Background: an optimization exercise with open tools, aiming at small area. Do not read the settings as production practice.
At most, simulation tests tie the RTL to the original design; equivalence was not proved.
Not every run is shown, and edits may drop behaviour that the tests do not exercise.
The RTL of runs 2 to 5 was laid out without a check of its function.
No driver is modelled on the clock port, so clocking that relies on it looks cheaper here than on a real chip.

<file path="flow/design.v">
`timescale 1ns / 1ps
module FIFO #(
	parameter WIDTH = 8,
	parameter DEPTH = 8
	)(
	input clk,
	input rst_n,
	input [WIDTH - 1:0] writeData,
	input writeEn,
	output [WIDTH - 1:0] readData,
	input readEn,
	output full,
	output empty
	);
	logic [WIDTH - 1:0] readDataReg;
	assign readData = readDataReg;
	logic [$clog2(DEPTH):0] readPtr, writePtr;
	logic [WIDTH - 1:0] mem [DEPTH - 1:0];
	assign full = (writePtr[$clog2(DEPTH) - 1:0] == readPtr[$clog2(DEPTH) - 1:0]) && (writePtr[$clog2(DEPTH)] != readPtr[$clog2(DEPTH)]);
	assign empty = writePtr == readPtr;
	always @(posedge clk) begin
		if (~rst_n) begin
			readPtr <= 0;
			writePtr <= 0;
			readDataReg <= 0;
		end else begin
		if (writeEn) begin  
			writePtr <= writePtr + 1;
			mem[writePtr[$clog2(DEPTH) - 1:0]] <= writeData;
		end
		if (readEn) begin
			readPtr <= readPtr + 1;
			readDataReg <= mem[readPtr[$clog2(DEPTH) - 1:0]];
		end
		end
	end
endmodule
`timescale 1ns / 1ps
module clkPrescale (
		input clk,
		input rst_n,
		input prescaleEn,
		input [7:0] prescale1,
		input [7:0] prescale2,
		output SCKTick
	);
	logic [7:0] count1, count2;
	logic SCKTickReg;
	assign SCKTick = SCKTickReg;
	always @(posedge clk) begin
		if (~rst_n) begin
			count1 <= 0;
			count2 <= 0;
			SCKTickReg <= 0;
		end else begin
		if (~prescaleEn) begin
			count1 <= 0;
			count2 <= 0;
			SCKTickReg <= 0;
		end else begin
			if (count1 == prescale1) begin  
				count1 <= 0;
				if (count2 == prescale2) begin
					count2 <= 0;
					SCKTickReg <= 1;
				end else begin
					SCKTickReg <= 0;
					count2 <= count2 + 1;
				end
			end else begin
				SCKTickReg <= 0;
				count1 <= count1 + 1;
			end
		end
		end
	end
endmodule
`timescale 1ns / 1ps
module SPIMaster #(
	parameter WIDTH = 8,
	parameter TxFIFODepth = 8,
	parameter RxFIFODepth = 8
	)(
	input clk,
	input rst_n,
    output CS_n,
    output SCK,
    output MOSI,
    input MISO,
	output [WIDTH - 1:0] RXdata,
	input readEn,
	output RXFIFOempty,
	output RXFIFOfull,
	output TXFIFOempty,
	output TXFIFOfull,
	input [WIDTH - 1:0] TXdata,
	input writeEn,
	input startTransaction,
	output doneTransaction,
	input [7:0] prescale1,
	input [7:0] prescale2
	);
	logic [WIDTH - 1:0] shiftIn;
	logic [WIDTH - 1:0] shiftOut;
	logic chipSelect;
	logic SCKReg;
	assign MOSI = shiftOut[WIDTH - 1];
	assign CS_n = chipSelect;
	assign SCK = SCKReg;
	logic [$clog2(WIDTH):0] bitCount;  
	localparam IDLE = 3'b000;
	localparam START = 3'b001;
	localparam LOAD_FIFO_DATA = 3'b010;
	localparam SEND_DATA = 3'b011;
	localparam END_TRANSACTION = 3'b100;
	logic [2:0] transactionState;
	logic transactionDone;
	assign transactionDone = bitCount == WIDTH;
	logic doneTransactionReg;
	assign doneTransaction = doneTransactionReg;
	logic writeRXFIFO;
	FIFO #(.WIDTH(WIDTH), .DEPTH(RxFIFODepth)) RXFIFO (
		.clk(clk),
		.rst_n(rst_n),
		.writeData(shiftIn),
		.writeEn(writeRXFIFO),
		.readData(RXdata),
		.readEn(readEn),
		.full(RXFIFOfull),
		.empty(RXFIFOempty)
	);
	logic readTXFIFO;
	logic [WIDTH - 1:0] TXFIFOdata;
	FIFO #(.WIDTH(WIDTH), .DEPTH(TxFIFODepth)) TXFIFO (
		.clk(clk),
		.rst_n(rst_n),
		.writeData(TXdata),
		.writeEn(writeEn),
		.readData(TXFIFOdata),
		.readEn(readTXFIFO),
		.full(TXFIFOfull),
		.empty(TXFIFOempty)
	);
	logic SCKTick;
	logic enSCK;
	clkPrescale prescaler (
		.clk(clk),
		.rst_n(rst_n),
		.prescaleEn(enSCK),
		.prescale1(prescale1),
		.prescale2(prescale2),
		.SCKTick(SCKTick)
	);
    always @ (posedge clk) begin
		if (~rst_n) begin
			shiftIn <= 0;
			shiftOut <= 0;
			chipSelect <= 1'b1;
			SCKReg <= 1'b0;
			enSCK <= 1'b0;
			bitCount <= 0;
			writeRXFIFO <= 1'b0;
			readTXFIFO <= 1'b0;
			transactionState <= IDLE;
			doneTransactionReg <= 1;
		end else begin
		case (transactionState)
			IDLE: begin
				if (startTransaction) begin
					readTXFIFO <= 1'b1;
					transactionState <= START;
					chipSelect <= 1'b0;
					doneTransactionReg <= 0;
				end
			end
			START: begin
				transactionState <= LOAD_FIFO_DATA;
				readTXFIFO <= 1'b0;
			end
			LOAD_FIFO_DATA: begin
				shiftOut <= TXFIFOdata;
				transactionState <= SEND_DATA;
				enSCK <= 1'b1;
			end
			SEND_DATA: begin
				if (~transactionDone) begin
					if (SCKTick) begin
						SCKReg <= ~SCKReg;
						if (SCKReg) begin  
							shiftOut <= {shiftOut[WIDTH - 2:0], 1'b0};
						end else begin  
							shiftIn <= {shiftIn[WIDTH - 2:0], MISO};
							bitCount <= bitCount + 1'd1;
						end
					end
				end else begin  
					writeRXFIFO <= 1'b1;
					transactionState <= END_TRANSACTION;
				end
			end
			END_TRANSACTION: begin
				writeRXFIFO <= 1'b0;
				if (SCKTick) begin  
					chipSelect <= 1'b1;
					enSCK <= 1'b0;
					SCKReg <= 1'b0;  
					shiftOut <= 0;
					bitCount <= 0;
					doneTransactionReg <= 1;
					transactionState <= IDLE;
				end
			end
			default: transactionState <= IDLE;
		endcase
		end
    end
endmodule
</file>
<file path="flow/run.sh">
#!/bin/bash
# synth_recipe.tcl (not shown) runs the flow's synth.tcl, then flattens the netlist and writes it again
# the make line also repeats each setting of config.mk as NAME=value (left out here)
make -C /OpenROAD-flow-scripts/flow DESIGN_CONFIG=/design/flow/config.mk WORK_HOME=/design/flow/orfs CLKGATE_MAP_FILE= SYNTH_SCRIPT=/design/flow/synth_recipe.tcl finish
</file>
<file path="flow/constraint.sdc">
create_clock -name core_clock -period 5.0 [get_ports {clk}]
set_input_delay 1.0000 -clock core_clock [delete_from_list [all_inputs] [get_ports {clk}]]
set_output_delay 1.0000 -clock core_clock [all_outputs]
set_load 0.01 [all_outputs]
</file>
<file path="flow/config.mk">
export PLATFORM = sky130hd
export DESIGN_NAME = SPIMaster
export DESIGN_NICKNAME = SPIMaster
export VERILOG_FILES = /design/flow/design.v
export SDC_FILE = /design/flow/constraint.sdc
export NUM_CORES = 4
export LEC_CHECK = 0
export CAP_MARGIN = 20
export CORE_MARGIN = 2
export CORE_UTILIZATION = 40
export SLEW_MARGIN = 20
</file>
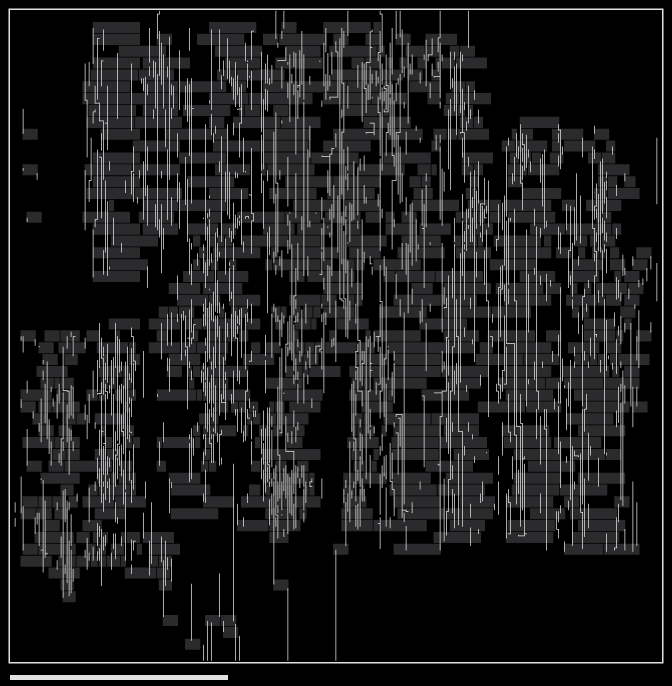
run_1/m2.png
Bar = 50 um. Cells faint in the background.
main direction: vertical
nets with wire on the layer: 596
via count: 4948
GR Util met2: 0.247
Total Wirelength: 15.9 mm

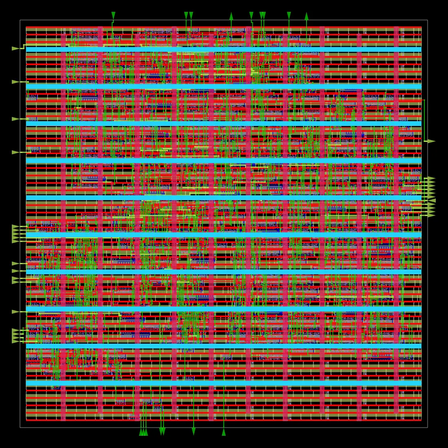
run_1/top_view.png
Non-Filler Instances: 954
Chip Width: 150 um

==> notes.md, run 1 <==
status finished clean; CP Launch Type flop; clock skew 10.7 ps; GR Util met1 0.195; area share of xor/xnor cells in the synthesized design 0.0414; # rows 53; post-synthesis simple-gate area fraction 0.110; global route overflow 0; vias in the first global route 5021; CP endpoint TXFIFOfull; WL met3 641 um; Iteration-0 DRC Markers 298; # diodes 0; minimum clock period around 3500 ps; post-cts sizing count 0; CP bufs+invs 1; cell with the most instances after synthesis edfxtp_1; Yosys top cell area share 0.454; area of the multi-input gates 2960 um^2; DRT antenna net count 0; placed standard-cell area slightly above 9000 um^2; worst hold start prescaler.count2[1]; crit path from TXFIFO.readPtr[2]; commonest non-fill, non-tap cell in the layout edfxtp_1; ratio of cells with drive above 1 in the final layout 0.137; Critical Path Stages 4; Final setup viols 0; Compound-Gate Fraction of Synth Area 0.0632; H-Tree Depth 1; worst r2r src transactionState[2]; final core utilization 0.480; fraction of area in multi-input gates 0.296; GRT Total Usage 0.146; crit-path max cell delay 930 ps; R2R Setup Slk 2840 ps; Non-clk bufs 51; fill count approximately 1800; highest clock rate 288 MHz; met3 Use GR 0.0280; yosys synthesis warning count 3; slack of the critical path roughly 1500 ps; Relative slew margins 0.273; Worst Hold Depth 2; FFs & Latches 205; #FFs+latches synth 205; WHS Endpoint prescaler.count2[1]; # clk buffers 26; most frequent cells in the layout edfxtp_1 (128), dfxtp_1 (77), nand2_1 (55), clkdlybuf4s50_1 (44), a21oi_1 (35); gp weighted congestion between 0.7 and 0.8; unrepaired setup endpoints after global routing no; Clock Latency Late Sink around 500 ps; Synth area leader edfxtp_1; Clock transition at path regs 70 ps; multi-input gate count about 380; Top class by area flip-flops and latches; Clock buf/inv share 0.0827; Syn Std Cell Area roughly 8500 um^2; Inverters 4; Worst Tran Pin Value 1080 ps; FFs w/ async S/R, synth 0; final instance area 10000 um^2; dpl ws 1840 ps; CP top delay family flip-flops; first-pass GRT wire length 26.1 mm; final hold violation count 0; cts hold-fix bufs 0; WL met2 approximately 7.7 mm; Arr. time, crit path 2470 ps; top cells by area, synth edfxtp_1 (45%), dfxtp_1 (18%), mux4_2 (8.5%); CTS Buffer Depth 3; register area share after synthesis 0.636; antenna violations before repair 0; Max-cap violations 0; Tcrit/Tclk final 0.694; worst-path cell chain xnor2_1 > nand3_1 > nor2b_1 > clkdlybuf4s50_1; CTS tree done; largest net degree at the start of global routing between 40 and 50
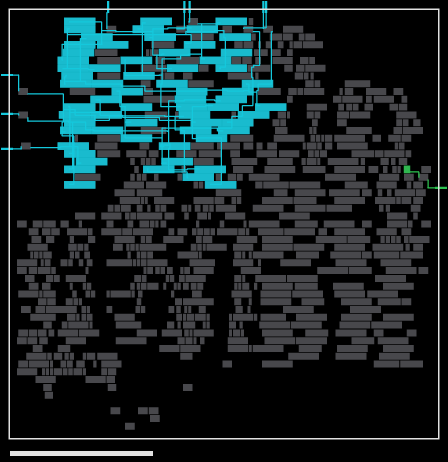
run_1/port_trees.png
Bar = 50 um.
legend:
  cyan:
    port: TXdata
    direction: input
    edge: 5 top, 3 left
    end_cells: 64
    buffers: 8
    wire: 1030 um
  green:
    port: RXFIFOfull
    direction: output
    edge: right
    end_cells: 1
    buffers: 1
    wire: 11.2 um
Ports: 46
I/O Buffers: 45

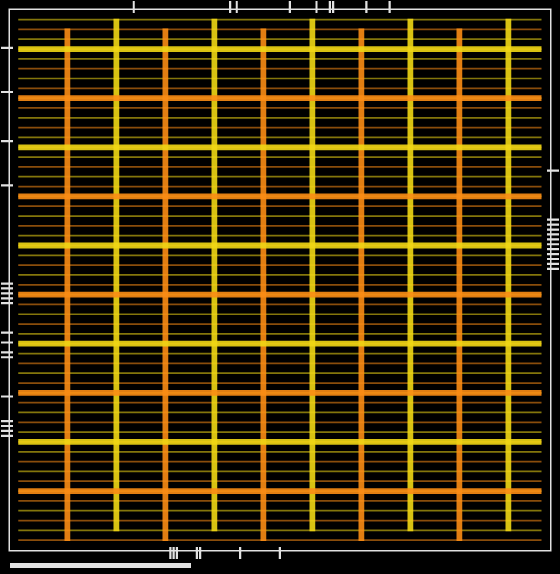
run_1/floorplan.png
Bar = 50 um. Pins as bars on the die edge.
legend:
  yellow:
    net: VDD
  orange:
    net: VSS
met1 rails: 54
met4 straps: 10
met5 straps: 10
die height: 150 um
core region area: 20900 um^2

run_1/ff_map.png
Bar = 50 um. Other sequential cells in the stronger gray, the rest of the logic in the fainter gray.
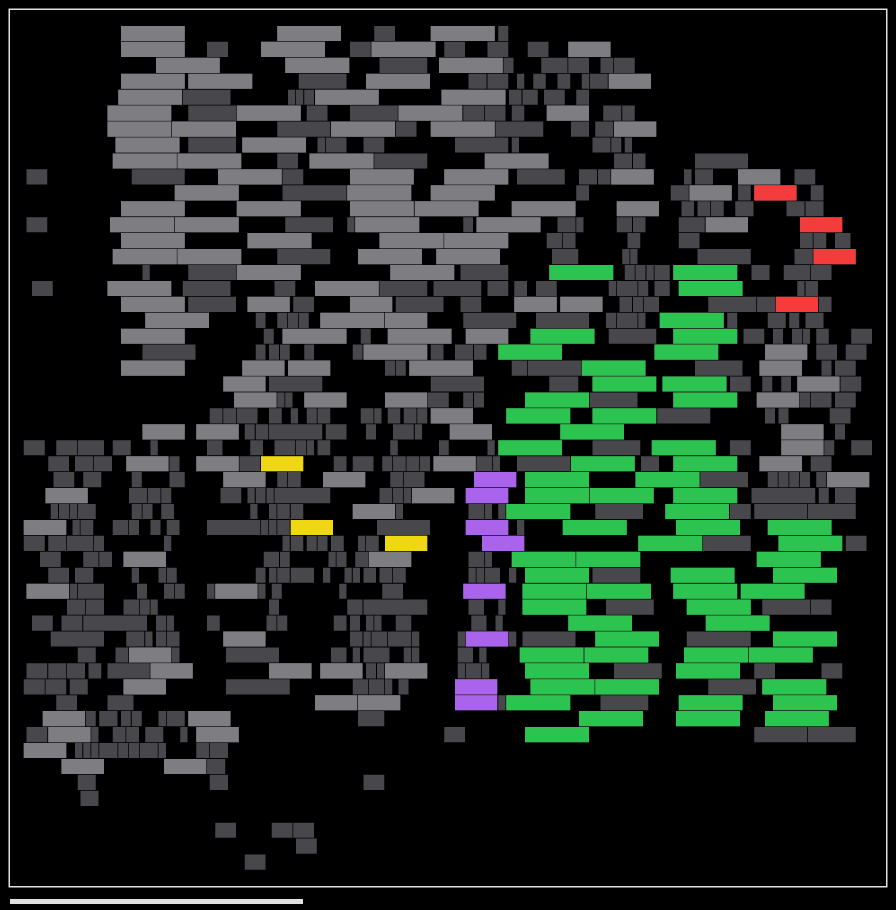

## Run 2: files that changed since run 1, shown whole
==> flow/design.v <==
`timescale 1ns / 1ps
module FIFO #(
	parameter WIDTH = 8,
	parameter DEPTH = 8
	)(
	input clk,
	input rst_n,
	input [WIDTH - 1:0] writeData,
	input writeEn,
	output [WIDTH - 1:0] readData,
	input readEn,
	output full,
	output empty
	);
	localparam AW = $clog2(DEPTH);
	logic [AW:0] readPtr, writePtr;
	logic [WIDTH - 1:0] mem [DEPTH - 1:0];
	assign readData = mem[readPtr[AW - 1:0]];
	assign full = (writePtr[AW - 1:0] == readPtr[AW - 1:0]) && (writePtr[AW] != readPtr[AW]);
	assign empty = writePtr == readPtr;
	always @(posedge clk) begin
		if (~rst_n) begin
			readPtr <= 0;
			writePtr <= 0;
		end else begin
			if (writeEn) writePtr <= writePtr + 1'd1;
			if (readEn) readPtr <= readPtr + 1'd1;
		end
	end
	always @(posedge clk) begin
		if (writeEn) mem[writePtr[AW - 1:0]] <= writeData;
	end
endmodule
module RXFIFO #(
	parameter WIDTH = 8,
	parameter DEPTH = 8
	)(
	input clk,
	input rst_n,
	input shiftBit,
	input shiftEn,
	input commit,
	output [WIDTH - 1:0] readData,
	input readEn,
	output full,
	output empty
	);
	localparam AW = $clog2(DEPTH);
	logic [WIDTH - 1:0] readDataReg;
	logic [AW:0] readPtr, writePtr;
	logic [WIDTH - 1:0] mem [DEPTH - 1:0];
	assign readData = readDataReg;
	assign full = (writePtr[AW - 1:0] == readPtr[AW - 1:0]) && (writePtr[AW] != readPtr[AW]);
	assign empty = writePtr == readPtr;
	always @(posedge clk) begin
		if (~rst_n) begin
			readPtr <= 0;
			writePtr <= 0;
			readDataReg <= 0;
		end else begin
			if (commit) writePtr <= writePtr + 1'd1;
			if (readEn) begin
				readPtr <= readPtr + 1'd1;
				readDataReg <= mem[readPtr[AW - 1:0]];
			end
		end
	end
	genvar i;
	generate
		for (i = 0; i < DEPTH; i = i + 1) begin : slot
			always @(posedge clk) begin
				if (shiftEn && writePtr[AW - 1:0] == i) mem[i] <= {mem[i][WIDTH - 2:0], shiftBit};
			end
		end
	endgenerate
endmodule
`timescale 1ns / 1ps
module clkPrescale (
		input clk,
		input rst_n,
		input prescaleEn,
		input [7:0] prescale1,
		input [7:0] prescale2,
		output SCKTick
	);
	logic [7:0] down1, down2;
	logic SCKTickReg;
	assign SCKTick = SCKTickReg;
	wire zero1 = down1 == 8'd0;
	wire zero2 = down2 == 8'd0;
	always @(posedge clk) begin
		if (~rst_n || ~prescaleEn) begin
			down1 <= prescale1;
			down2 <= prescale2;
			SCKTickReg <= 0;
		end else begin
			SCKTickReg <= zero1 & zero2;
			if (zero1) begin
				down1 <= prescale1;
				down2 <= zero2 ? prescale2 : down2 - 1'd1;
			end else begin
				down1 <= down1 - 1'd1;
			end
		end
	end
endmodule
`timescale 1ns / 1ps
module SPIMaster #(
	parameter WIDTH = 8,
	parameter TxFIFODepth = 8,
	parameter RxFIFODepth = 8
	)(
	input clk,
	input rst_n,
    output CS_n,
    output SCK,
    output MOSI,
    input MISO,
	output [WIDTH - 1:0] RXdata,
	input readEn,
	output RXFIFOempty,
	output RXFIFOfull,
	output TXFIFOempty,
	output TXFIFOfull,
	input [WIDTH - 1:0] TXdata,
	input writeEn,
	input startTransaction,
	output doneTransaction,
	input [7:0] prescale1,
	input [7:0] prescale2
	);
	localparam [4:0] IDLE = 5'b00000;
	localparam [4:0] START = 5'b00010;
	localparam [4:0] LOAD = 5'b00100;
	localparam [4:0] END1 = 5'b00001;
	localparam [4:0] END2 = 5'b00011;
	localparam [4:0] SEND0 = 5'b10000;
	localparam [4:0] SENDLAST = 5'b11111;
	logic [4:0] state;
	logic [WIDTH - 1:0] shiftOut;
	wire idle = state == IDLE;
	wire sending = state[4];
	wire active = state[4] | state[0];
	wire lastBit = state == SENDLAST;
	assign CS_n = idle;
	assign doneTransaction = idle;
	assign SCK = state[0];
	assign MOSI = shiftOut[WIDTH - 1] & active;
	logic SCKTick;
	clkPrescale prescaler (
		.clk(clk),
		.rst_n(rst_n),
		.prescaleEn(active),
		.prescale1(prescale1),
		.prescale2(prescale2),
		.SCKTick(SCKTick)
	);
	logic [WIDTH - 1:0] TXFIFOdata;
	FIFO #(.WIDTH(WIDTH), .DEPTH(TxFIFODepth)) TXFIFO (
		.clk(clk),
		.rst_n(rst_n),
		.writeData(TXdata),
		.writeEn(writeEn),
		.readData(TXFIFOdata),
		.readEn(state == START),
		.full(TXFIFOfull),
		.empty(TXFIFOempty)
	);
	RXFIFO #(.WIDTH(WIDTH), .DEPTH(RxFIFODepth)) RXFIFO (
		.clk(clk),
		.rst_n(rst_n),
		.shiftBit(MISO),
		.shiftEn(SCKTick & sending & ~state[0]),
		.commit(state == END1),
		.readData(RXdata),
		.readEn(readEn),
		.full(RXFIFOfull),
		.empty(RXFIFOempty)
	);
	always @(posedge clk) begin
		if (state == START)
			shiftOut <= TXFIFOdata;
		else if (SCKTick & sending & state[0] & ~lastBit)
			shiftOut <= {shiftOut[WIDTH - 2:0], 1'b0};
	end
	always @(posedge clk) begin
		if (~rst_n) begin
			state <= IDLE;
		end else begin
			case (state)
				IDLE: if (startTransaction) state <= START;
				START: state <= LOAD;
				LOAD: state <= SEND0;
				END1, END2: state <= SCKTick ? IDLE : END2;
				SENDLAST: state <= END1;
				default: if (sending & SCKTick) state <= state + 1'd1;
			endcase
		end
	end
endmodule
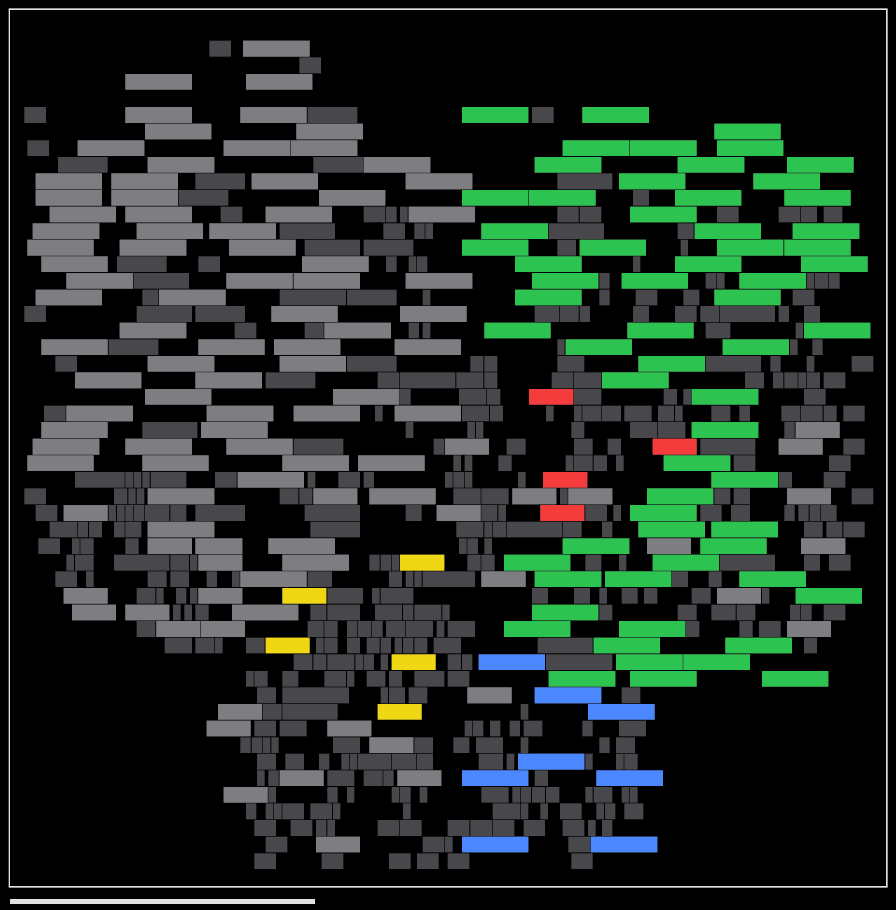
run_2/ff_map.png
Bar = 50 um. Other sequential cells in the stronger gray, the rest of the logic in the fainter gray.
legend:
  green:
    netlist_name: RXFIFO.mem
    flops: 64
  red:
    netlist_name: RXFIFO.readPtr
    flops: 4
  blue:
    netlist_name: prescaler.down2
    flops: 8
  yellow:
    netlist_name: state
    flops: 5
    where: bottom center
sequential portion of the cell area: 0.566
final core utilization: 0.470
register area: 5150 um^2

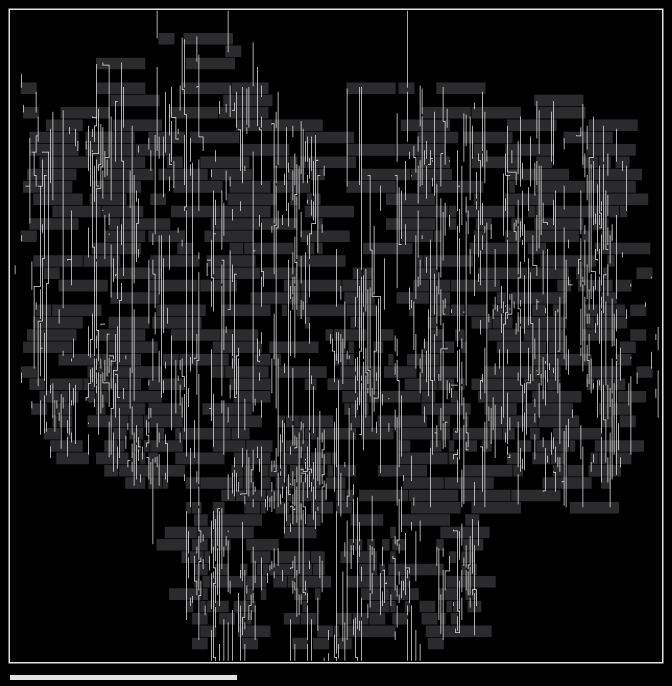
run_2/m2.png
Bar = 50 um. Cells faint in the background.
longest straight run: 57.1 um
wire length on this layer: 7610 um
GR Util met2: 0.270
Total Wirelength: 15.0 mm
via count: 4510

==> run 2 against run 1 <==
Against the previous run:
- still clean
- fmax increased by 1.0%
- utilization is 0.96 points lower
- flip-flop and latch count is 20 lower
- non-clock buffer count down 2
- register-to-register slack got worse by 80 ps
- clock skew about the same
- critical path type unchanged
==> notes.md, run 2 <==
worst hold start RXFIFO.mem[0][3]; clock skew 10.5 ps (-0.176 ps); Worst Hold Depth 0 (-2); Inverters 18 (+14); final hold violation count 0 (unchanged); minimum clock period 3440 ps (-35.6 ps); ratio of cells with drive above 1 in the final layout 0.118 (-0.0192); vias in the first global route 4626 (-7.9%); # clk buffers 17 (-35%); CP bufs+invs 3 (+2); Max-cap violations 0 (unchanged); Synth area leader edfxtp_1; WL met3 479 um (-25%); largest net degree at the start of global routing 26 (-38%); dpl ws 1950 ps (+104 ps); GR Util met1 0.194 (-0.000679); Iteration-0 DRC Markers 299 (+0.34%); CTS tree done; fraction of area in multi-input gates 0.268 (-0.0275); post-cts sizing count 0 (unchanged); FFs & Latches 185 (-9.8%); Non-clk bufs 49 (-3.9%); gp weighted congestion 0.801 (+2.6%); CTS Buffer Depth 2 (-1); Syn Std Cell Area 7810 um^2 (-7.8%); crit path from state[0]; yosys synthesis warning count 5 (+2); Critical Path Stages 5 (+1); first-pass GRT wire length 24.3 mm (-6.7%); global route overflow 0 (unchanged); area share of xor/xnor cells in the synthesized design 0.0314 (-0.00994); status finished clean; Ports 46 (unchanged); Clock Latency Late Sink 440 ps (-50 ps); post-synthesis simple-gate area fraction 0.0952 (-0.0148); placed standard-cell area 8460 um^2 (-7.6%); crit-path max cell delay 540 ps (-390 ps); Worst Tran Pin Value 920 ps (-162 ps); FFs w/ async S/R, synth 0 (unchanged); die height 144 um (-3.9%); worst-path cell chain inv_1 > ha_1 > or4b_4 > inv_1 > clkdlybuf4s50_1; Relative slew margins 0.385 (+0.111); Yosys top cell area share 0.554 (+0.100)
run_2/port_trees.png
Bar = 50 um.
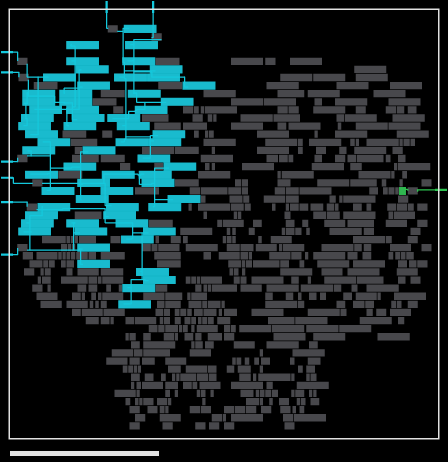

## Run 3: what changed since run 2
--- a/flow/design.v
+++ b/flow/design.v
@@ -83,24 +83,34 @@
 		input [7:0] prescale2,
 		output SCKTick
 	);
-	logic [7:0] down1, down2;
+	logic [7:0] count1, count2;
 	logic SCKTickReg;
 	assign SCKTick = SCKTickReg;
-	wire zero1 = down1 == 8'd0;
-	wire zero2 = down2 == 8'd0;
-	always @(posedge clk) begin
-		if (~rst_n || ~prescaleEn) begin
-			down1 <= prescale1;
-			down2 <= prescale2;
+	always @(posedge clk) begin
+		if (~rst_n) begin
+			count1 <= 0;
+			count2 <= 0;
 			SCKTickReg <= 0;
 		end else begin
-			SCKTickReg <= zero1 & zero2;
-			if (zero1) begin
-				down1 <= prescale1;
-				down2 <= zero2 ? prescale2 : down2 - 1'd1;
+		if (~prescaleEn) begin
+			count1 <= 0;
+			count2 <= 0;
+			SCKTickReg <= 0;
+		end else begin
+			if (count1 == prescale1) begin  
+				count1 <= 0;
+				if (count2 == prescale2) begin
+					count2 <= 0;
+					SCKTickReg <= 1;
+				end else begin
+					SCKTickReg <= 0;
+					count2 <= count2 + 1;
+				end
 			end else begin
-				down1 <= down1 - 1'd1;
+				SCKTickReg <= 0;
+				count1 <= count1 + 1;
 			end
+		end
 		end
 	end
 endmodule
==> flow/flow/run.sh (new file) <==
#!/bin/bash
# Standard ORFS layout with smaller port buffers and a clock tree without dummy loads.
set -euo pipefail
export BUFFER_PORTS_ARGS="-buffer_cell sky130_fd_sc_hd__buf_1"
export CTS_ARGS="-sink_clustering_enable -repair_clock_nets -dont_use_dummy_load -sink_clustering_size 100 -sink_clustering_max_diameter 500 -buf_list sky130_fd_sc_hd__clkbuf_16"
bash standard.sh > standard_flow.log 2>&1
==> flow/standard.sh (new file) <==
#!/bin/bash
# synth_recipe.tcl (not shown) runs the flow's synth.tcl, then flattens the netlist and writes it again
# the make line also repeats each setting of config.mk as NAME=value (left out here)
make -C /OpenROAD-flow-scripts/flow DESIGN_CONFIG=/design/flow/config.mk WORK_HOME=/design/flow/orfs CLKGATE_MAP_FILE= SYNTH_SCRIPT=/design/flow/synth_recipe.tcl "${@:-finish}"
removed: flow/run.sh
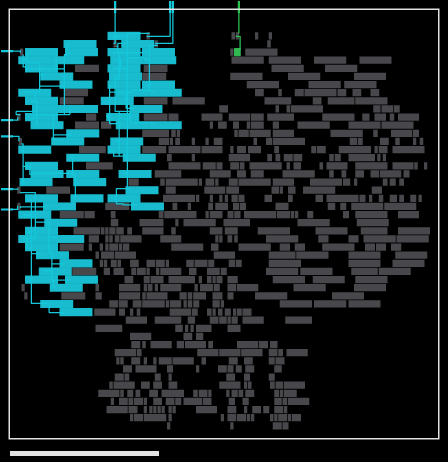
run_3/port_trees.png
Bar = 50 um.
legend:
  cyan:
    port: TXdata
    direction: input
    edge: 5 left, 3 top
    end_cells: 64
    buffers: 8
    wire: 646 um
  green:
    port: RXFIFOfull
    direction: output
    edge: top
    end_cells: 1
    buffers: 1
    wire: 13.3 um

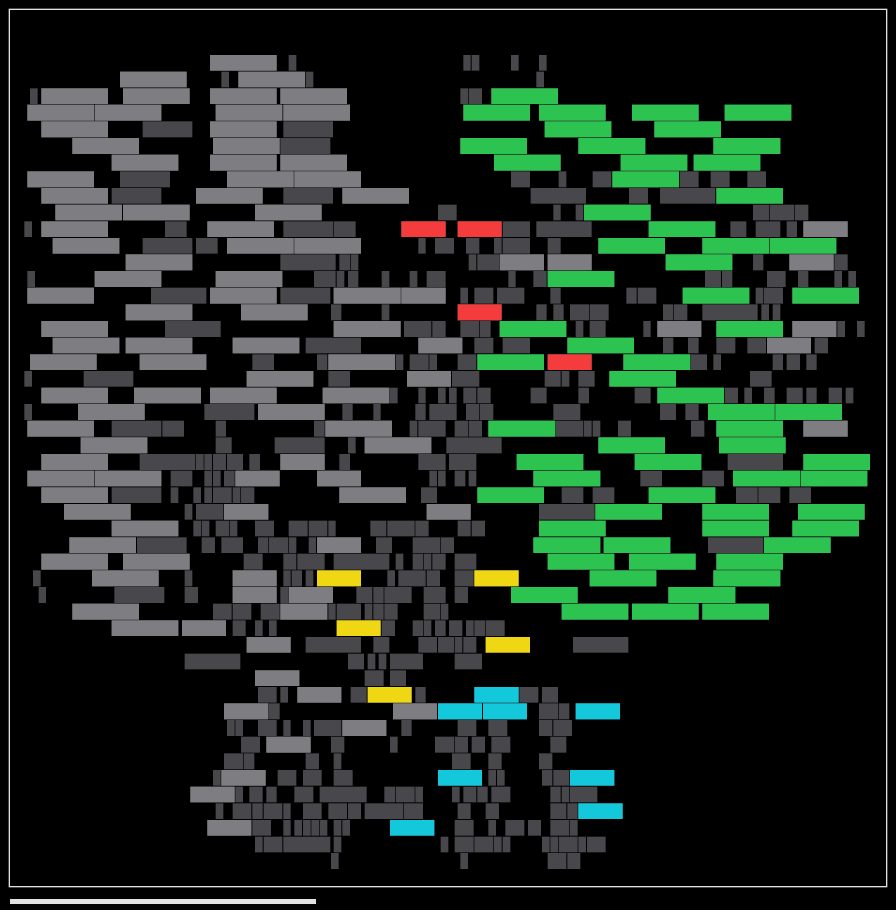
run_3/ff_map.png
Bar = 50 um. Other sequential cells in the stronger gray, the rest of the logic in the fainter gray.
legend:
  green:
    netlist_name: RXFIFO.mem
    flops: 64
  yellow:
    netlist_name: state
    flops: 5
  cyan:
    netlist_name: prescaler.count2
    flops: 8
    where: bottom center
  red:
    netlist_name: RXFIFO.readPtr
    flops: 4
final core utilization: 0.454
register area: 5070 um^2

==> run 3 against run 2 <==
Against the previous run:
- still clean
- die area is 0.59% lower
- sequential share of layout area increased by 2.5 points
- routed wire length down 2.7%
- count of clock-buffer cells in the layout did not move
- worst setup slack better by 490 ps
- fmax increased by 16%
- cell area is 5.7% lower
- critical path type unchanged
- critical endpoint is now RXFIFOfull
- largest cell class unchanged
==> notes.md, run 3 <==
CP bufs+invs 1 (-2); global route hottest layer met2; crit-path max cell delay 900 ps (+360 ps); Iteration-0 DRC Markers 309 (+3.3%); WL met3 489 um (+2.1%); placed standard-cell area 8150 um^2 (-3.7%); Inverters 12 (-6); Ports 46 (unchanged); vias in the first global route 4518 (-2.3%); FFs w/ async S/R, synth 0 (unchanged); Non-clk bufs 48 (-2.0%); Total Wirelength 14.6 mm (-2.7%); highest clock rate 339 MHz; worst-path cell chain xnor2_1 > nand3_1 > nor2b_1 > buf_1; dpl ws 2150 ps (+205 ps); register area share after synthesis 0.653; Post-Syn Nets 598; die height 143 um (-0.30%); crit path from RXFIFO.readPtr[2]; final hold violation count 0 (unchanged); sequential portion of the cell area 0.591 (+0.0249); Worst Hold Depth 0 (unchanged); GR Util met2 0.261 (-0.00954); Critical Path Stages 4 (-1); worst r2r src RXFIFO.readPtr[2]; worst hold start RXFIFO.mem[0][1]; area share of xor/xnor cells in the synthesized design 0.0451 (+0.0137); gp weighted congestion 0.776 (-3.1%); post-cts sizing count 0 (unchanged); post-synthesis simple-gate area fraction 0.0990 (+0.00381); ratio of cells with drive above 1 in the final layout 0.0838 (-0.0340); Max-cap violations 0 (unchanged); Synth cell types 58; first-pass GRT wire length 23.5 mm (-3.4%); largest family of logic cells by synthesized area simple AND/OR/NAND/NOR gates; clock skew 23.4 ps (+12.8 ps); FFs & Latches 185 (unchanged); minimum clock period 2950 ps (-485 ps); Syn Std Cell Area 7760 um^2 (-0.61%); GR Util met1 0.181 (-0.0130); Synth area leader edfxtp_1; placed insts 828; largest net degree at the start of global routing 28 (+7.7%); Initial Util 0.411; Yosys top cell area share 0.526 (-0.0276); Relative slew margins 0.357 (-0.0276); fraction of area in multi-input gates 0.294 (+0.0261); Detailed Routing Iterations Pass 1 4; Worst Tran Pin Value 961 ps (+40.7 ps); status finished clean
run_3/m2.png
Bar = 50 um. Cells faint in the background.
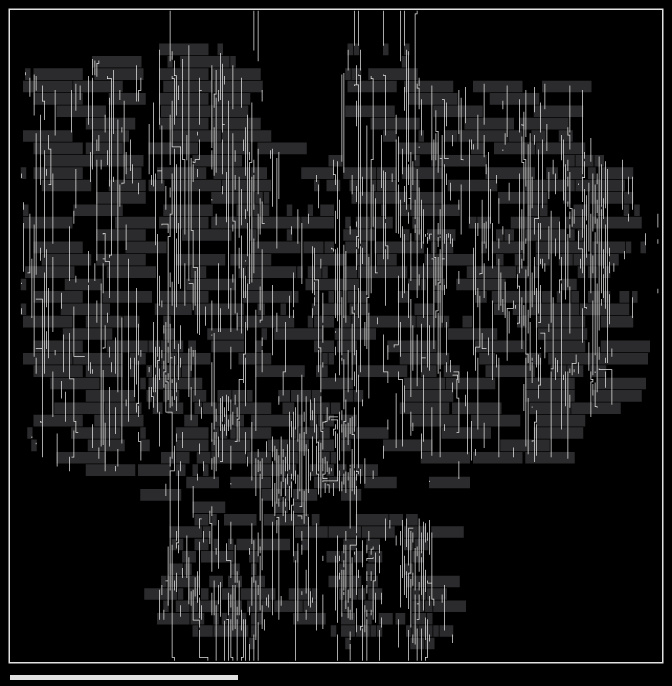

## Run 4: what changed since run 3
==> flow/flow/run.sh (replaced) <==
#!/bin/bash
# Standard ORFS layout with smaller port buffers and a clock tree without dummy loads.
set -euo pipefail
export BUFFER_PORTS_ARGS="-buffer_cell sky130_fd_sc_hd__buf_1"
export CTS_ARGS="-sink_clustering_enable -repair_clock_nets -dont_use_dummy_load -sink_clustering_size 100 -sink_clustering_max_diameter 500 -buf_list sky130_fd_sc_hd__clkbuf_8"
bash standard.sh > standard_flow.log 2>&1
--- a/flow/config.mk
+++ b/flow/config.mk
@@ -7,5 +7,5 @@
 export LEC_CHECK = 0
 export CAP_MARGIN = 20
 export CORE_MARGIN = 2
-export CORE_UTILIZATION = 40
+export CORE_UTILIZATION = 60
 export SLEW_MARGIN = 20
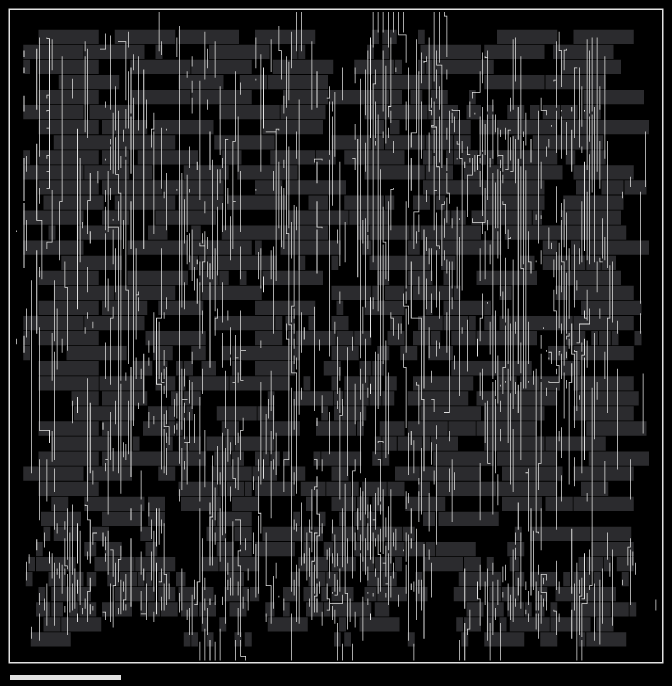
run_4/m2.png
Bar = 20 um. Cells faint in the background.
share of all routed wire: 51%
longest straight run: 78.9 um
nets with wire on the layer: 545
GR Util met2: 0.372
via count: 4477
Total Wirelength: 14.2 mm

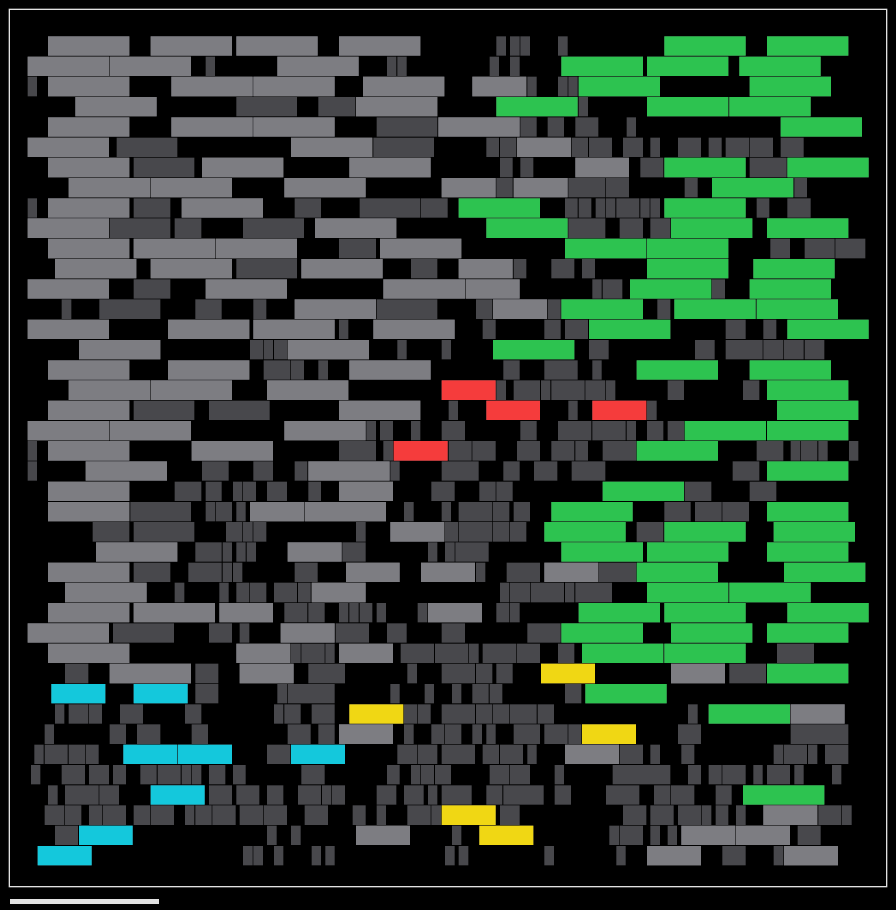
run_4/ff_map.png
Bar = 20 um. Other sequential cells in the stronger gray, the rest of the logic in the fainter gray.
legend:
  yellow:
    netlist_name: state
    flops: 5
    where: bottom center
  cyan:
    netlist_name: prescaler.count2
    flops: 8
    where: lower left
  red:
    netlist_name: RXFIFO.readPtr
    flops: 4
    where: center
  green:
    netlist_name: RXFIFO.mem
    flops: 64
    where: a column on the right
not colored: 104
register area: 5060 um^2
sequential portion of the cell area: 0.612
final core utilization: 0.656

==> run 4 against run 3 <==
Against the previous run:
- sequential share of layout area is 2.1 points higher
- via count is 0.90% higher
- cell area is 3.5% lower
- first-iteration DRC count is 10% higher
- critical path depth stayed put
- largest cell class unchanged
- highest routed layer unchanged
==> notes.md, run 4 <==
status finished clean; worst hold start RXFIFO.mem[6][2]; Ports 46 (unchanged); Inverters 12 (unchanged); final hold violation count 0 (unchanged); Detailed Routing Iterations Pass 1 7 (+3); FFs & Latches 185 (unchanged); Post-Syn Nets 598 (unchanged); Worst Tran Pin Value 960 ps (-0.581 ps); highest clock rate 337 MHz (-0.43%); Relative slew margins 0.357 (+0.000389); worst-path cell chain xnor2_1 > nand3_1 > nor2_1 > buf_1; gp weighted congestion 0.827 (+6.5%); global route hottest layer met2; Max-cap violations 0 (unchanged); Yosys top cell area share 0.526 (unchanged); Critical Path Stages 4 (unchanged); crit path from RXFIFO.readPtr[2]; Worst Hold Depth 0 (unchanged); Iteration-0 DRC Markers 340 (+10%); fraction of area in multi-input gates 0.305 (+0.0112); vias in the first global route 4459 (-1.3%); ratio of cells with drive above 1 in the final layout 0.0838 (unchanged); post-cts sizing count 0 (unchanged); GR Util met1 0.276 (+0.0955); post-synthesis simple-gate area fraction 0.0990 (unchanged); WL met3 580 um (+19%); clock skew 17.7 ps (-5.67 ps); die height 118 um (-18%); Synth area leader edfxtp_1; placed insts 740 (-11%); area share of xor/xnor cells in the synthesized design 0.0451 (unchanged); largest family of logic cells by synthesized area simple AND/OR/NAND/NOR gates; Syn Std Cell Area 7760 um^2 (unchanged); dpl ws 2240 ps (+88.6 ps); largest net degree at the start of global routing 28 (unchanged); minimum clock period 2960 ps (+12.7 ps); register area share after synthesis 0.653 (unchanged); CP bufs+invs 1 (unchanged); Non-clk bufs 48 (unchanged); placed standard-cell area 8050 um^2 (-1.3%)
run_4/port_trees.png
Bar = 20 um.
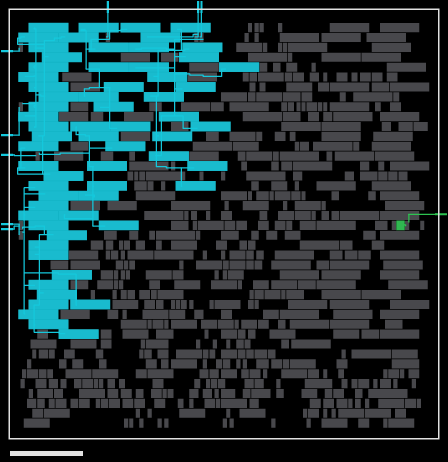

## Run 5: what changed since run 4
==> flow/flow/run.sh (replaced) <==
#!/bin/bash
# Standard ORFS layout with smaller port buffers and a clock tree without dummy loads.
set -euo pipefail
export BUFFER_PORTS_ARGS="-buffer_cell sky130_fd_sc_hd__buf_1"
export CTS_ARGS="-sink_clustering_enable -repair_clock_nets -dont_use_dummy_load -sink_clustering_size 100 -sink_clustering_max_diameter 500 -buf_list sky130_fd_sc_hd__clkbuf_4 -root_buf sky130_fd_sc_hd__clkbuf_16"
export LEAF_MAX=10
export POST_CTS_TCL="$PWD/flow/post_cts.tcl"
bash standard.sh > standard_flow.log 2>&1
==> flow/flow/post_cts.tcl (new file) <==
# After CTS: a clkbuf_4 that drives more than LEAF_MAX sinks is upsized to clkbuf_8,
# since the extracted wiring makes its sinks' slew exceed what CTS estimated.
set leaf_max $::env(LEAF_MAX)
set changed 0
foreach inst [[ord::get_db_block] getInsts] {
  if {[[$inst getMaster] getName] eq "sky130_fd_sc_hd__clkbuf_4"} {
    set net [[$inst findITerm X] getNet]
    set n [expr {[llength [$net getITerms]] - 1}]
    if {$n > $leaf_max} {
      puts "post_cts: [$inst getName] drives $n sinks, upsizing to clkbuf_8"
      replace_cell [$inst getName] sky130_fd_sc_hd__clkbuf_8
      incr changed
    }
  }
}
if {$changed} {
  detailed_placement
  check_placement -verbose
}
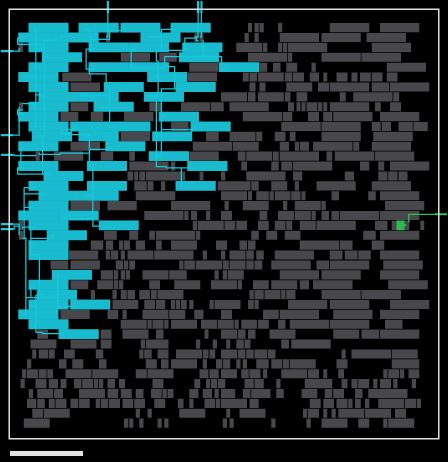
run_5/port_trees.png
Bar = 20 um.
legend:
  cyan:
    port: TXdata
    direction: input
    edge: 5 left, 3 top
    end_cells: 64
    buffers: 8
    wire: 625 um
  green:
    port: RXFIFOfull
    direction: output
    edge: right
    end_cells: 1
    buffers: 1
    wire: 10.6 um

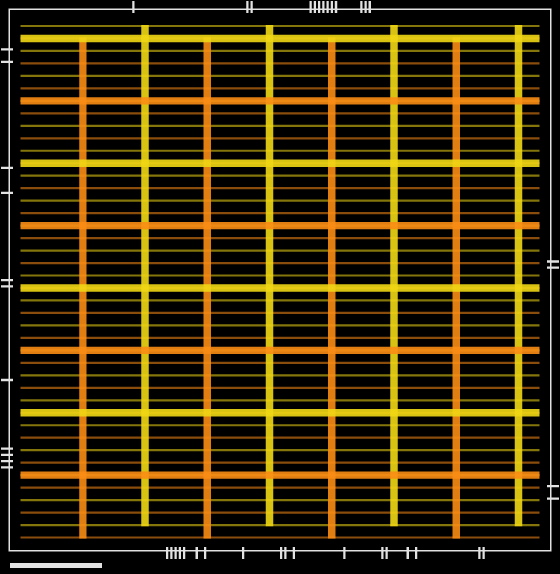
run_5/floorplan.png
Bar = 20 um. Pins as bars on the die edge.
legend:
  orange:
    net: VSS
  yellow:
    net: VDD
met4 straps: 8
met1 rails: 42
core region area: 12600 um^2

==> run 5 against run 4 <==
Against the previous run:
- critical endpoint unchanged
- fmax up 1.2%
- register-to-register slack barely moved
- still clean on timing, DRC and antenna
==> notes.md, run 5 <==
register area share after synthesis 0.653 (unchanged); Non-clk bufs 48 (unchanged); Critical Path Stages 4 (unchanged); dpl ws 2240 ps (unchanged); Total Wirelength 14.3 mm (+0.37%); sequential portion of the cell area 0.614 (+0.00195); Worst Tran Pin Value 960 ps (-0.424 ps); Clock transition at path regs 100 ps; CP endpoint kind output port; Yosys top cell area share 0.526 (unchanged); first-pass GRT wire length 23.3 mm; Top class by area flip-flops and latches; syn_area_per_cell 14.2 um^2; Avg WL per Cell 18.9 um; final instance area ~8300 um^2; final hold violation count 0 (unchanged); top cells by area, synth edfxtp_1 (53%), dfxtp_1 (13%), mux4_2 (4.6%); area share of xor/xnor cells in the synthesized design 0.0451 (unchanged); status finished clean; Compound-Gate Fraction of Synth Area 0.0850; max-slew violation count 0; global route overflow 0; via count 4480 (+0.067%); slowest CP cell dfxtp_1; fraction of area in multi-input gates 0.306 (+0.000972); placed insts 740 (unchanged); # diodes 0; Post-Synth Adder-Cell Area 0.0339; Non-Filler Instances 757; clock net sink count 185; worst hold start RXFIFO.mem[6][6]; GR Util met2 0.376 (+0.00327); area of the multi-input gates around 2500 um^2; FFs & Latches 185 (unchanged); met3 Use GR 0.0518; Post-Syn Nets 598 (unchanged); Detailed Routing Iterations Pass 1 8 (+1); register area 5060 um^2 (unchanged); #FFs+latches synth 185; Max-cap violations 0 (unchanged); largest family of logic cells by synthesized area simple AND/OR/NAND/NOR gates; final hold slack 441 ps; FFs w/ async S/R, synth 0; Ports 46 (unchanged); Synth area leader edfxtp_1; crit path from RXFIFO.readPtr[2]; WL met3 581 um (+0.17%); post-synthesis simple-gate area fraction 0.0990 (unchanged); cell with the most instances after synthesis edfxtp_1; ratio of cells with drive above 1 in the final layout 0.0838 (unchanged); die height 118 um (unchanged); CP top delay family flip-flops; Inverters 12 (unchanged); vias in the first global route 4484 (+0.56%); most frequent cells in the layout edfxtp_1 (136), dfxtp_1 (49), buf_1 (45), nor2_1 (36), nand2_1 (30); GR Util met1 0.278 (+0.00177); R2R depth 7; multiplexer share of the synthesized area 0.0622; global route hottest layer met2; CP bufs+invs 1 (unchanged); Synth cell types 58; clock skew 36.9 ps (+19.2 ps); synthesized instance count 547; multi-input gate count 323; Worst Hold Depth 0 (unchanged); Max FO, Critical Path 24; drc violations 0; commonest non-fill, non-tap cell in the layout edfxtp_1; final core utilization 0.654 (-0.00208); FF-to-FF End RXFIFO.readDataReg[1]; CP Data Required Time ~4000 ps; # rows 41; R2R Setup Slk 2400 ps; Iteration-0 DRC Markers 360 (+5.9%); Syn Std Cell Area 7760 um^2 (unchanged); worst-path cell chain xnor2_1 > nand3_1 > nor2_1 > buf_1; yosys synthesis warning count 5; GRT Total Usage 0.218; largest net degree at the start of global routing 28 (unchanged); Detail Placement HPWL around 10 mm; top layer in use met4; gp weighted congestion 0.827 (unchanged); Relative slew margins 0.358 (about the same); ys flop type edfxtp_1; highest clock rate 342 MHz (+1.2%); Crit Path Category flop to output port; WHS Endpoint RXFIFO.mem[6][7]; CTS tree done; Data buffer area share 0.0232; placed standard-cell area 8050 um^2 (unchanged); unrepaired setup endpoints after global routing no; fill count roughly 940; minimum clock period 2930 ps (-36.4 ps); # clk buffers 17; WL met2 between 7 and 8 mm; die area ~14000 um^2
run_5/top_view.png
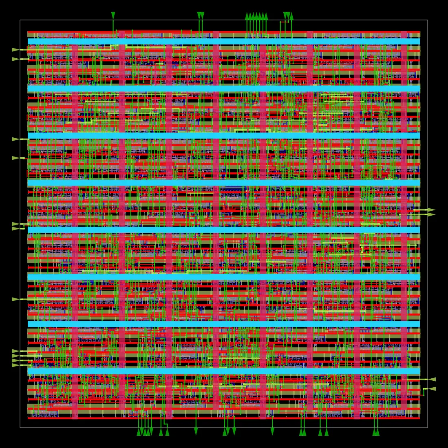

## Run 6: files that changed since run 5, shown whole
==> flow/design.v <==
`timescale 1ns / 1ps
module FIFO #(
	parameter WIDTH = 8,
	parameter DEPTH = 8
	)(
	input clk,
	input rst_n,
	input [WIDTH - 1:0] writeData,
	input writeEn,
	input [$clog2(DEPTH) - 1:0] readPtr,
	input [$clog2(DEPTH) - 1:0] readSel,
	output [WIDTH - 1:0] readData,
	input readEn,
	output full,
	output empty
	);
	localparam AW = $clog2(DEPTH);
	logic [AW - 1:0] writePtr;
	logic lastWrite;
	logic [WIDTH - 1:0] mem [DEPTH - 1:0];
	wire same = writePtr == readPtr;
	assign full = same & lastWrite;
	assign empty = same & ~lastWrite;
	logic [WIDTH - 1:0] readMux;
	always_comb begin
		readMux = 0;
		for (int k = 0; k < DEPTH; k++)
			readMux = readMux | (mem[k] & {WIDTH{readSel == k}});
	end
	assign readData = readMux;
	always @(posedge clk) begin
		if (~rst_n) begin
			writePtr <= 0;
			lastWrite <= 0;
		end else begin
			if (writeEn) writePtr <= writePtr + 1'd1;
			if (writeEn | readEn) lastWrite <= writeEn;
		end
	end
	always @(posedge clk) begin
		if (writeEn) mem[writePtr] <= writeData;
	end
endmodule
module RXFIFO #(
	parameter WIDTH = 8,
	parameter DEPTH = 8
	)(
	input clk,
	input rst_n,
	input shiftBit,
	input shiftEn,
	input commit,
	output [$clog2(DEPTH) - 1:0] writePtrOut,
	output [WIDTH - 1:0] readData,
	input readEn,
	output full,
	output empty
	);
	localparam AW = $clog2(DEPTH);
	logic [WIDTH - 1:0] readDataReg;
	logic [AW - 1:0] readPtr, writePtr;
	logic lastWrite;
	logic [WIDTH - 1:0] mem [DEPTH - 1:0];
	wire same = writePtr == readPtr;
	assign full = same & lastWrite;
	assign empty = same & ~lastWrite;
	assign readData = readDataReg;
	assign writePtrOut = writePtr;
	logic [WIDTH - 1:0] readMux;
	always_comb begin
		readMux = 0;
		for (int k = 0; k < DEPTH; k++)
			readMux = readMux | (mem[k] & {WIDTH{readPtr == k}});
	end
	always @(posedge clk) begin
		if (~rst_n) begin
			readPtr <= 0;
			writePtr <= 0;
			lastWrite <= 0;
			readDataReg <= 0;
		end else begin
			if (commit) writePtr <= writePtr + 1'd1;
			if (commit | readEn) lastWrite <= commit;
			if (readEn) begin
				readPtr <= readPtr + 1'd1;
				readDataReg <= readMux;
			end
		end
	end
	genvar i;
	generate
		for (i = 0; i < DEPTH; i = i + 1) begin : slot
			always @(posedge clk) begin
				if (shiftEn && writePtr == i) mem[i] <= {mem[i][WIDTH - 2:0], shiftBit};
			end
		end
	endgenerate
endmodule
`timescale 1ns / 1ps
module clkPrescale (
		input clk,
		input rst_n,
		input prescaleEn,
		input [7:0] prescale1,
		input [7:0] prescale2,
		output SCKTick
	);
	logic [7:0] count1, count2;
	logic SCKTickReg;
	assign SCKTick = SCKTickReg;
	wire [8:0] next1 = count1 + 1'd1;
	wire [8:0] next2 = count2 + 1'd1;
	wire match1 = next1[8];
	wire match2 = next2[8];
	always @(posedge clk) begin
		if (~rst_n || ~prescaleEn) begin
			count1 <= ~prescale1;
			count2 <= ~prescale2;
			SCKTickReg <= 0;
		end else begin
			SCKTickReg <= match1 & match2;
			if (match1) begin
				count1 <= ~prescale1;
				count2 <= match2 ? ~prescale2 : next2[7:0];
			end else begin
				count1 <= next1[7:0];
			end
		end
	end
endmodule
`timescale 1ns / 1ps
module SPIMaster #(
	parameter WIDTH = 8,
	parameter TxFIFODepth = 8,
	parameter RxFIFODepth = 8
	)(
	input clk,
	input rst_n,
    output CS_n,
    output SCK,
    output MOSI,
    input MISO,
	output [WIDTH - 1:0] RXdata,
	input readEn,
	output RXFIFOempty,
	output RXFIFOfull,
	output TXFIFOempty,
	output TXFIFOfull,
	input [WIDTH - 1:0] TXdata,
	input writeEn,
	input startTransaction,
	output doneTransaction,
	input [7:0] prescale1,
	input [7:0] prescale2
	);
	localparam [4:0] IDLE = 5'b00000;
	localparam [4:0] START = 5'b00010;
	localparam [4:0] LOAD = 5'b00100;
	localparam [4:0] END1 = 5'b00101;
	localparam [4:0] END2 = 5'b00011;
	localparam [4:0] SEND0 = 5'b10000;
	localparam [4:0] SENDLAST = 5'b11111;
	logic [4:0] state;
	logic [WIDTH - 1:0] shiftOut;
	wire idle = state == IDLE;
	wire sending = state[4];
	wire active = state[4] | state[0];
	wire inFlight = state[4] | state[2];
	wire lastBit = state == SENDLAST;
	assign CS_n = idle;
	assign doneTransaction = idle;
	assign SCK = state[0];
	assign MOSI = shiftOut[WIDTH - 1] & active;
	logic SCKTick;
	clkPrescale prescaler (
		.clk(clk),
		.rst_n(rst_n),
		.prescaleEn(active),
		.prescale1(prescale1),
		.prescale2(prescale2),
		.SCKTick(SCKTick)
	);
	logic [$clog2(RxFIFODepth) - 1:0] rxWritePtr;
	logic [WIDTH - 1:0] TXFIFOdata;
	FIFO #(.WIDTH(WIDTH), .DEPTH(TxFIFODepth)) TXFIFO (
		.clk(clk),
		.rst_n(rst_n),
		.writeData(TXdata),
		.writeEn(writeEn),
		.readPtr(rxWritePtr + inFlight),
		.readSel(rxWritePtr),
		.readData(TXFIFOdata),
		.readEn(state == START),
		.full(TXFIFOfull),
		.empty(TXFIFOempty)
	);
	RXFIFO #(.WIDTH(WIDTH), .DEPTH(RxFIFODepth)) RXFIFO (
		.clk(clk),
		.rst_n(rst_n),
		.shiftBit(MISO),
		.shiftEn(SCKTick & sending & ~state[0]),
		.commit(state == END1),
		.writePtrOut(rxWritePtr),
		.readData(RXdata),
		.readEn(readEn),
		.full(RXFIFOfull),
		.empty(RXFIFOempty)
	);
	always @(posedge clk) begin
		if (idle)
			shiftOut <= TXFIFOdata;
		else if (SCKTick & sending & state[0] & ~lastBit)
			shiftOut <= {shiftOut[WIDTH - 2:0], 1'b0};
	end
	always @(posedge clk) begin
		if (~rst_n) begin
			state <= IDLE;
		end else begin
			case (state)
				IDLE: if (startTransaction) state <= START;
				START: state <= LOAD;
				LOAD: state <= SEND0;
				END1, END2: state <= SCKTick ? IDLE : END2;
				SENDLAST: state <= END1;
				default: if (sending & SCKTick) state <= state + 1'd1;
			endcase
		end
	end
endmodule
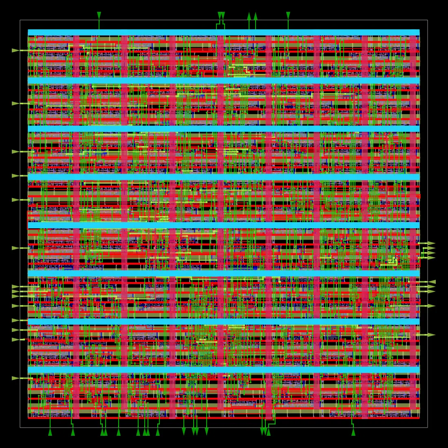
run_6/top_view.png
Non-Filler Instances: 703
Total Wirelength: 14.4 mm
die height: 115 um
Chip Width: 115 um

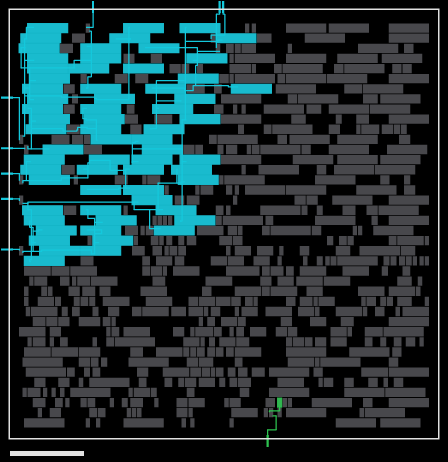
run_6/port_trees.png
Bar = 20 um.
legend:
  green:
    port: RXFIFOfull
    direction: output
    edge: bottom
    end_cells: 1
    buffers: 1
    wire: 13.3 um
  cyan:
    port: TXdata
    direction: input
    edge: 5 left, 3 top
    end_cells: 64
    buffers: 8
    wire: 634 um

==> run 6 against run 5 <==
Against the previous run:
- still clean on timing, DRC and antenna
- worst setup slack lost 340 ps
- cell area shrank 5.2%
- utilization shrank 0.24 points
- via count shrank 1.8%
==> notes.md, run 6 <==
top cells by area, synth edfxtp_1 (58%), dfxtp_1 (8.9%), ha_1 (3.7%); minimum clock period 3270 ps (+339 ps); CP Data Required Time 4000 ps (about the same); WL met2 7.51 mm (+2.7%); clock net sink count 177 (-4.3%); # diodes 0 (unchanged); Max FO, Critical Path 12 (-50%); worst hold start RXFIFO.mem[6][4]; most frequent cells in the layout edfxtp_1 (144), buf_1 (45), dfxtp_1 (33), nand2_1 (28), nor2_1 (24); via count 4401 (-1.8%); Data buffer area share 0.0264 (+0.00318); cell with the most instances after synthesis edfxtp_1; Clock transition at path regs 100 ps (about the same); first-pass GRT wire length 22.8 mm (-2.0%); Top class by area flip-flops and latches; Compound-Gate Fraction of Synth Area 0.121 (+0.0357); ratio of cells with drive above 1 in the final layout 0.0755 (-0.00822); CP endpoint kind output port; FFs w/ async S/R, synth 0 (unchanged); global route overflow 0 (unchanged); status finished clean; fill count 905 (-4.1%); #FFs+latches synth 177 (-4.3%); final hold slack 437 ps (-4.17 ps); global route hottest layer met2; multiplexer share of the synthesized area 0.0266 (-0.0357); post-synthesis simple-gate area fraction 0.0885 (-0.0105); sequential portion of the cell area 0.637 (+0.0232); max-slew violation count 0 (unchanged); highest clock rate 306 MHz (-10%); register area 4980 um^2 (-1.6%); drc violations 0 (unchanged); R2R depth 7 (unchanged); area share of xor/xnor cells in the synthesized design 0.0261 (-0.0191); core region area 12000 um^2 (-4.8%); GR Util met2 0.405 (+0.0298); commonest non-fill, non-tap cell in the layout edfxtp_1; # clk buffers 17 (unchanged); GR Util met1 0.282 (+0.00392); Post-Syn Nets 574 (-4.0%); gp weighted congestion 0.890 (+7.6%); vias in the first global route 4361 (-2.7%); Synth cell types 56 (-3.4%); R2R Setup Slk 2510 ps (+110 ps); multi-input gate count 300 (-7.1%); GRT Total Usage 0.232 (+0.0143); Critical Path Stages 7 (+3); WL met3 707 um (+22%); die area 13200 um^2 (-4.6%); largest family of logic cells by synthesized area compound AO/OA/AOI/OAI gates; CP bufs+invs 1 (unchanged); synthesized instance count 522 (-4.6%)
run_6/ff_map.png
Bar = 20 um. Other sequential cells in the stronger gray, the rest of the logic in the fainter gray.
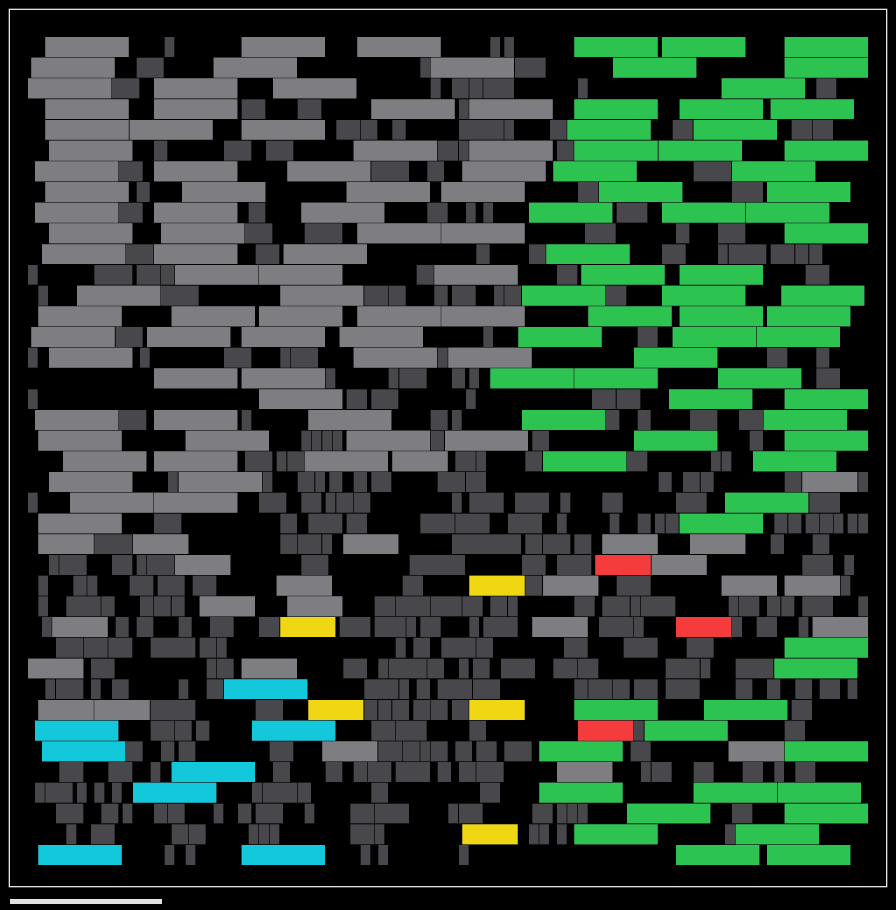

## Run 7: what changed since run 6
--- a/flow/design.v
+++ b/flow/design.v
@@ -109,22 +109,18 @@
 	logic SCKTickReg;
 	assign SCKTick = SCKTickReg;
 	wire [8:0] next1 = count1 + 1'd1;
-	wire [8:0] next2 = count2 + 1'd1;
 	wire match1 = next1[8];
-	wire match2 = next2[8];
+	wire [8:0] next2 = count2 + match1;
+	wire match = next2[8];
 	always @(posedge clk) begin
 		if (~rst_n || ~prescaleEn) begin
 			count1 <= ~prescale1;
 			count2 <= ~prescale2;
 			SCKTickReg <= 0;
 		end else begin
-			SCKTickReg <= match1 & match2;
-			if (match1) begin
-				count1 <= ~prescale1;
-				count2 <= match2 ? ~prescale2 : next2[7:0];
-			end else begin
-				count1 <= next1[7:0];
-			end
+			SCKTickReg <= match;
+			count1 <= match1 ? ~prescale1 : next1[7:0];
+			count2 <= match ? ~prescale2 : next2[7:0];
 		end
 	end
 endmodule
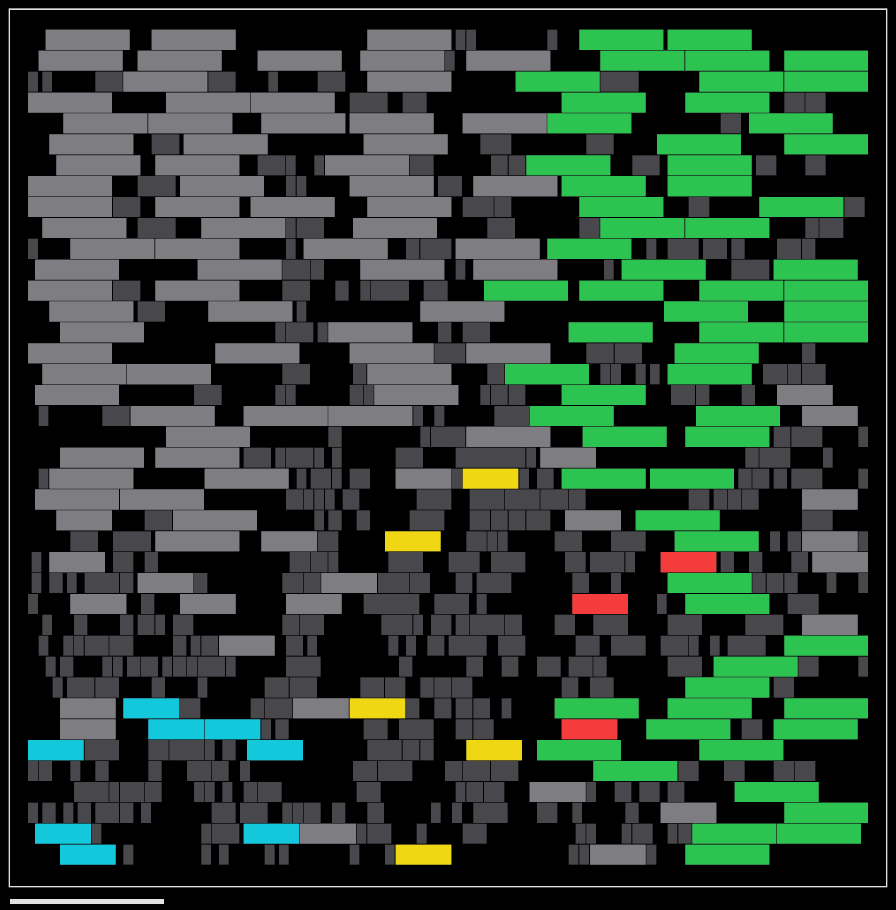
run_7/ff_map.png
Bar = 20 um. Other sequential cells in the stronger gray, the rest of the logic in the fainter gray.
legend:
  cyan:
    netlist_name: prescaler.count2
    flops: 8
    where: lower left
  green:
    netlist_name: RXFIFO.mem
    flops: 64
  yellow:
    netlist_name: state
    flops: 5
    where: bottom center
  red:
    netlist_name: RXFIFO.readPtr
    flops: 3
not colored: 97
sequential portion of the cell area: 0.636
final core utilization: 0.647
register area: 4900 um^2

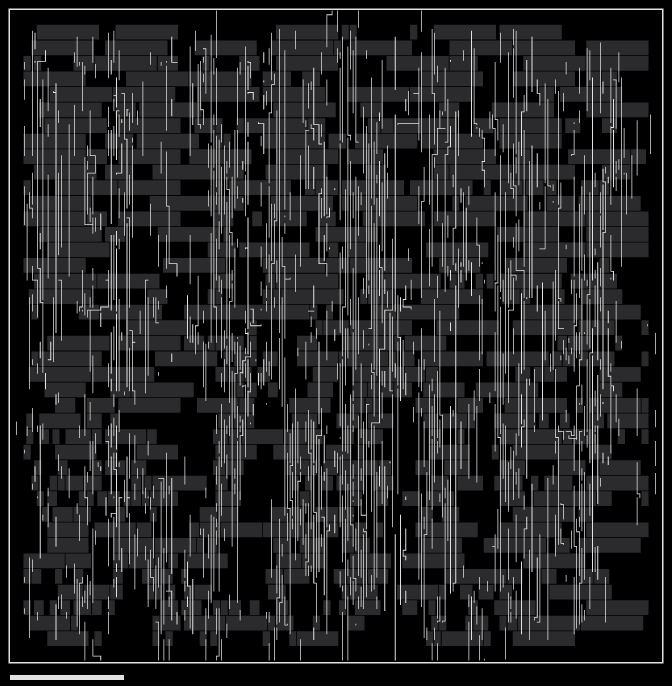
run_7/m2.png
Bar = 20 um. Cells faint in the background.
share of all routed wire: 52%
nets with wire on the layer: 521
main direction: vertical
wire length on this layer: 7240 um
via count: 4394
Total Wirelength: 14.0 mm

==> run 7 against run 6 <==
Against the previous run:
- cell count grew 0.57%
- still clean
- highest routed layer unchanged
- global-route usage shrank 0.074 points
- count of clock-buffer cells in the layout is the same
==> notes.md, run 7 <==
status finished clean; GR Util met2 0.395 (-0.0103); CP endpoint kind output port; post-synthesis simple-gate area fraction 0.0942 (+0.00569); highest clock rate 306 MHz (about the same); #FFs+latches synth 177 (unchanged); GRT Total Usage 0.231 (-0.000736); GR Util met1 0.284 (+0.00215); global route hottest layer met2; die height 114 um (-0.84%); Chip Width 114 um (-0.84%); most frequent cells in the layout edfxtp_1 (136), buf_1 (45), dfxtp_1 (41), nand2_1 (39), nor2_1 (25); global route overflow 0 (unchanged); Post-Syn Nets 580 (+1.0%); multi-input gate count 302 (+0.67%); Top class by area flip-flops and latches; max-slew violation count 0 (unchanged); multiplexer share of the synthesized area 0.0201 (-0.00642); commonest non-fill, non-tap cell in the layout edfxtp_1; WL met2 7.24 mm (-3.6%); Synth cell types 57 (+1.8%); vias in the first global route 4349 (-0.28%); ratio of cells with drive above 1 in the final layout 0.0750 (-0.000540); Clock transition at path regs 110 ps (about the same); # clk buffers 17 (unchanged); worst hold start RXFIFO.mem[5][3]; FFs w/ async S/R, synth 0 (unchanged); # diodes 0 (unchanged); WL met3 616 um (-13%); R2R Setup Slk 2380 ps (-130 ps); Compound-Gate Fraction of Synth Area 0.120 (-0.000292); Max FO, Critical Path 13 (+1); minimum clock period 3260 ps (-2.45 ps); top cells by area, synth edfxtp_1 (56%), dfxtp_1 (11%), ha_1 (4.0%); final hold slack 435 ps (-1.20 ps); synthesized instance count 527 (+0.96%); CP bufs+invs 1 (unchanged); die area 13000 um^2 (-1.7%); core region area 11900 um^2 (-0.83%); first-pass GRT wire length 22.5 mm (-1.3%); Data buffer area share 0.0268 (+0.000402); gp weighted congestion 0.909 (+2.1%); cell with the most instances after synthesis edfxtp_1; clock net sink count 177 (unchanged); Non-Filler Instances 707 (+0.57%); fill count 914 (+0.99%); largest family of logic cells by synthesized area compound AO/OA/AOI/OAI gates
run_7/floorplan.png
Bar = 20 um. Pins as bars on the die edge.
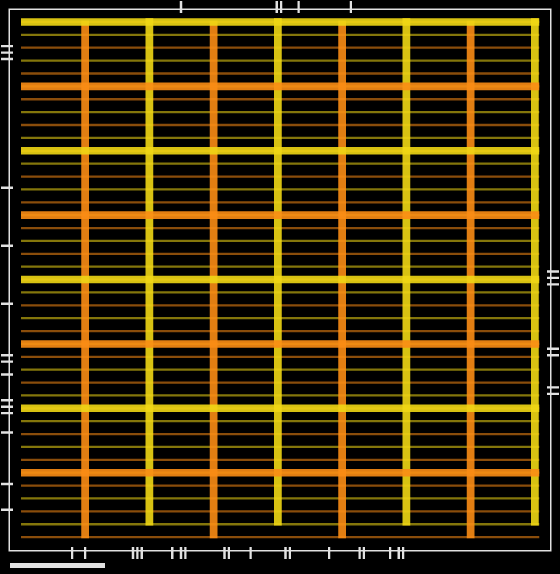

## Run 8: what changed since run 7
--- a/flow/design.v
+++ b/flow/design.v
@@ -9,6 +9,7 @@
 	input writeEn,
 	input [$clog2(DEPTH) - 1:0] readPtr,
 	input [$clog2(DEPTH) - 1:0] readSel,
+	input readGate,
 	output [WIDTH - 1:0] readData,
 	input readEn,
 	output full,
@@ -25,7 +26,7 @@
 	always_comb begin
 		readMux = 0;
 		for (int k = 0; k < DEPTH; k++)
-			readMux = readMux | (mem[k] & {WIDTH{readSel == k}});
+			readMux = readMux | (mem[k] & {WIDTH{readGate & (readSel == k)}});
 	end
 	assign readData = readMux;
 	always @(posedge clk) begin
@@ -185,6 +186,7 @@
 		.writeEn(writeEn),
 		.readPtr(rxWritePtr + inFlight),
 		.readSel(rxWritePtr),
+		.readGate(idle),
 		.readData(TXFIFOdata),
 		.readEn(state == START),
 		.full(TXFIFOfull),
@@ -202,12 +204,10 @@
 		.full(RXFIFOfull),
 		.empty(RXFIFOempty)
 	);
-	always @(posedge clk) begin
-		if (idle)
-			shiftOut <= TXFIFOdata;
-		else if (SCKTick & sending & state[0] & ~lastBit)
-			shiftOut <= {shiftOut[WIDTH - 2:0], 1'b0};
-	end
+	wire shiftNow = SCKTick & sending & state[0] & ~lastBit;
+	wire holdNow = ~idle & ~shiftNow;
+	always @(posedge clk)
+		shiftOut <= TXFIFOdata | ({shiftOut[WIDTH - 2:0], 1'b0} & {WIDTH{shiftNow}}) | (shiftOut & {WIDTH{holdNow}});
 	always @(posedge clk) begin
 		if (~rst_n) begin
 			state <= IDLE;
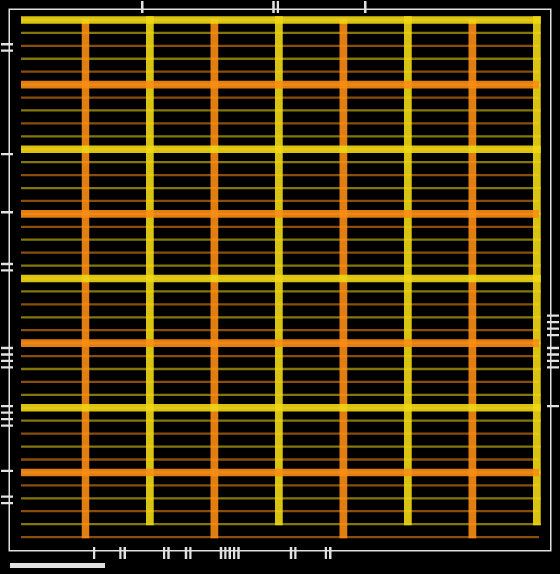
run_8/floorplan.png
Bar = 20 um. Pins as bars on the die edge.
legend:
  yellow:
    net: VDD
  orange:
    net: VSS
met5 straps: 8
met4 straps: 8
rows: 40
signal pins: 46
die height: 114 um
Chip Width: 114 um
core region area: 11900 um^2

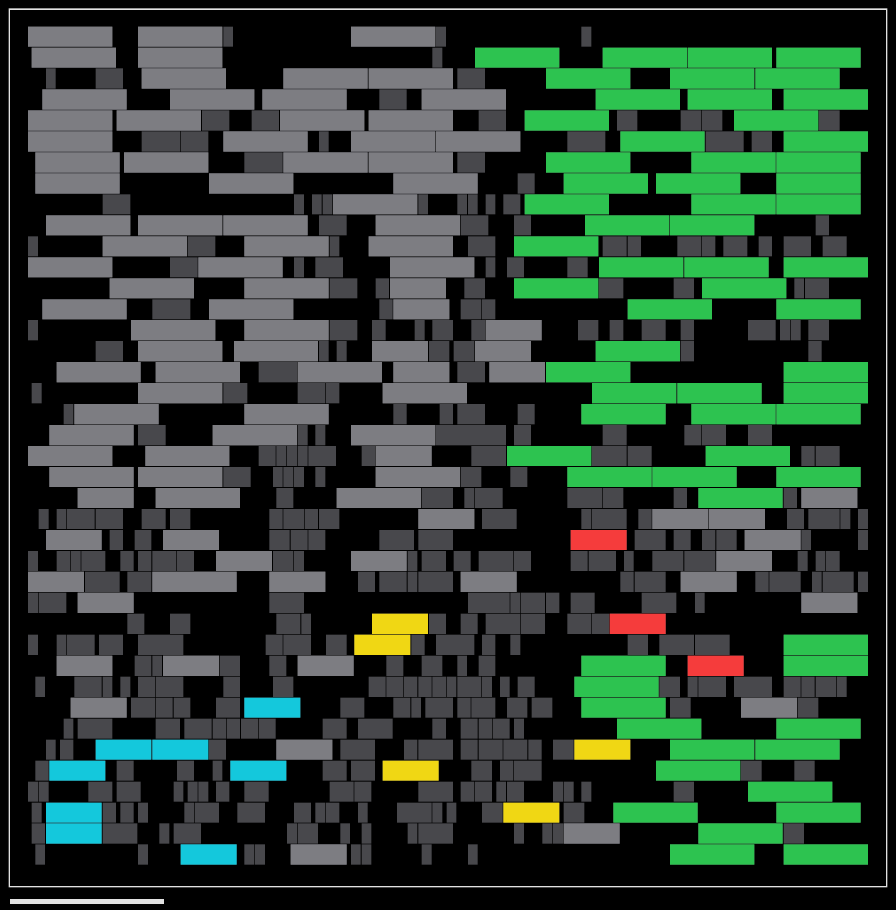
run_8/ff_map.png
Bar = 20 um. Other sequential cells in the stronger gray, the rest of the logic in the fainter gray.
legend:
  yellow:
    netlist_name: state
    flops: 5
    where: bottom center
  red:
    netlist_name: RXFIFO.readPtr
    flops: 3
  cyan:
    netlist_name: prescaler.count2
    flops: 8
    where: lower left
  green:
    netlist_name: RXFIFO.mem
    flops: 64
not colored: 97
register area: 4820 um^2
final core utilization: 0.643

==> run 8 against run 7 <==
Against the previous run:
- first-iteration DRC count grew 14%
- via count fell by 1.0%
- die area decreased by 0.76%
- count of clock-buffer cells in the layout did not move
==> notes.md, run 8 <==
status finished clean; global route hottest layer met2; cell with the most instances after synthesis edfxtp_1; FFs w/ async S/R, synth 0 (unchanged); commonest non-fill, non-tap cell in the layout edfxtp_1; Compound-Gate Fraction of Synth Area 0.137 (+0.0168); die area 12900 um^2 (-0.76%); CP bufs+invs 1 (unchanged); Worst Hold Depth 0; dpl ws 2160 ps; largest family of logic cells by synthesized area compound AO/OA/AOI/OAI gates; gp weighted congestion 0.876 (-3.7%); global route overflow 0 (unchanged); DRT antenna net count 0; synthesized instance count 523 (-0.76%); Data buffer area share 0.0261 (-0.000712); slack of the critical path 1770 ps; yosys synthesis warning count 5; FFs & Latches about 180; # diodes 0 (unchanged); max-slew violation count 0 (unchanged); CP Launch Type flop; sequential portion of the cell area 0.632 (-0.00403); most frequent cells in the layout edfxtp_1 (128), dfxtp_1 (49), buf_1 (45), nand2_1 (27), a222oi_1 (24); largest net degree at the start of global routing 28; Synth cell types 54 (-5.3%); multi-input gate count 297 (-1.7%); GR Util met1 0.297 (+0.0126); Max-cap violations 0; first-pass GRT wire length 22.7 mm (+0.95%); Iteration-0 DRC Markers 482; Synth area leader edfxtp_1; minimum clock period 3230 ps (-33.5 ps); Initial Util 0.608; DRT met1 WL 5.90 mm; Detail Placement HPWL 9.42 mm; top cells by area, synth edfxtp_1 (53%), dfxtp_1 (14%), ha_1 (4.0%); Ports 46; placed insts 685; Worst Hold Class flop to flop; CP endpoint kind output port; WL met2 7.15 mm (-1.2%); final hold slack 441 ps (+5.61 ps); Top class by area flip-flops and latches; crit path from state[4]; GR Util met2 0.397 (+0.00157); #FFs+latches synth 177 (unchanged); I/O Buffers 45; ratio of cells with drive above 1 in the final layout 0.0613 (-0.0137); Syn Std Cell Area 7210 um^2; highest clock rate 310 MHz (+1.0%); Max FO, Critical Path 13 (unchanged); post-synthesis simple-gate area fraction 0.0840 (-0.0102); GRT Total Usage 0.233 (+0.00153); clock net sink count 177 (unchanged); Total Wirelength 13.9 mm (-1.1%); fill count 899 (-1.6%); via count 4348 (-1.0%); WL met3 675 um (+9.6%); R2R depth 9; # clk buffers 17 (unchanged); CTS tree done; Non-Filler Instances 702 (-0.71%); FF-to-FF End prescaler.count2[7]; worst hold start RXFIFO.mem[5][2]; Relative slew margins 0.381; Post-Syn Nets 576 (-0.69%); final hold violation count 0; R2R Setup Slk 2560 ps (+180 ps); Clock transition at path regs 90 ps (-20 ps); area share of xor/xnor cells in the synthesized design 0.0243; multiplexer share of the synthesized area 0.0168 (-0.00331); vias in the first global route 4431 (+1.9%)
run_8/top_view.png
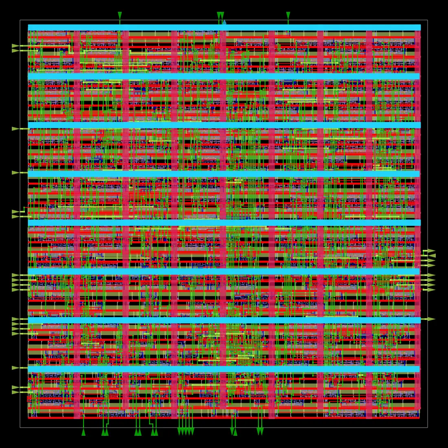

## Run 9: what changed since run 8
--- a/flow/design.v
+++ b/flow/design.v
@@ -159,11 +159,14 @@
 	localparam [4:0] SENDLAST = 5'b11111;
 	logic [4:0] state;
 	logic [WIDTH - 1:0] shiftOut;
-	wire idle = state == IDLE;
+	wire idle = ~(state[4] | state[2] | state[1] | state[0]);
 	wire sending = state[4];
 	wire active = state[4] | state[0];
 	wire inFlight = state[4] | state[2];
 	wire lastBit = state == SENDLAST;
+	wire isStart = ~state[4] & state[1] & ~state[0];
+	wire isLoad = ~state[4] & state[2] & ~state[0];
+	wire isEnd = ~state[4] & state[0];
 	assign CS_n = idle;
 	assign doneTransaction = idle;
 	assign SCK = state[0];
@@ -188,7 +191,7 @@
 		.readSel(rxWritePtr),
 		.readGate(idle),
 		.readData(TXFIFOdata),
-		.readEn(state == START),
+		.readEn(isStart),
 		.full(TXFIFOfull),
 		.empty(TXFIFOempty)
 	);
@@ -197,7 +200,7 @@
 		.rst_n(rst_n),
 		.shiftBit(MISO),
 		.shiftEn(SCKTick & sending & ~state[0]),
-		.commit(state == END1),
+		.commit(~state[4] & state[2] & state[0]),
 		.writePtrOut(rxWritePtr),
 		.readData(RXdata),
 		.readEn(readEn),
@@ -208,18 +211,17 @@
 	wire holdNow = ~idle & ~shiftNow;
 	always @(posedge clk)
 		shiftOut <= TXFIFOdata | ({shiftOut[WIDTH - 2:0], 1'b0} & {WIDTH{shiftNow}}) | (shiftOut & {WIDTH{holdNow}});
-	always @(posedge clk) begin
-		if (~rst_n) begin
-			state <= IDLE;
-		end else begin
-			case (state)
-				IDLE: if (startTransaction) state <= START;
-				START: state <= LOAD;
-				LOAD: state <= SEND0;
-				END1, END2: state <= SCKTick ? IDLE : END2;
-				SENDLAST: state <= END1;
-				default: if (sending & SCKTick) state <= state + 1'd1;
-			endcase
-		end
-	end
-endmodule
+	wire t = SCKTick;
+	wire h15 = &state[3:0];
+	wire [4:0] stateNext;
+	assign stateNext[4] = isLoad | (sending & ~h15);
+	assign stateNext[3] = sending & ~h15 & (state[3] ^ (t & state[0] & state[1] & state[2]));
+	assign stateNext[2] = sending ? (h15 | (state[2] ^ (t & state[0] & state[1]))) : isStart;
+	assign stateNext[1] = sending ? (~h15 & (state[1] ^ (t & state[0])))
+	                              : ((idle & startTransaction) | (isEnd & ~t));
+	assign stateNext[0] = sending ? (h15 | (state[0] ^ t)) : (isEnd & ~t);
+	always @(posedge clk) begin
+		if (~rst_n) state <= IDLE;
+		else state <= stateNext;
+	end
+endmodule
==> flow/flow/run.sh (replaced) <==
#!/bin/bash
# The standard ORFS layout (standard.sh), with these changes:
#  - synthesis maps the logic with an area-oriented ABC script (flow/abc_area.script in
#    place of ORFS's abc_speed.script); everything before ABC, the flip-flop mapping
#    included, is unchanged, so the registers are the standard synthesis's;
#  - port buffers are buf_1;
#  - the clock tree is clkbuf_4 leaves under a clkbuf_16 root with no dummy loads, and
#    flow/post_cts.tcl upsizes a leaf that drives more than LEAF_MAX sinks to clkbuf_8.
# Each step's full output goes to a log file in this folder (and ORFS's own logs under orfs/logs).
set -euo pipefail
WORK=$PWD

rm -rf "$WORK/synth_scripts"
cp -r "$FLOW_HOME/scripts" "$WORK/synth_scripts"
cp "$WORK/flow/abc_area.script" "$WORK/synth_scripts/abc_speed.script"

export BUFFER_PORTS_ARGS="-buffer_cell sky130_fd_sc_hd__buf_1"
export CTS_ARGS="-sink_clustering_enable -repair_clock_nets -dont_use_dummy_load -sink_clustering_size 100 -sink_clustering_max_diameter 500 -buf_list sky130_fd_sc_hd__clkbuf_4 -root_buf sky130_fd_sc_hd__clkbuf_16"
export LEAF_MAX=10
export POST_CTS_TCL="$WORK/flow/post_cts.tcl"

bash standard.sh SCRIPTS_DIR="$WORK/synth_scripts" synth > synth.log 2>&1
bash standard.sh finish > layout.log 2>&1
==> flow/flow/abc_area.script (new file) <==
strash
&get -n
&fraig -x
&put
scorr
dc2
strash
dch -f
amap -m -F 4 -A 8
topo
stime -c
dnsize -c
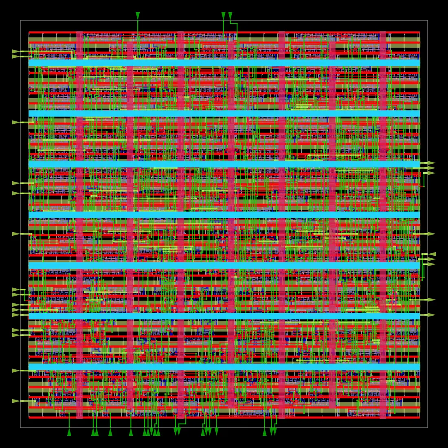
run_9/top_view.png
# rows: 38
die height: 109 um
Non-Filler Instances: 684

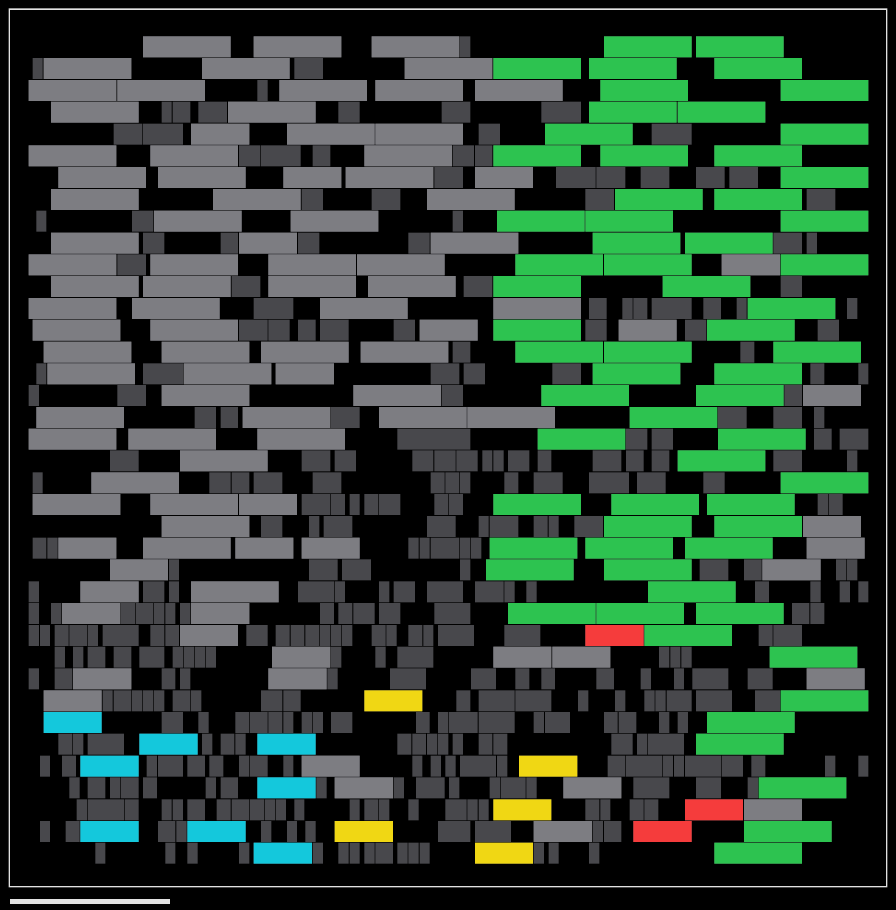
run_9/ff_map.png
Bar = 20 um. Other sequential cells in the stronger gray, the rest of the logic in the fainter gray.
legend:
  green:
    netlist_name: RXFIFO.mem
    flops: 64
  yellow:
    netlist_name: state
    flops: 5
    where: bottom center
  red:
    netlist_name: RXFIFO.readPtr
    flops: 3
  cyan:
    netlist_name: prescaler.count2
    flops: 8
    where: lower left
not colored: 97
final core utilization: 0.676

==> run 9 against run 8 <==
Against the previous run:
- register-to-register slack worse by 820 ps
- cell count shrank 2.6%
- count of clock-buffer cells in the layout stayed put
- cell area fell by 4.0%
- worst hold slack lost 9.8 ps
- non-clock buffer count grew 6
- routed wire length rose by 1.3%
- critical endpoint is now prescaler.count2[0]
- critical path depth rose by 9
==> notes.md, run 9 <==
met3 Use GR 0.0480; gp weighted congestion 0.823 (-6.0%); Chip Width 109 um (-3.8%); ratio of cells with drive above 1 in the final layout 0.0717 (+0.0104); core region area 10800 um^2 (-8.6%); largest net degree at the start of global routing 20 (-29%); WL met2 7.40 mm (+3.5%); FFs w/ async S/R, synth 0 (unchanged); Detail Placement HPWL 9.65 mm (+2.4%); first-pass GRT wire length 21.7 mm (-4.6%); FF-to-FF End prescaler.count2[0]; dpl ws 1750 ps (-402 ps); final hold slack 431 ps (-9.79 ps); GR Util met2 0.443 (+0.0463); die area 12000 um^2 (-7.4%); largest family of logic cells by synthesized area compound AO/OA/AOI/OAI gates; DRT met1 WL 5.69 mm (-3.6%); Clock transition at path regs 100 ps (about the same); top cells by area, synth edfxtp_1 (58%), dfxtp_1 (15%), a222oi_1 (5.0%); GR Util met1 0.311 (+0.0140); Post-Syn Nets 524 (-9.0%); clock net sink count 177 (unchanged); global route overflow 0 (unchanged); Initial Util 0.614 (+0.00611); via count 4251 (-2.2%); I/O Buffers 45 (unchanged); worst hold start RXFIFO.mem[2][3]; Iteration-0 DRC Markers 428 (-11%); Top class by area flip-flops and latches; highest clock rate 306 MHz (-1.0%); WHS Endpoint RXFIFO.mem[2][4]; minimum clock period 3260 ps (+32.9 ps); Worst Hold Depth 0 (unchanged); area share of xor/xnor cells in the synthesized design 0 (-0.0243); commonest non-fill, non-tap cell in the layout edfxtp_1; Post-Synth Adder-Cell Area 0.0395; most frequent cells in the layout edfxtp_1 (128), dfxtp_1 (49), buf_1 (45), nor2_1 (43), clkinv_1 (38); fill count 805 (-10%); vias in the first global route 4112 (-7.2%); # clk buffers 17 (unchanged); Max-cap violations 0 (unchanged); drc violations 0; yosys synthesis warning count 5 (unchanged); R2R depth 16 (+7); Worst Hold Class flop to flop; cell with the most instances after synthesis edfxtp_1; slack of the critical path 1740 ps (-32.9 ps); Total Wirelength 14.1 mm (+1.3%); multiplexer share of the synthesized area 0 (-0.0168); GRT Total Usage 0.252 (+0.0197); Compound-Gate Fraction of Synth Area 0.140 (+0.00277); CP bufs+invs 2 (+1); max-slew violation count 0 (unchanged); Ports 46 (unchanged); status finished clean; CTS tree done; CP endpoint prescaler.count2[0]; CP Launch Type flop; Syn Std Cell Area 6660 um^2 (-7.7%); placed insts 666 (-2.8%); sequential portion of the cell area 0.659 (+0.0263); WL met3 679 um (+0.59%); CP endpoint kind flop; Relative slew margins 0.329 (-0.0525); global route hottest layer met2; multi-input gate count 257 (-13%); register area 4820 um^2 (unchanged); Data buffer area share 0.0330 (+0.00689); DRT antenna net count 0 (unchanged); Non-clk bufs 55; synthesized instance count 473 (-9.6%); #FFs+latches synth 177 (unchanged)
run_9/floorplan.png
Bar = 20 um. Pins as bars on the die edge.
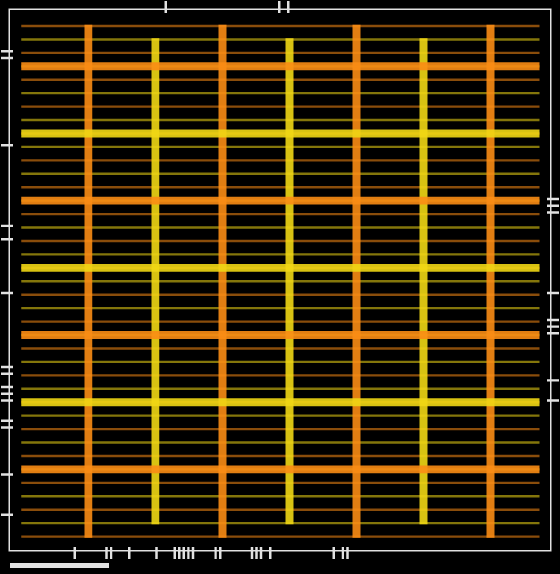

## Run 10: what changed since run 9
--- a/flow/flow/run.sh
+++ b/flow/flow/run.sh
@@ -3,6 +3,7 @@
 #  - synthesis maps the logic with an area-oriented ABC script (flow/abc_area.script in
 #    place of ORFS's abc_speed.script); everything before ABC, the flip-flop mapping
 #    included, is unchanged, so the registers are the standard synthesis's;
+#  - no half/full adder cells (ADDER_MAP_FILE empty): ABC maps adders with the rest;
 #  - port buffers are buf_1;
 #  - the clock tree is clkbuf_4 leaves under a clkbuf_16 root with no dummy loads, and
 #    flow/post_cts.tcl upsizes a leaf that drives more than LEAF_MAX sinks to clkbuf_8.
@@ -19,5 +20,5 @@
 export LEAF_MAX=10
 export POST_CTS_TCL="$WORK/flow/post_cts.tcl"
 
-bash standard.sh SCRIPTS_DIR="$WORK/synth_scripts" synth > synth.log 2>&1
+bash standard.sh SCRIPTS_DIR="$WORK/synth_scripts" ADDER_MAP_FILE= synth > synth.log 2>&1
 bash standard.sh finish > layout.log 2>&1
==> flow/config.mk (replaced) <==
export PLATFORM = sky130hd
export DESIGN_NAME = SPIMaster
export DESIGN_NICKNAME = SPIMaster
export VERILOG_FILES = /design/flow/design.v
export SDC_FILE = /design/flow/constraint.sdc
export NUM_CORES = 4
export LEC_CHECK = 0
export CAP_MARGIN = 0
export CORE_MARGIN = 2
export CORE_UTILIZATION = 70
export SLEW_MARGIN = 0
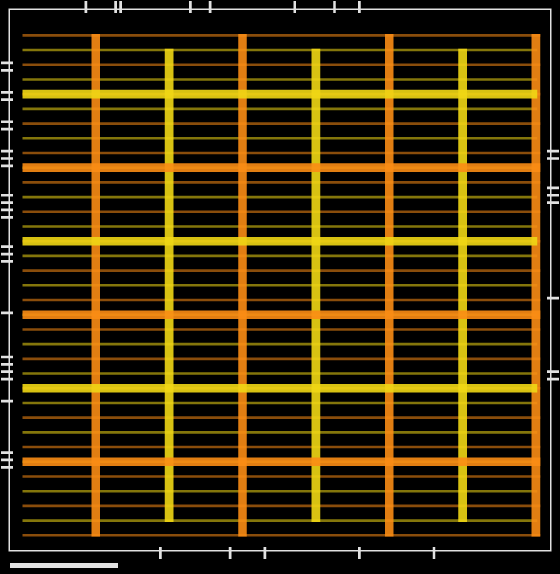
run_10/floorplan.png
Bar = 20 um. Pins as bars on the die edge.
legend:
  yellow:
    net: VDD
  orange:
    net: VSS
met5 straps: 6
signal pins: 46
Chip Width: 99.9 um
core region area: 8810 um^2
die height: 99.9 um

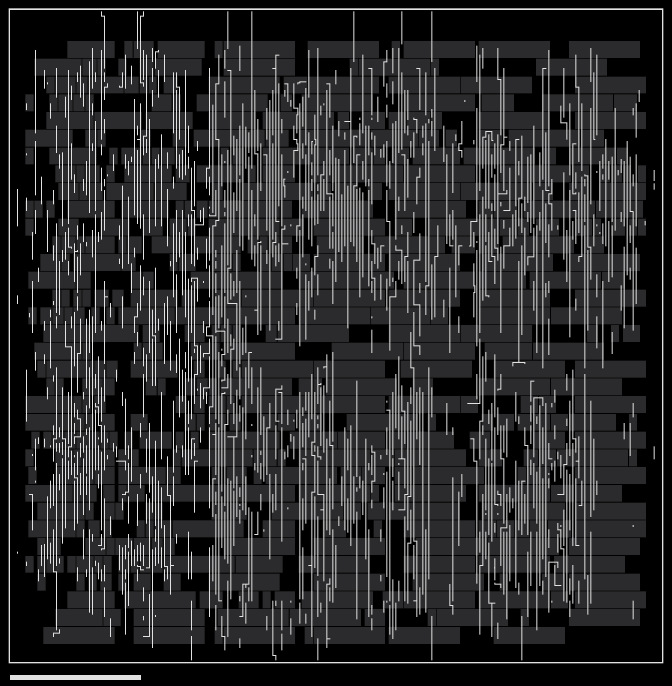
run_10/m2.png
Bar = 20 um. Cells faint in the background.
main direction: vertical
longest straight run: 35.2 um
nets with wire on the layer: 493
share of all routed wire: 48%
wire length on this layer: 6370 um
via count: 4265
Total Wirelength: 13.2 mm
GR Util met2: 0.442

==> run 10 against run 9 <==
Against the previous run:
- register-to-register slack improved by 180 ps
- global-route usage increased by 2.6 points
- worst hold slack about the same
- non-clock buffer count fell by 3
- critical path type unchanged
- critical endpoint is now shiftOut[1]
==> notes.md, run 10 <==
global route overflow 0 (unchanged); register area 4820 um^2 (unchanged); clock net sink count 177 (unchanged); GR Util met1 0.377 (+0.0656); Fin Setup TNS 0 ps; well tap count roughly 110; Top class by area flip-flops and latches; CP bufs+invs 2 (unchanged); Worst Hold Class flop to flop; I/O Buffers 45 (unchanged); FFs w/ async S/R, synth 0 (unchanged); Post-synth EDFFs 128; Initial Util 0.731 (+0.117); fill count 515 (-36%); FF-to-FF End shiftOut[1]; vias in the first global route 4169 (+1.4%); commonest non-fill, non-tap cell in the layout edfxtp_1; Non-clk bufs 52 (-5.5%); multi-input gate count 245 (-4.7%); Final setup viols 0; met3 Use GR 0.0696 (+0.0216); top cells by area, synth edfxtp_1 (60%), dfxtp_1 (15%), a222oi_1 (3.9%); Data buffer area share 0.0318 (-0.00121); max-slew violation count 0 (unchanged); R2R depth 7 (-9); Max FO, Critical Path 8; Compound-Gate Fraction of Synth Area 0.150 (+0.0106); Relative slew margins 0.132 (-0.197); #FFs+latches synth 177 (unchanged); FFs & Latches 177; Post-Syn Nets 480 (-8.4%); # clk buffers 17 (unchanged); slowest CP cell nor3_1; Non-Filler Instances 626 (-8.5%); Iteration-0 DRC Markers 421 (-1.6%); top layer in use met4; CP Launch Type flop; final core utilization 0.792 (+0.116); clock skew between 20 and 25 ps; synthesized instance count 450 (-4.9%); Detail Placement HPWL 9.27 mm (-3.9%); Worst Hold Depth 0 (unchanged); worst-path cell chain nor2_1 > clkinv_1 > nor3_1 > clkinv_1 > nor3_1 > a222oi_1 > o2111ai_1; unrepaired setup endpoints after global routing no; post-synthesis simple-gate area fraction 0.0830; slack of the critical path 1920 ps (+181 ps); CP Data Required Time 5280 ps; Max-cap violations 0 (unchanged); sequential portion of the cell area 0.692 (+0.0332); Post-Synth Adder-Cell Area 0 (-0.0395); WL met3 1.23 mm (+81%); cell with the most instances after synthesis edfxtp_1; drc violations 0 (unchanged); global route hottest layer met2; synth cell count leaders edfxtp_1 (128), dfxtp_1 (49), nor2_1 (49); area of the multi-input gates between 1500 and 2000 um^2; crit path from state[4]; dpl ws 2080 ps (+328 ps); gp weighted congestion 0.872 (+6.0%); yosys synthesis warning count 5 (unchanged); area share of xor/xnor cells in the synthesized design 0 (unchanged); Clock Latency Late Sink 370 ps; Synth area leader edfxtp_1; die area 9980 um^2 (-17%); CP endpoint shiftOut[1]; Tcrit/Tclk final 0.616; final hold slack 432 ps (+0.498 ps); most frequent cells in the layout edfxtp_1 (128), dfxtp_1 (49), nor2_1 (49), buf_1 (45), clkinv_1 (27); DRT met1 WL 5.31 mm (-6.7%); Syn Std Cell Area 6440 um^2 (-3.3%); CTS tree done; placed insts 609 (-8.6%); CP endpoint kind flop; highest clock rate 324 MHz (+5.9%); ratio of cells with drive above 1 in the final layout 0.0463 (-0.0254); GRT Total Usage 0.279 (+0.0264); DR vias/cell just under 7; WL met2 6.37 mm (-14%); Clock transition at path regs 90 ps (about the same); Detailed Routing Iterations Pass 1 5; DRT antenna net count 0 (unchanged); WHS Endpoint RXFIFO.mem[4][5]; multiplexer share of the synthesized area 0 (unchanged); first-pass GRT wire length 20.7 mm (-4.5%); worst hold start RXFIFO.mem[4][4]; register area share after synthesis 0.750; Ports 46 (unchanged); largest family of logic cells by synthesized area compound AO/OA/AOI/OAI gates; minimum clock period 3080 ps (-181 ps); status finished clean; largest net degree at the start of global routing 19 (-5.0%); antenna violations before repair 0; # rows 34 (-11%)
run_10/top_view.png
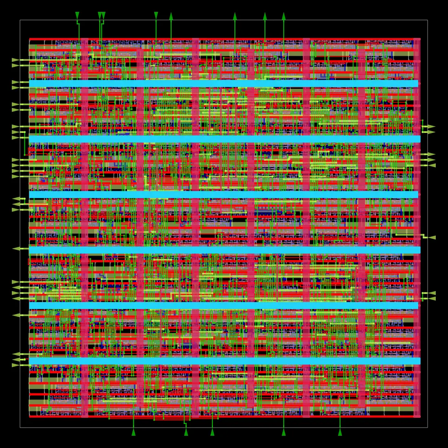

## Run 11: what changed since run 10
--- a/flow/config.mk
+++ b/flow/config.mk
@@ -7,5 +7,5 @@
 export LEC_CHECK = 0
 export CAP_MARGIN = 0
 export CORE_MARGIN = 2
-export CORE_UTILIZATION = 70
+export CORE_UTILIZATION = 60
 export SLEW_MARGIN = 0
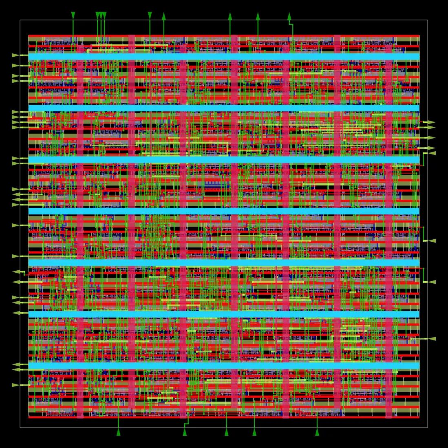
run_11/top_view.png
final instance area: 7030 um^2
final core utilization: 0.678
Chip Width: 108 um
die height: 108 um
# rows: 37

==> run 11 against run 10 <==
Against the previous run:
- non-clock buffer count increased by 1
- routed wire length grew 1.4%
- critical path depth did not move
- global-route usage shrank 3.0 points
- cell area is 0.79% higher
- synthesized cell count unchanged
- critical endpoint is now TXFIFOfull
==> notes.md, run 11 <==
minimum clock period 3130 ps (+52.1 ps); GR Util met1 0.346 (-0.0301); Ports 46 (unchanged); unrepaired setup endpoints after global routing no; FF-to-FF End shiftOut[0]; register area 4820 um^2 (unchanged); max-slew violation count 0 (unchanged); global route hottest layer met2; status finished clean; I/O Buffers 45 (unchanged); synthesized instance count 450 (unchanged); well tap count 136 (+26%); Top class by area flip-flops and latches; worst hold start RXFIFO.mem[3][1]; vias in the first global route 4087 (-2.0%); post-synthesis simple-gate area fraction 0.0830 (unchanged); Fin Setup TNS 0 ps (unchanged); Post-synth EDFFs 128 (unchanged); largest net degree at the start of global routing 19 (unchanged); cell with the most instances after synthesis edfxtp_1; crit path from RXFIFO.writePtr[0]; sequential portion of the cell area 0.686 (-0.00542); WL met2 6.31 mm (-1.1%); Synth area leader edfxtp_1; final hold slack 438 ps (+6.04 ps); Final setup viols 0 (unchanged); Data buffer area share 0.0326 (+0.000819); drc violations 0 (unchanged); CP endpoint TXFIFOfull; largest family of logic cells by synthesized area compound AO/OA/AOI/OAI gates; die area 11600 um^2 (+16%); multi-input gate count 245 (unchanged); CP Launch Type flop; global route overflow 0 (unchanged); placed insts 638 (+4.8%); CP top delay family flip-flops; synth cell count leaders edfxtp_1 (128), dfxtp_1 (49), nor2_1 (49); DRT met1 WL 5.90 mm (+11%); Worst Hold Class flop to flop; fill count 752 (+46%); Total Wirelength 13.4 mm (+1.4%); R2R depth 8 (+1); CP bufs+invs 2 (unchanged); GRT Total Usage 0.249 (-0.0297); register area share after synthesis 0.750 (unchanged); Worst Hold Depth 0 (unchanged); clock skew 32.3 ps (+7.49 ps); CP endpoint kind output port; met3 Use GR 0.0726 (+0.00300); highest clock rate 319 MHz (-1.7%); area share of xor/xnor cells in the synthesized design 0 (unchanged); Max-cap violations 0 (unchanged); gp weighted congestion 0.889 (+2.0%); commonest non-fill, non-tap cell in the layout edfxtp_1; FFs & Latches 177 (unchanged); multiplexer share of the synthesized area 0 (unchanged); CP Data Required Time 4000 ps (-1280 ps); top layer in use met4; Iteration-0 DRC Markers 422 (+0.24%); Max FO, Critical Path 10 (+2); Detailed Routing Iterations Pass 1 7 (+2); WL met3 995 um (-19%); # clk buffers 17 (unchanged); via count 4187 (-1.8%); #FFs+latches synth 177 (unchanged); Compound-Gate Fraction of Synth Area 0.150 (unchanged); DR vias/cell 6.39 (-6.2%); Detail Placement HPWL 9.34 mm (+0.77%); FFs w/ async S/R, synth 0 (unchanged); Tcrit/Tclk final 0.627 (+0.0104); yosys synthesis warning count 5 (unchanged); WHS Endpoint RXFIFO.mem[3][2]; first-pass GRT wire length 21.0 mm (+1.4%); GR Util met2 0.380 (-0.0617); Post-Synth Adder-Cell Area 0 (unchanged); Non-Filler Instances 655 (+4.6%); Clock Latency Late Sink 390 ps (+20 ps); area of the multi-input gates 1500 um^2 (unchanged); Non-clk bufs 53 (+1.9%); slack of the critical path 1870 ps (-52.1 ps); worst-path cell chain clkinv_1 > nor2_1 > nand2_1 > o21ai_0 > o2111ai_1 > nor2b_1 > buf_1; Area growth syn-to-layout 9.21%; CTS tree done; Initial Util 0.621 (-0.110); Yosys top cell area share 0.597; Post-Syn Nets 480 (unchanged); Relative slew margins 0.195 (+0.0635); DRT antenna net count 0 (unchanged); clock net sink count 177 (unchanged); Syn Std Cell Area 6440 um^2 (unchanged); Clock transition at path regs 100 ps (about the same); ratio of cells with drive above 1 in the final layout 0.0482 (+0.00184); antenna violations before repair 0 (unchanged); top cells by area, synth edfxtp_1 (60%), dfxtp_1 (15%), a222oi_1 (3.9%)
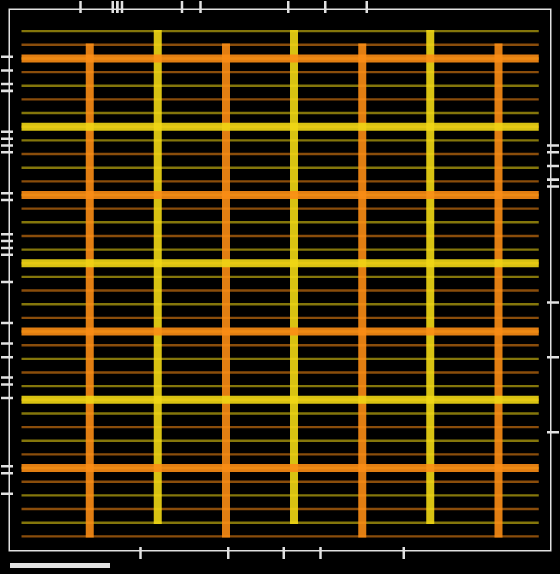
run_11/floorplan.png
Bar = 20 um. Pins as bars on the die edge.
legend:
  yellow:
    net: VDD
  orange:
    net: VSS
signal pins: 46
met5 straps: 7
met1 rails: 38
core region area: 10400 um^2

run_11/port_trees.png
Bar = 20 um.
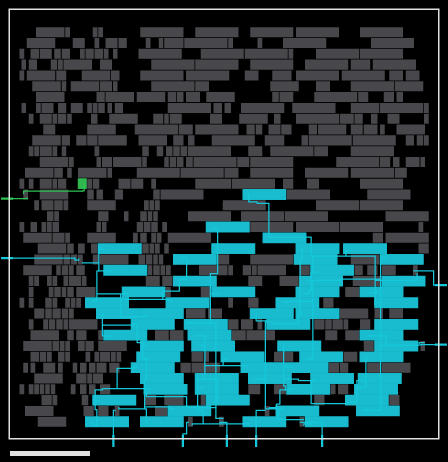

## Run 12: what changed since run 11
--- a/flow/flow/run.sh
+++ b/flow/flow/run.sh
@@ -6,7 +6,7 @@
 #  - no half/full adder cells (ADDER_MAP_FILE empty): ABC maps adders with the rest;
 #  - port buffers are buf_1;
 #  - the clock tree is clkbuf_4 leaves under a clkbuf_16 root with no dummy loads, and
-#    flow/post_cts.tcl upsizes a leaf that drives more than LEAF_MAX sinks to clkbuf_8.
+#    flow/post_cts.tcl upsizes a leaf that drives more than LEAF_MAX sinks to buf_6.
 # Each step's full output goes to a log file in this folder (and ORFS's own logs under orfs/logs).
 set -euo pipefail
 WORK=$PWD
==> flow/flow/abc_area.script (replaced) <==
strash
&get -n
&fraig -x
&put
scorr
dc2
strash
if -K 4
mfs2 -W 4
strash
dc2
dch -f
amap -m -F 4 -A 8
topo
stime -c
dnsize -c
==> flow/flow/post_cts.tcl (replaced) <==
# After CTS: a clkbuf_4 that drives more than LEAF_MAX sinks is upsized to buf_6
# (about the drive of clkbuf_8 in less area),
# since the extracted wiring makes its sinks' slew exceed what CTS estimated.
set leaf_max $::env(LEAF_MAX)
set changed 0
foreach inst [[ord::get_db_block] getInsts] {
  if {[[$inst getMaster] getName] eq "sky130_fd_sc_hd__clkbuf_4"} {
    set net [[$inst findITerm X] getNet]
    set n [expr {[llength [$net getITerms]] - 1}]
    if {$n > $leaf_max} {
      puts "post_cts: [$inst getName] drives $n sinks, upsizing to buf_6"
      replace_cell [$inst getName] sky130_fd_sc_hd__buf_6
      incr changed
    }
  }
}
if {$changed} {
  detailed_placement
  check_placement -verbose
}
--- a/flow/config.mk
+++ b/flow/config.mk
@@ -7,5 +7,5 @@
 export LEC_CHECK = 0
 export CAP_MARGIN = 0
 export CORE_MARGIN = 2
-export CORE_UTILIZATION = 60
+export CORE_UTILIZATION = 70
 export SLEW_MARGIN = 0
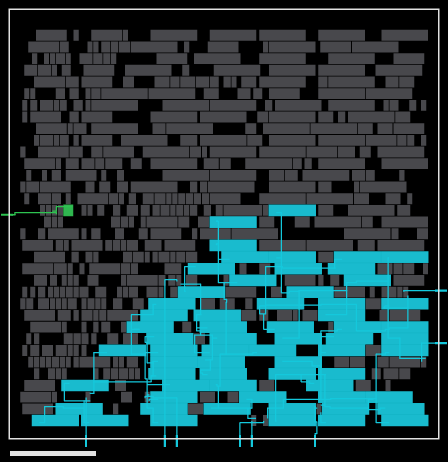
run_12/port_trees.png
Bar = 20 um.
legend:
  green:
    port: RXFIFOfull
    direction: output
    edge: left
    end_cells: 1
    buffers: 1
    wire: 16.8 um
  cyan:
    port: TXdata
    direction: input
    edge: 6 bottom, 2 right
    end_cells: 64
    buffers: 8
    wire: 718 um

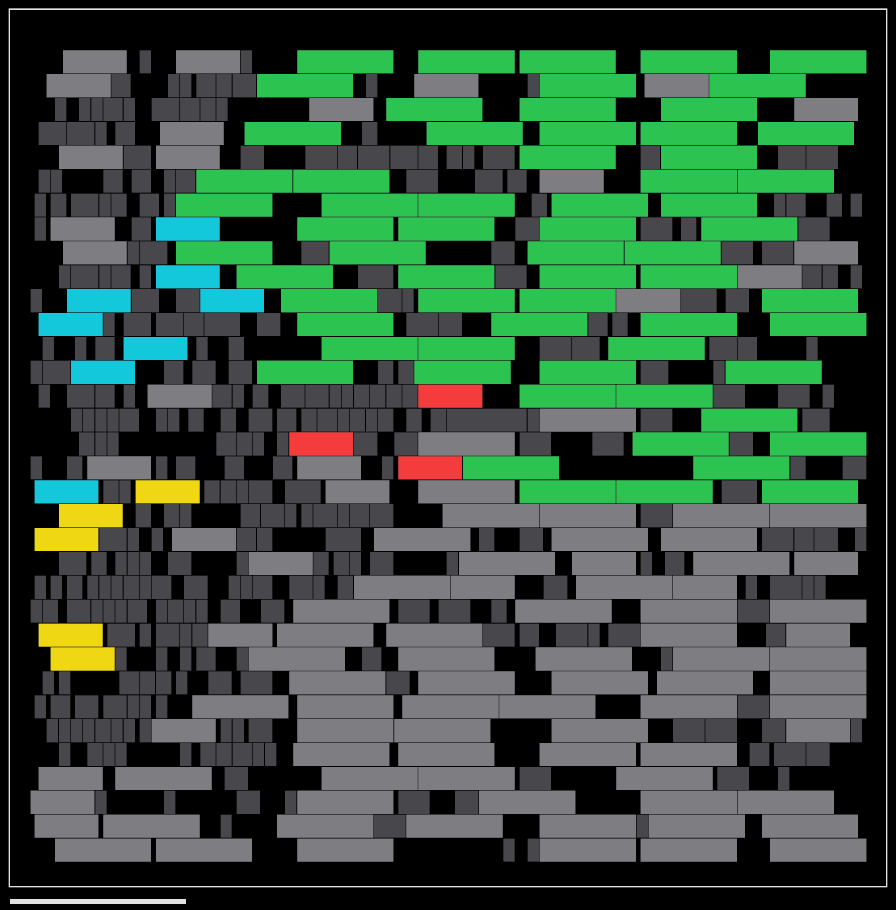
run_12/ff_map.png
Bar = 20 um. Other sequential cells in the stronger gray, the rest of the logic in the fainter gray.
legend:
  yellow:
    netlist_name: state
    flops: 5
    where: middle left
  cyan:
    netlist_name: prescaler.count2
    flops: 8
  red:
    netlist_name: RXFIFO.readPtr
    flops: 3
  green:
    netlist_name: RXFIFO.mem
    flops: 64
not colored: 97
final core utilization: 0.793
sequential portion of the cell area: 0.691

==> run 12 against run 11 <==
Against the previous run:
- worst hold slack lost 21 ps
- critical path depth is the same
- sequential share of layout area grew 0.48 points
- register-to-register slack lost 80 ps
- fmax shrank 5.6%
- still clean
- synthesized cell count shrank 1.8%
- global-route usage grew 3.5 points
- non-clock buffer count grew 6
==> notes.md, run 12 <==
top layer in use met4; Fin Setup TNS 0 ps (unchanged); Clock transition at path regs 100 ps (about the same); GRT Total Usage 0.284 (+0.0348); Final setup viols 0 (unchanged); die area 9950 um^2 (-14%); FF-to-FF End shiftOut[5]; Clock Latency Late Sink 360 ps (-30 ps); CP top delay family compound AO/OA/AOI/OAI gates; Detail Placement HPWL 9.25 mm (-0.96%); register area 4820 um^2 (unchanged); status finished clean; fill count 523 (-30%); slack of the critical path 1680 ps (-187 ps); drc violations 0 (unchanged); final hold slack 417 ps (-20.5 ps); placed insts 608 (-4.7%); Worst Hold Depth 0 (unchanged); WL met3 1.19 mm (+19%); vias in the first global route 4143 (+1.4%); first-pass GRT wire length 21.1 mm (+0.60%); post-synthesis simple-gate area fraction 0.0905 (+0.00749); FFs w/ async S/R, synth 0 (unchanged); global route hottest layer met2; minimum clock period 3320 ps (+187 ps); Iteration-0 DRC Markers 373 (-12%); Yosys top cell area share 0.599 (+0.00198); via count 4246 (+1.4%); Worst Hold Class flop to flop; CP Launch Type flop; DRT met1 WL 5.54 mm (-6.0%); CP bufs+invs 2 (unchanged); Chip Width 99.7 um (-7.3%); Non-Filler Instances 625 (-4.6%); Tcrit/Tclk final 0.664 (+0.0375); clock net sink count 177 (unchanged); Syn Std Cell Area 6410 um^2 (-0.33%); Data buffer area share 0.0393 (+0.00668); unrepaired setup endpoints after global routing no; DRT antenna net count 0 (unchanged); Top class by area flip-flops and latches; max-slew violation count 0 (unchanged); largest net degree at the start of global routing 19 (unchanged); area of the multi-input gates 1490 um^2 (-1.2%); synth cell count leaders edfxtp_1 (128), dfxtp_1 (49), nor2_1 (44); Post-synth EDFFs 128 (unchanged); Non-clk bufs 59 (+11%); I/O Buffers 45 (unchanged); Synth area leader edfxtp_1

==> layout pictures side by side <==
Wires at chosen ports, followed through buffers.
Bar = 20 um.
(a)
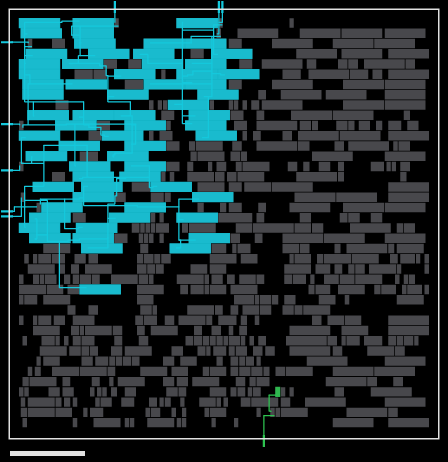
(b)
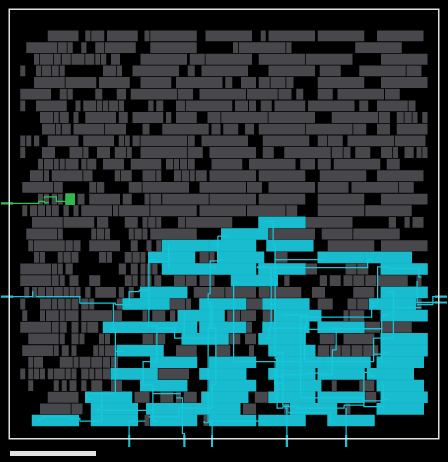
(c)
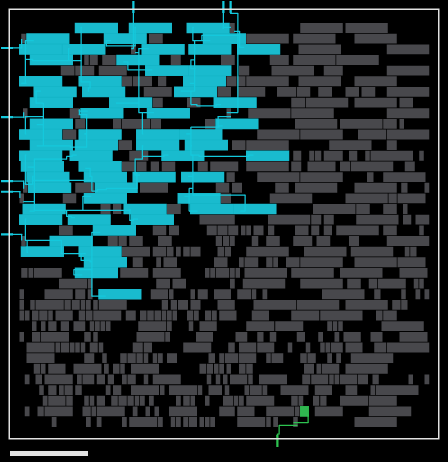
(c) is run 9.
(a) is run 8.
(b) is run 10.
The one with the smallest die is (b).

Key to (c):
legend:
  green:
    port: RXFIFOfull
    direction: output
    edge: bottom
    end_cells: 1
    buffers: 1
    wire: 13.7 um
  cyan:
    port: TXdata
    direction: input
    edge: 5 left, 3 top
    end_cells: 64
    buffers: 8
    wire: 575 um


==> notes/layouts.md <==
Pictures saved along the way, in no particular order.

Clock tree branches.
Plate I
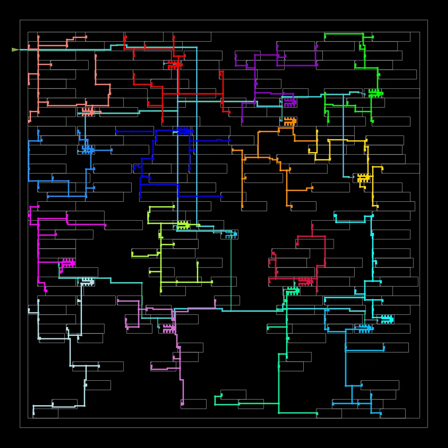
Plate II
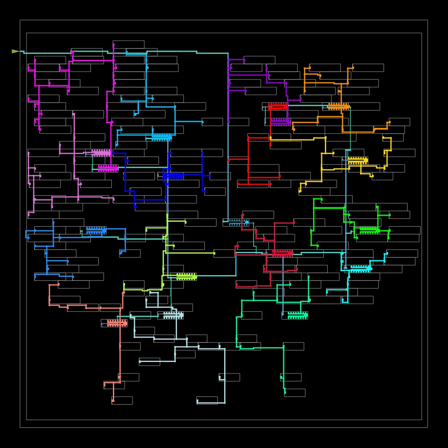
Plate III
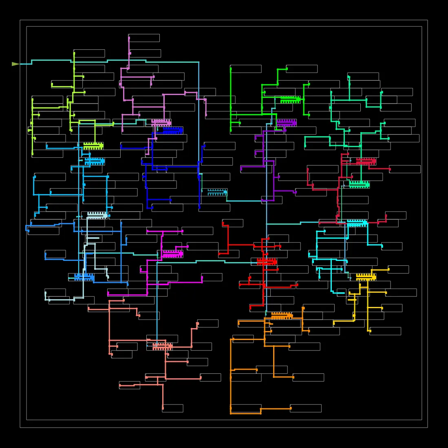
Plate IV
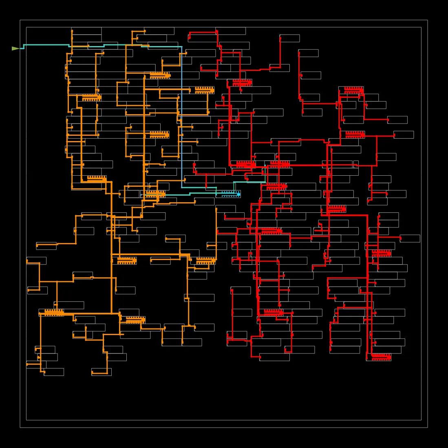
| picture | from |
|---|---|
| Plate IV | run 1 |
| Plate I | run 4 |
| Plate III | run 2 |
| Plate II | run 3 |

## re-timing with driven ports
The flow's constraints put no driver on any port. The routed layouts listed below were extracted and timed again, unchanged, in two steps. Step 1: set_driving_cell puts a clkbuf_16 on clk and a buf_2 on each other input, an assumption about the parent block. Step 2 times the ports against the registers' clock, not the clock port: input delays grow and output delays shrink by t, the midpoint of the rising clock arrivals with the driver on. a / b / c = ideal / step 1 / step 2; a / b = the first two.
run | t, ns | setup slack, ns | worst slew at a driven data input, ns
run 1 | 0.533 | 1.528 / 1.483 / 1.857 | 0.05
run 2 | 0.471 | 1.564 / 1.524 / 1.950 | 0.05
run 3 | 0.472 | 2.049 / 2.004 / 2.172 | 0.04
run 4 | 0.489 | 2.036 / 1.998 / 2.263 | 0.04
run 5 | 0.407 | 2.073 / 2.033 / 2.264 | 0.04
run 6 | 0.403 | 1.733 / 1.690 / 2.094 | 0.04
run 7 | 0.411 | 1.736 / 1.691 / 2.102 | 0.03
run 8 | 0.403 | 1.769 / 1.728 / 2.131 | 0.03
run 9 | 0.406 | 1.737 / 1.737 / 1.737 | 0.04
run 10 | 0.395 | 1.918 / 1.903 / 1.918 | 0.03
run 11 | 0.409 | 1.865 / 1.828 / 1.915 | 0.04
run 12 | 0.373 | 1.678 / 1.639 / 1.840 | 0.05
After both steps setup and hold are still met in every run listed.
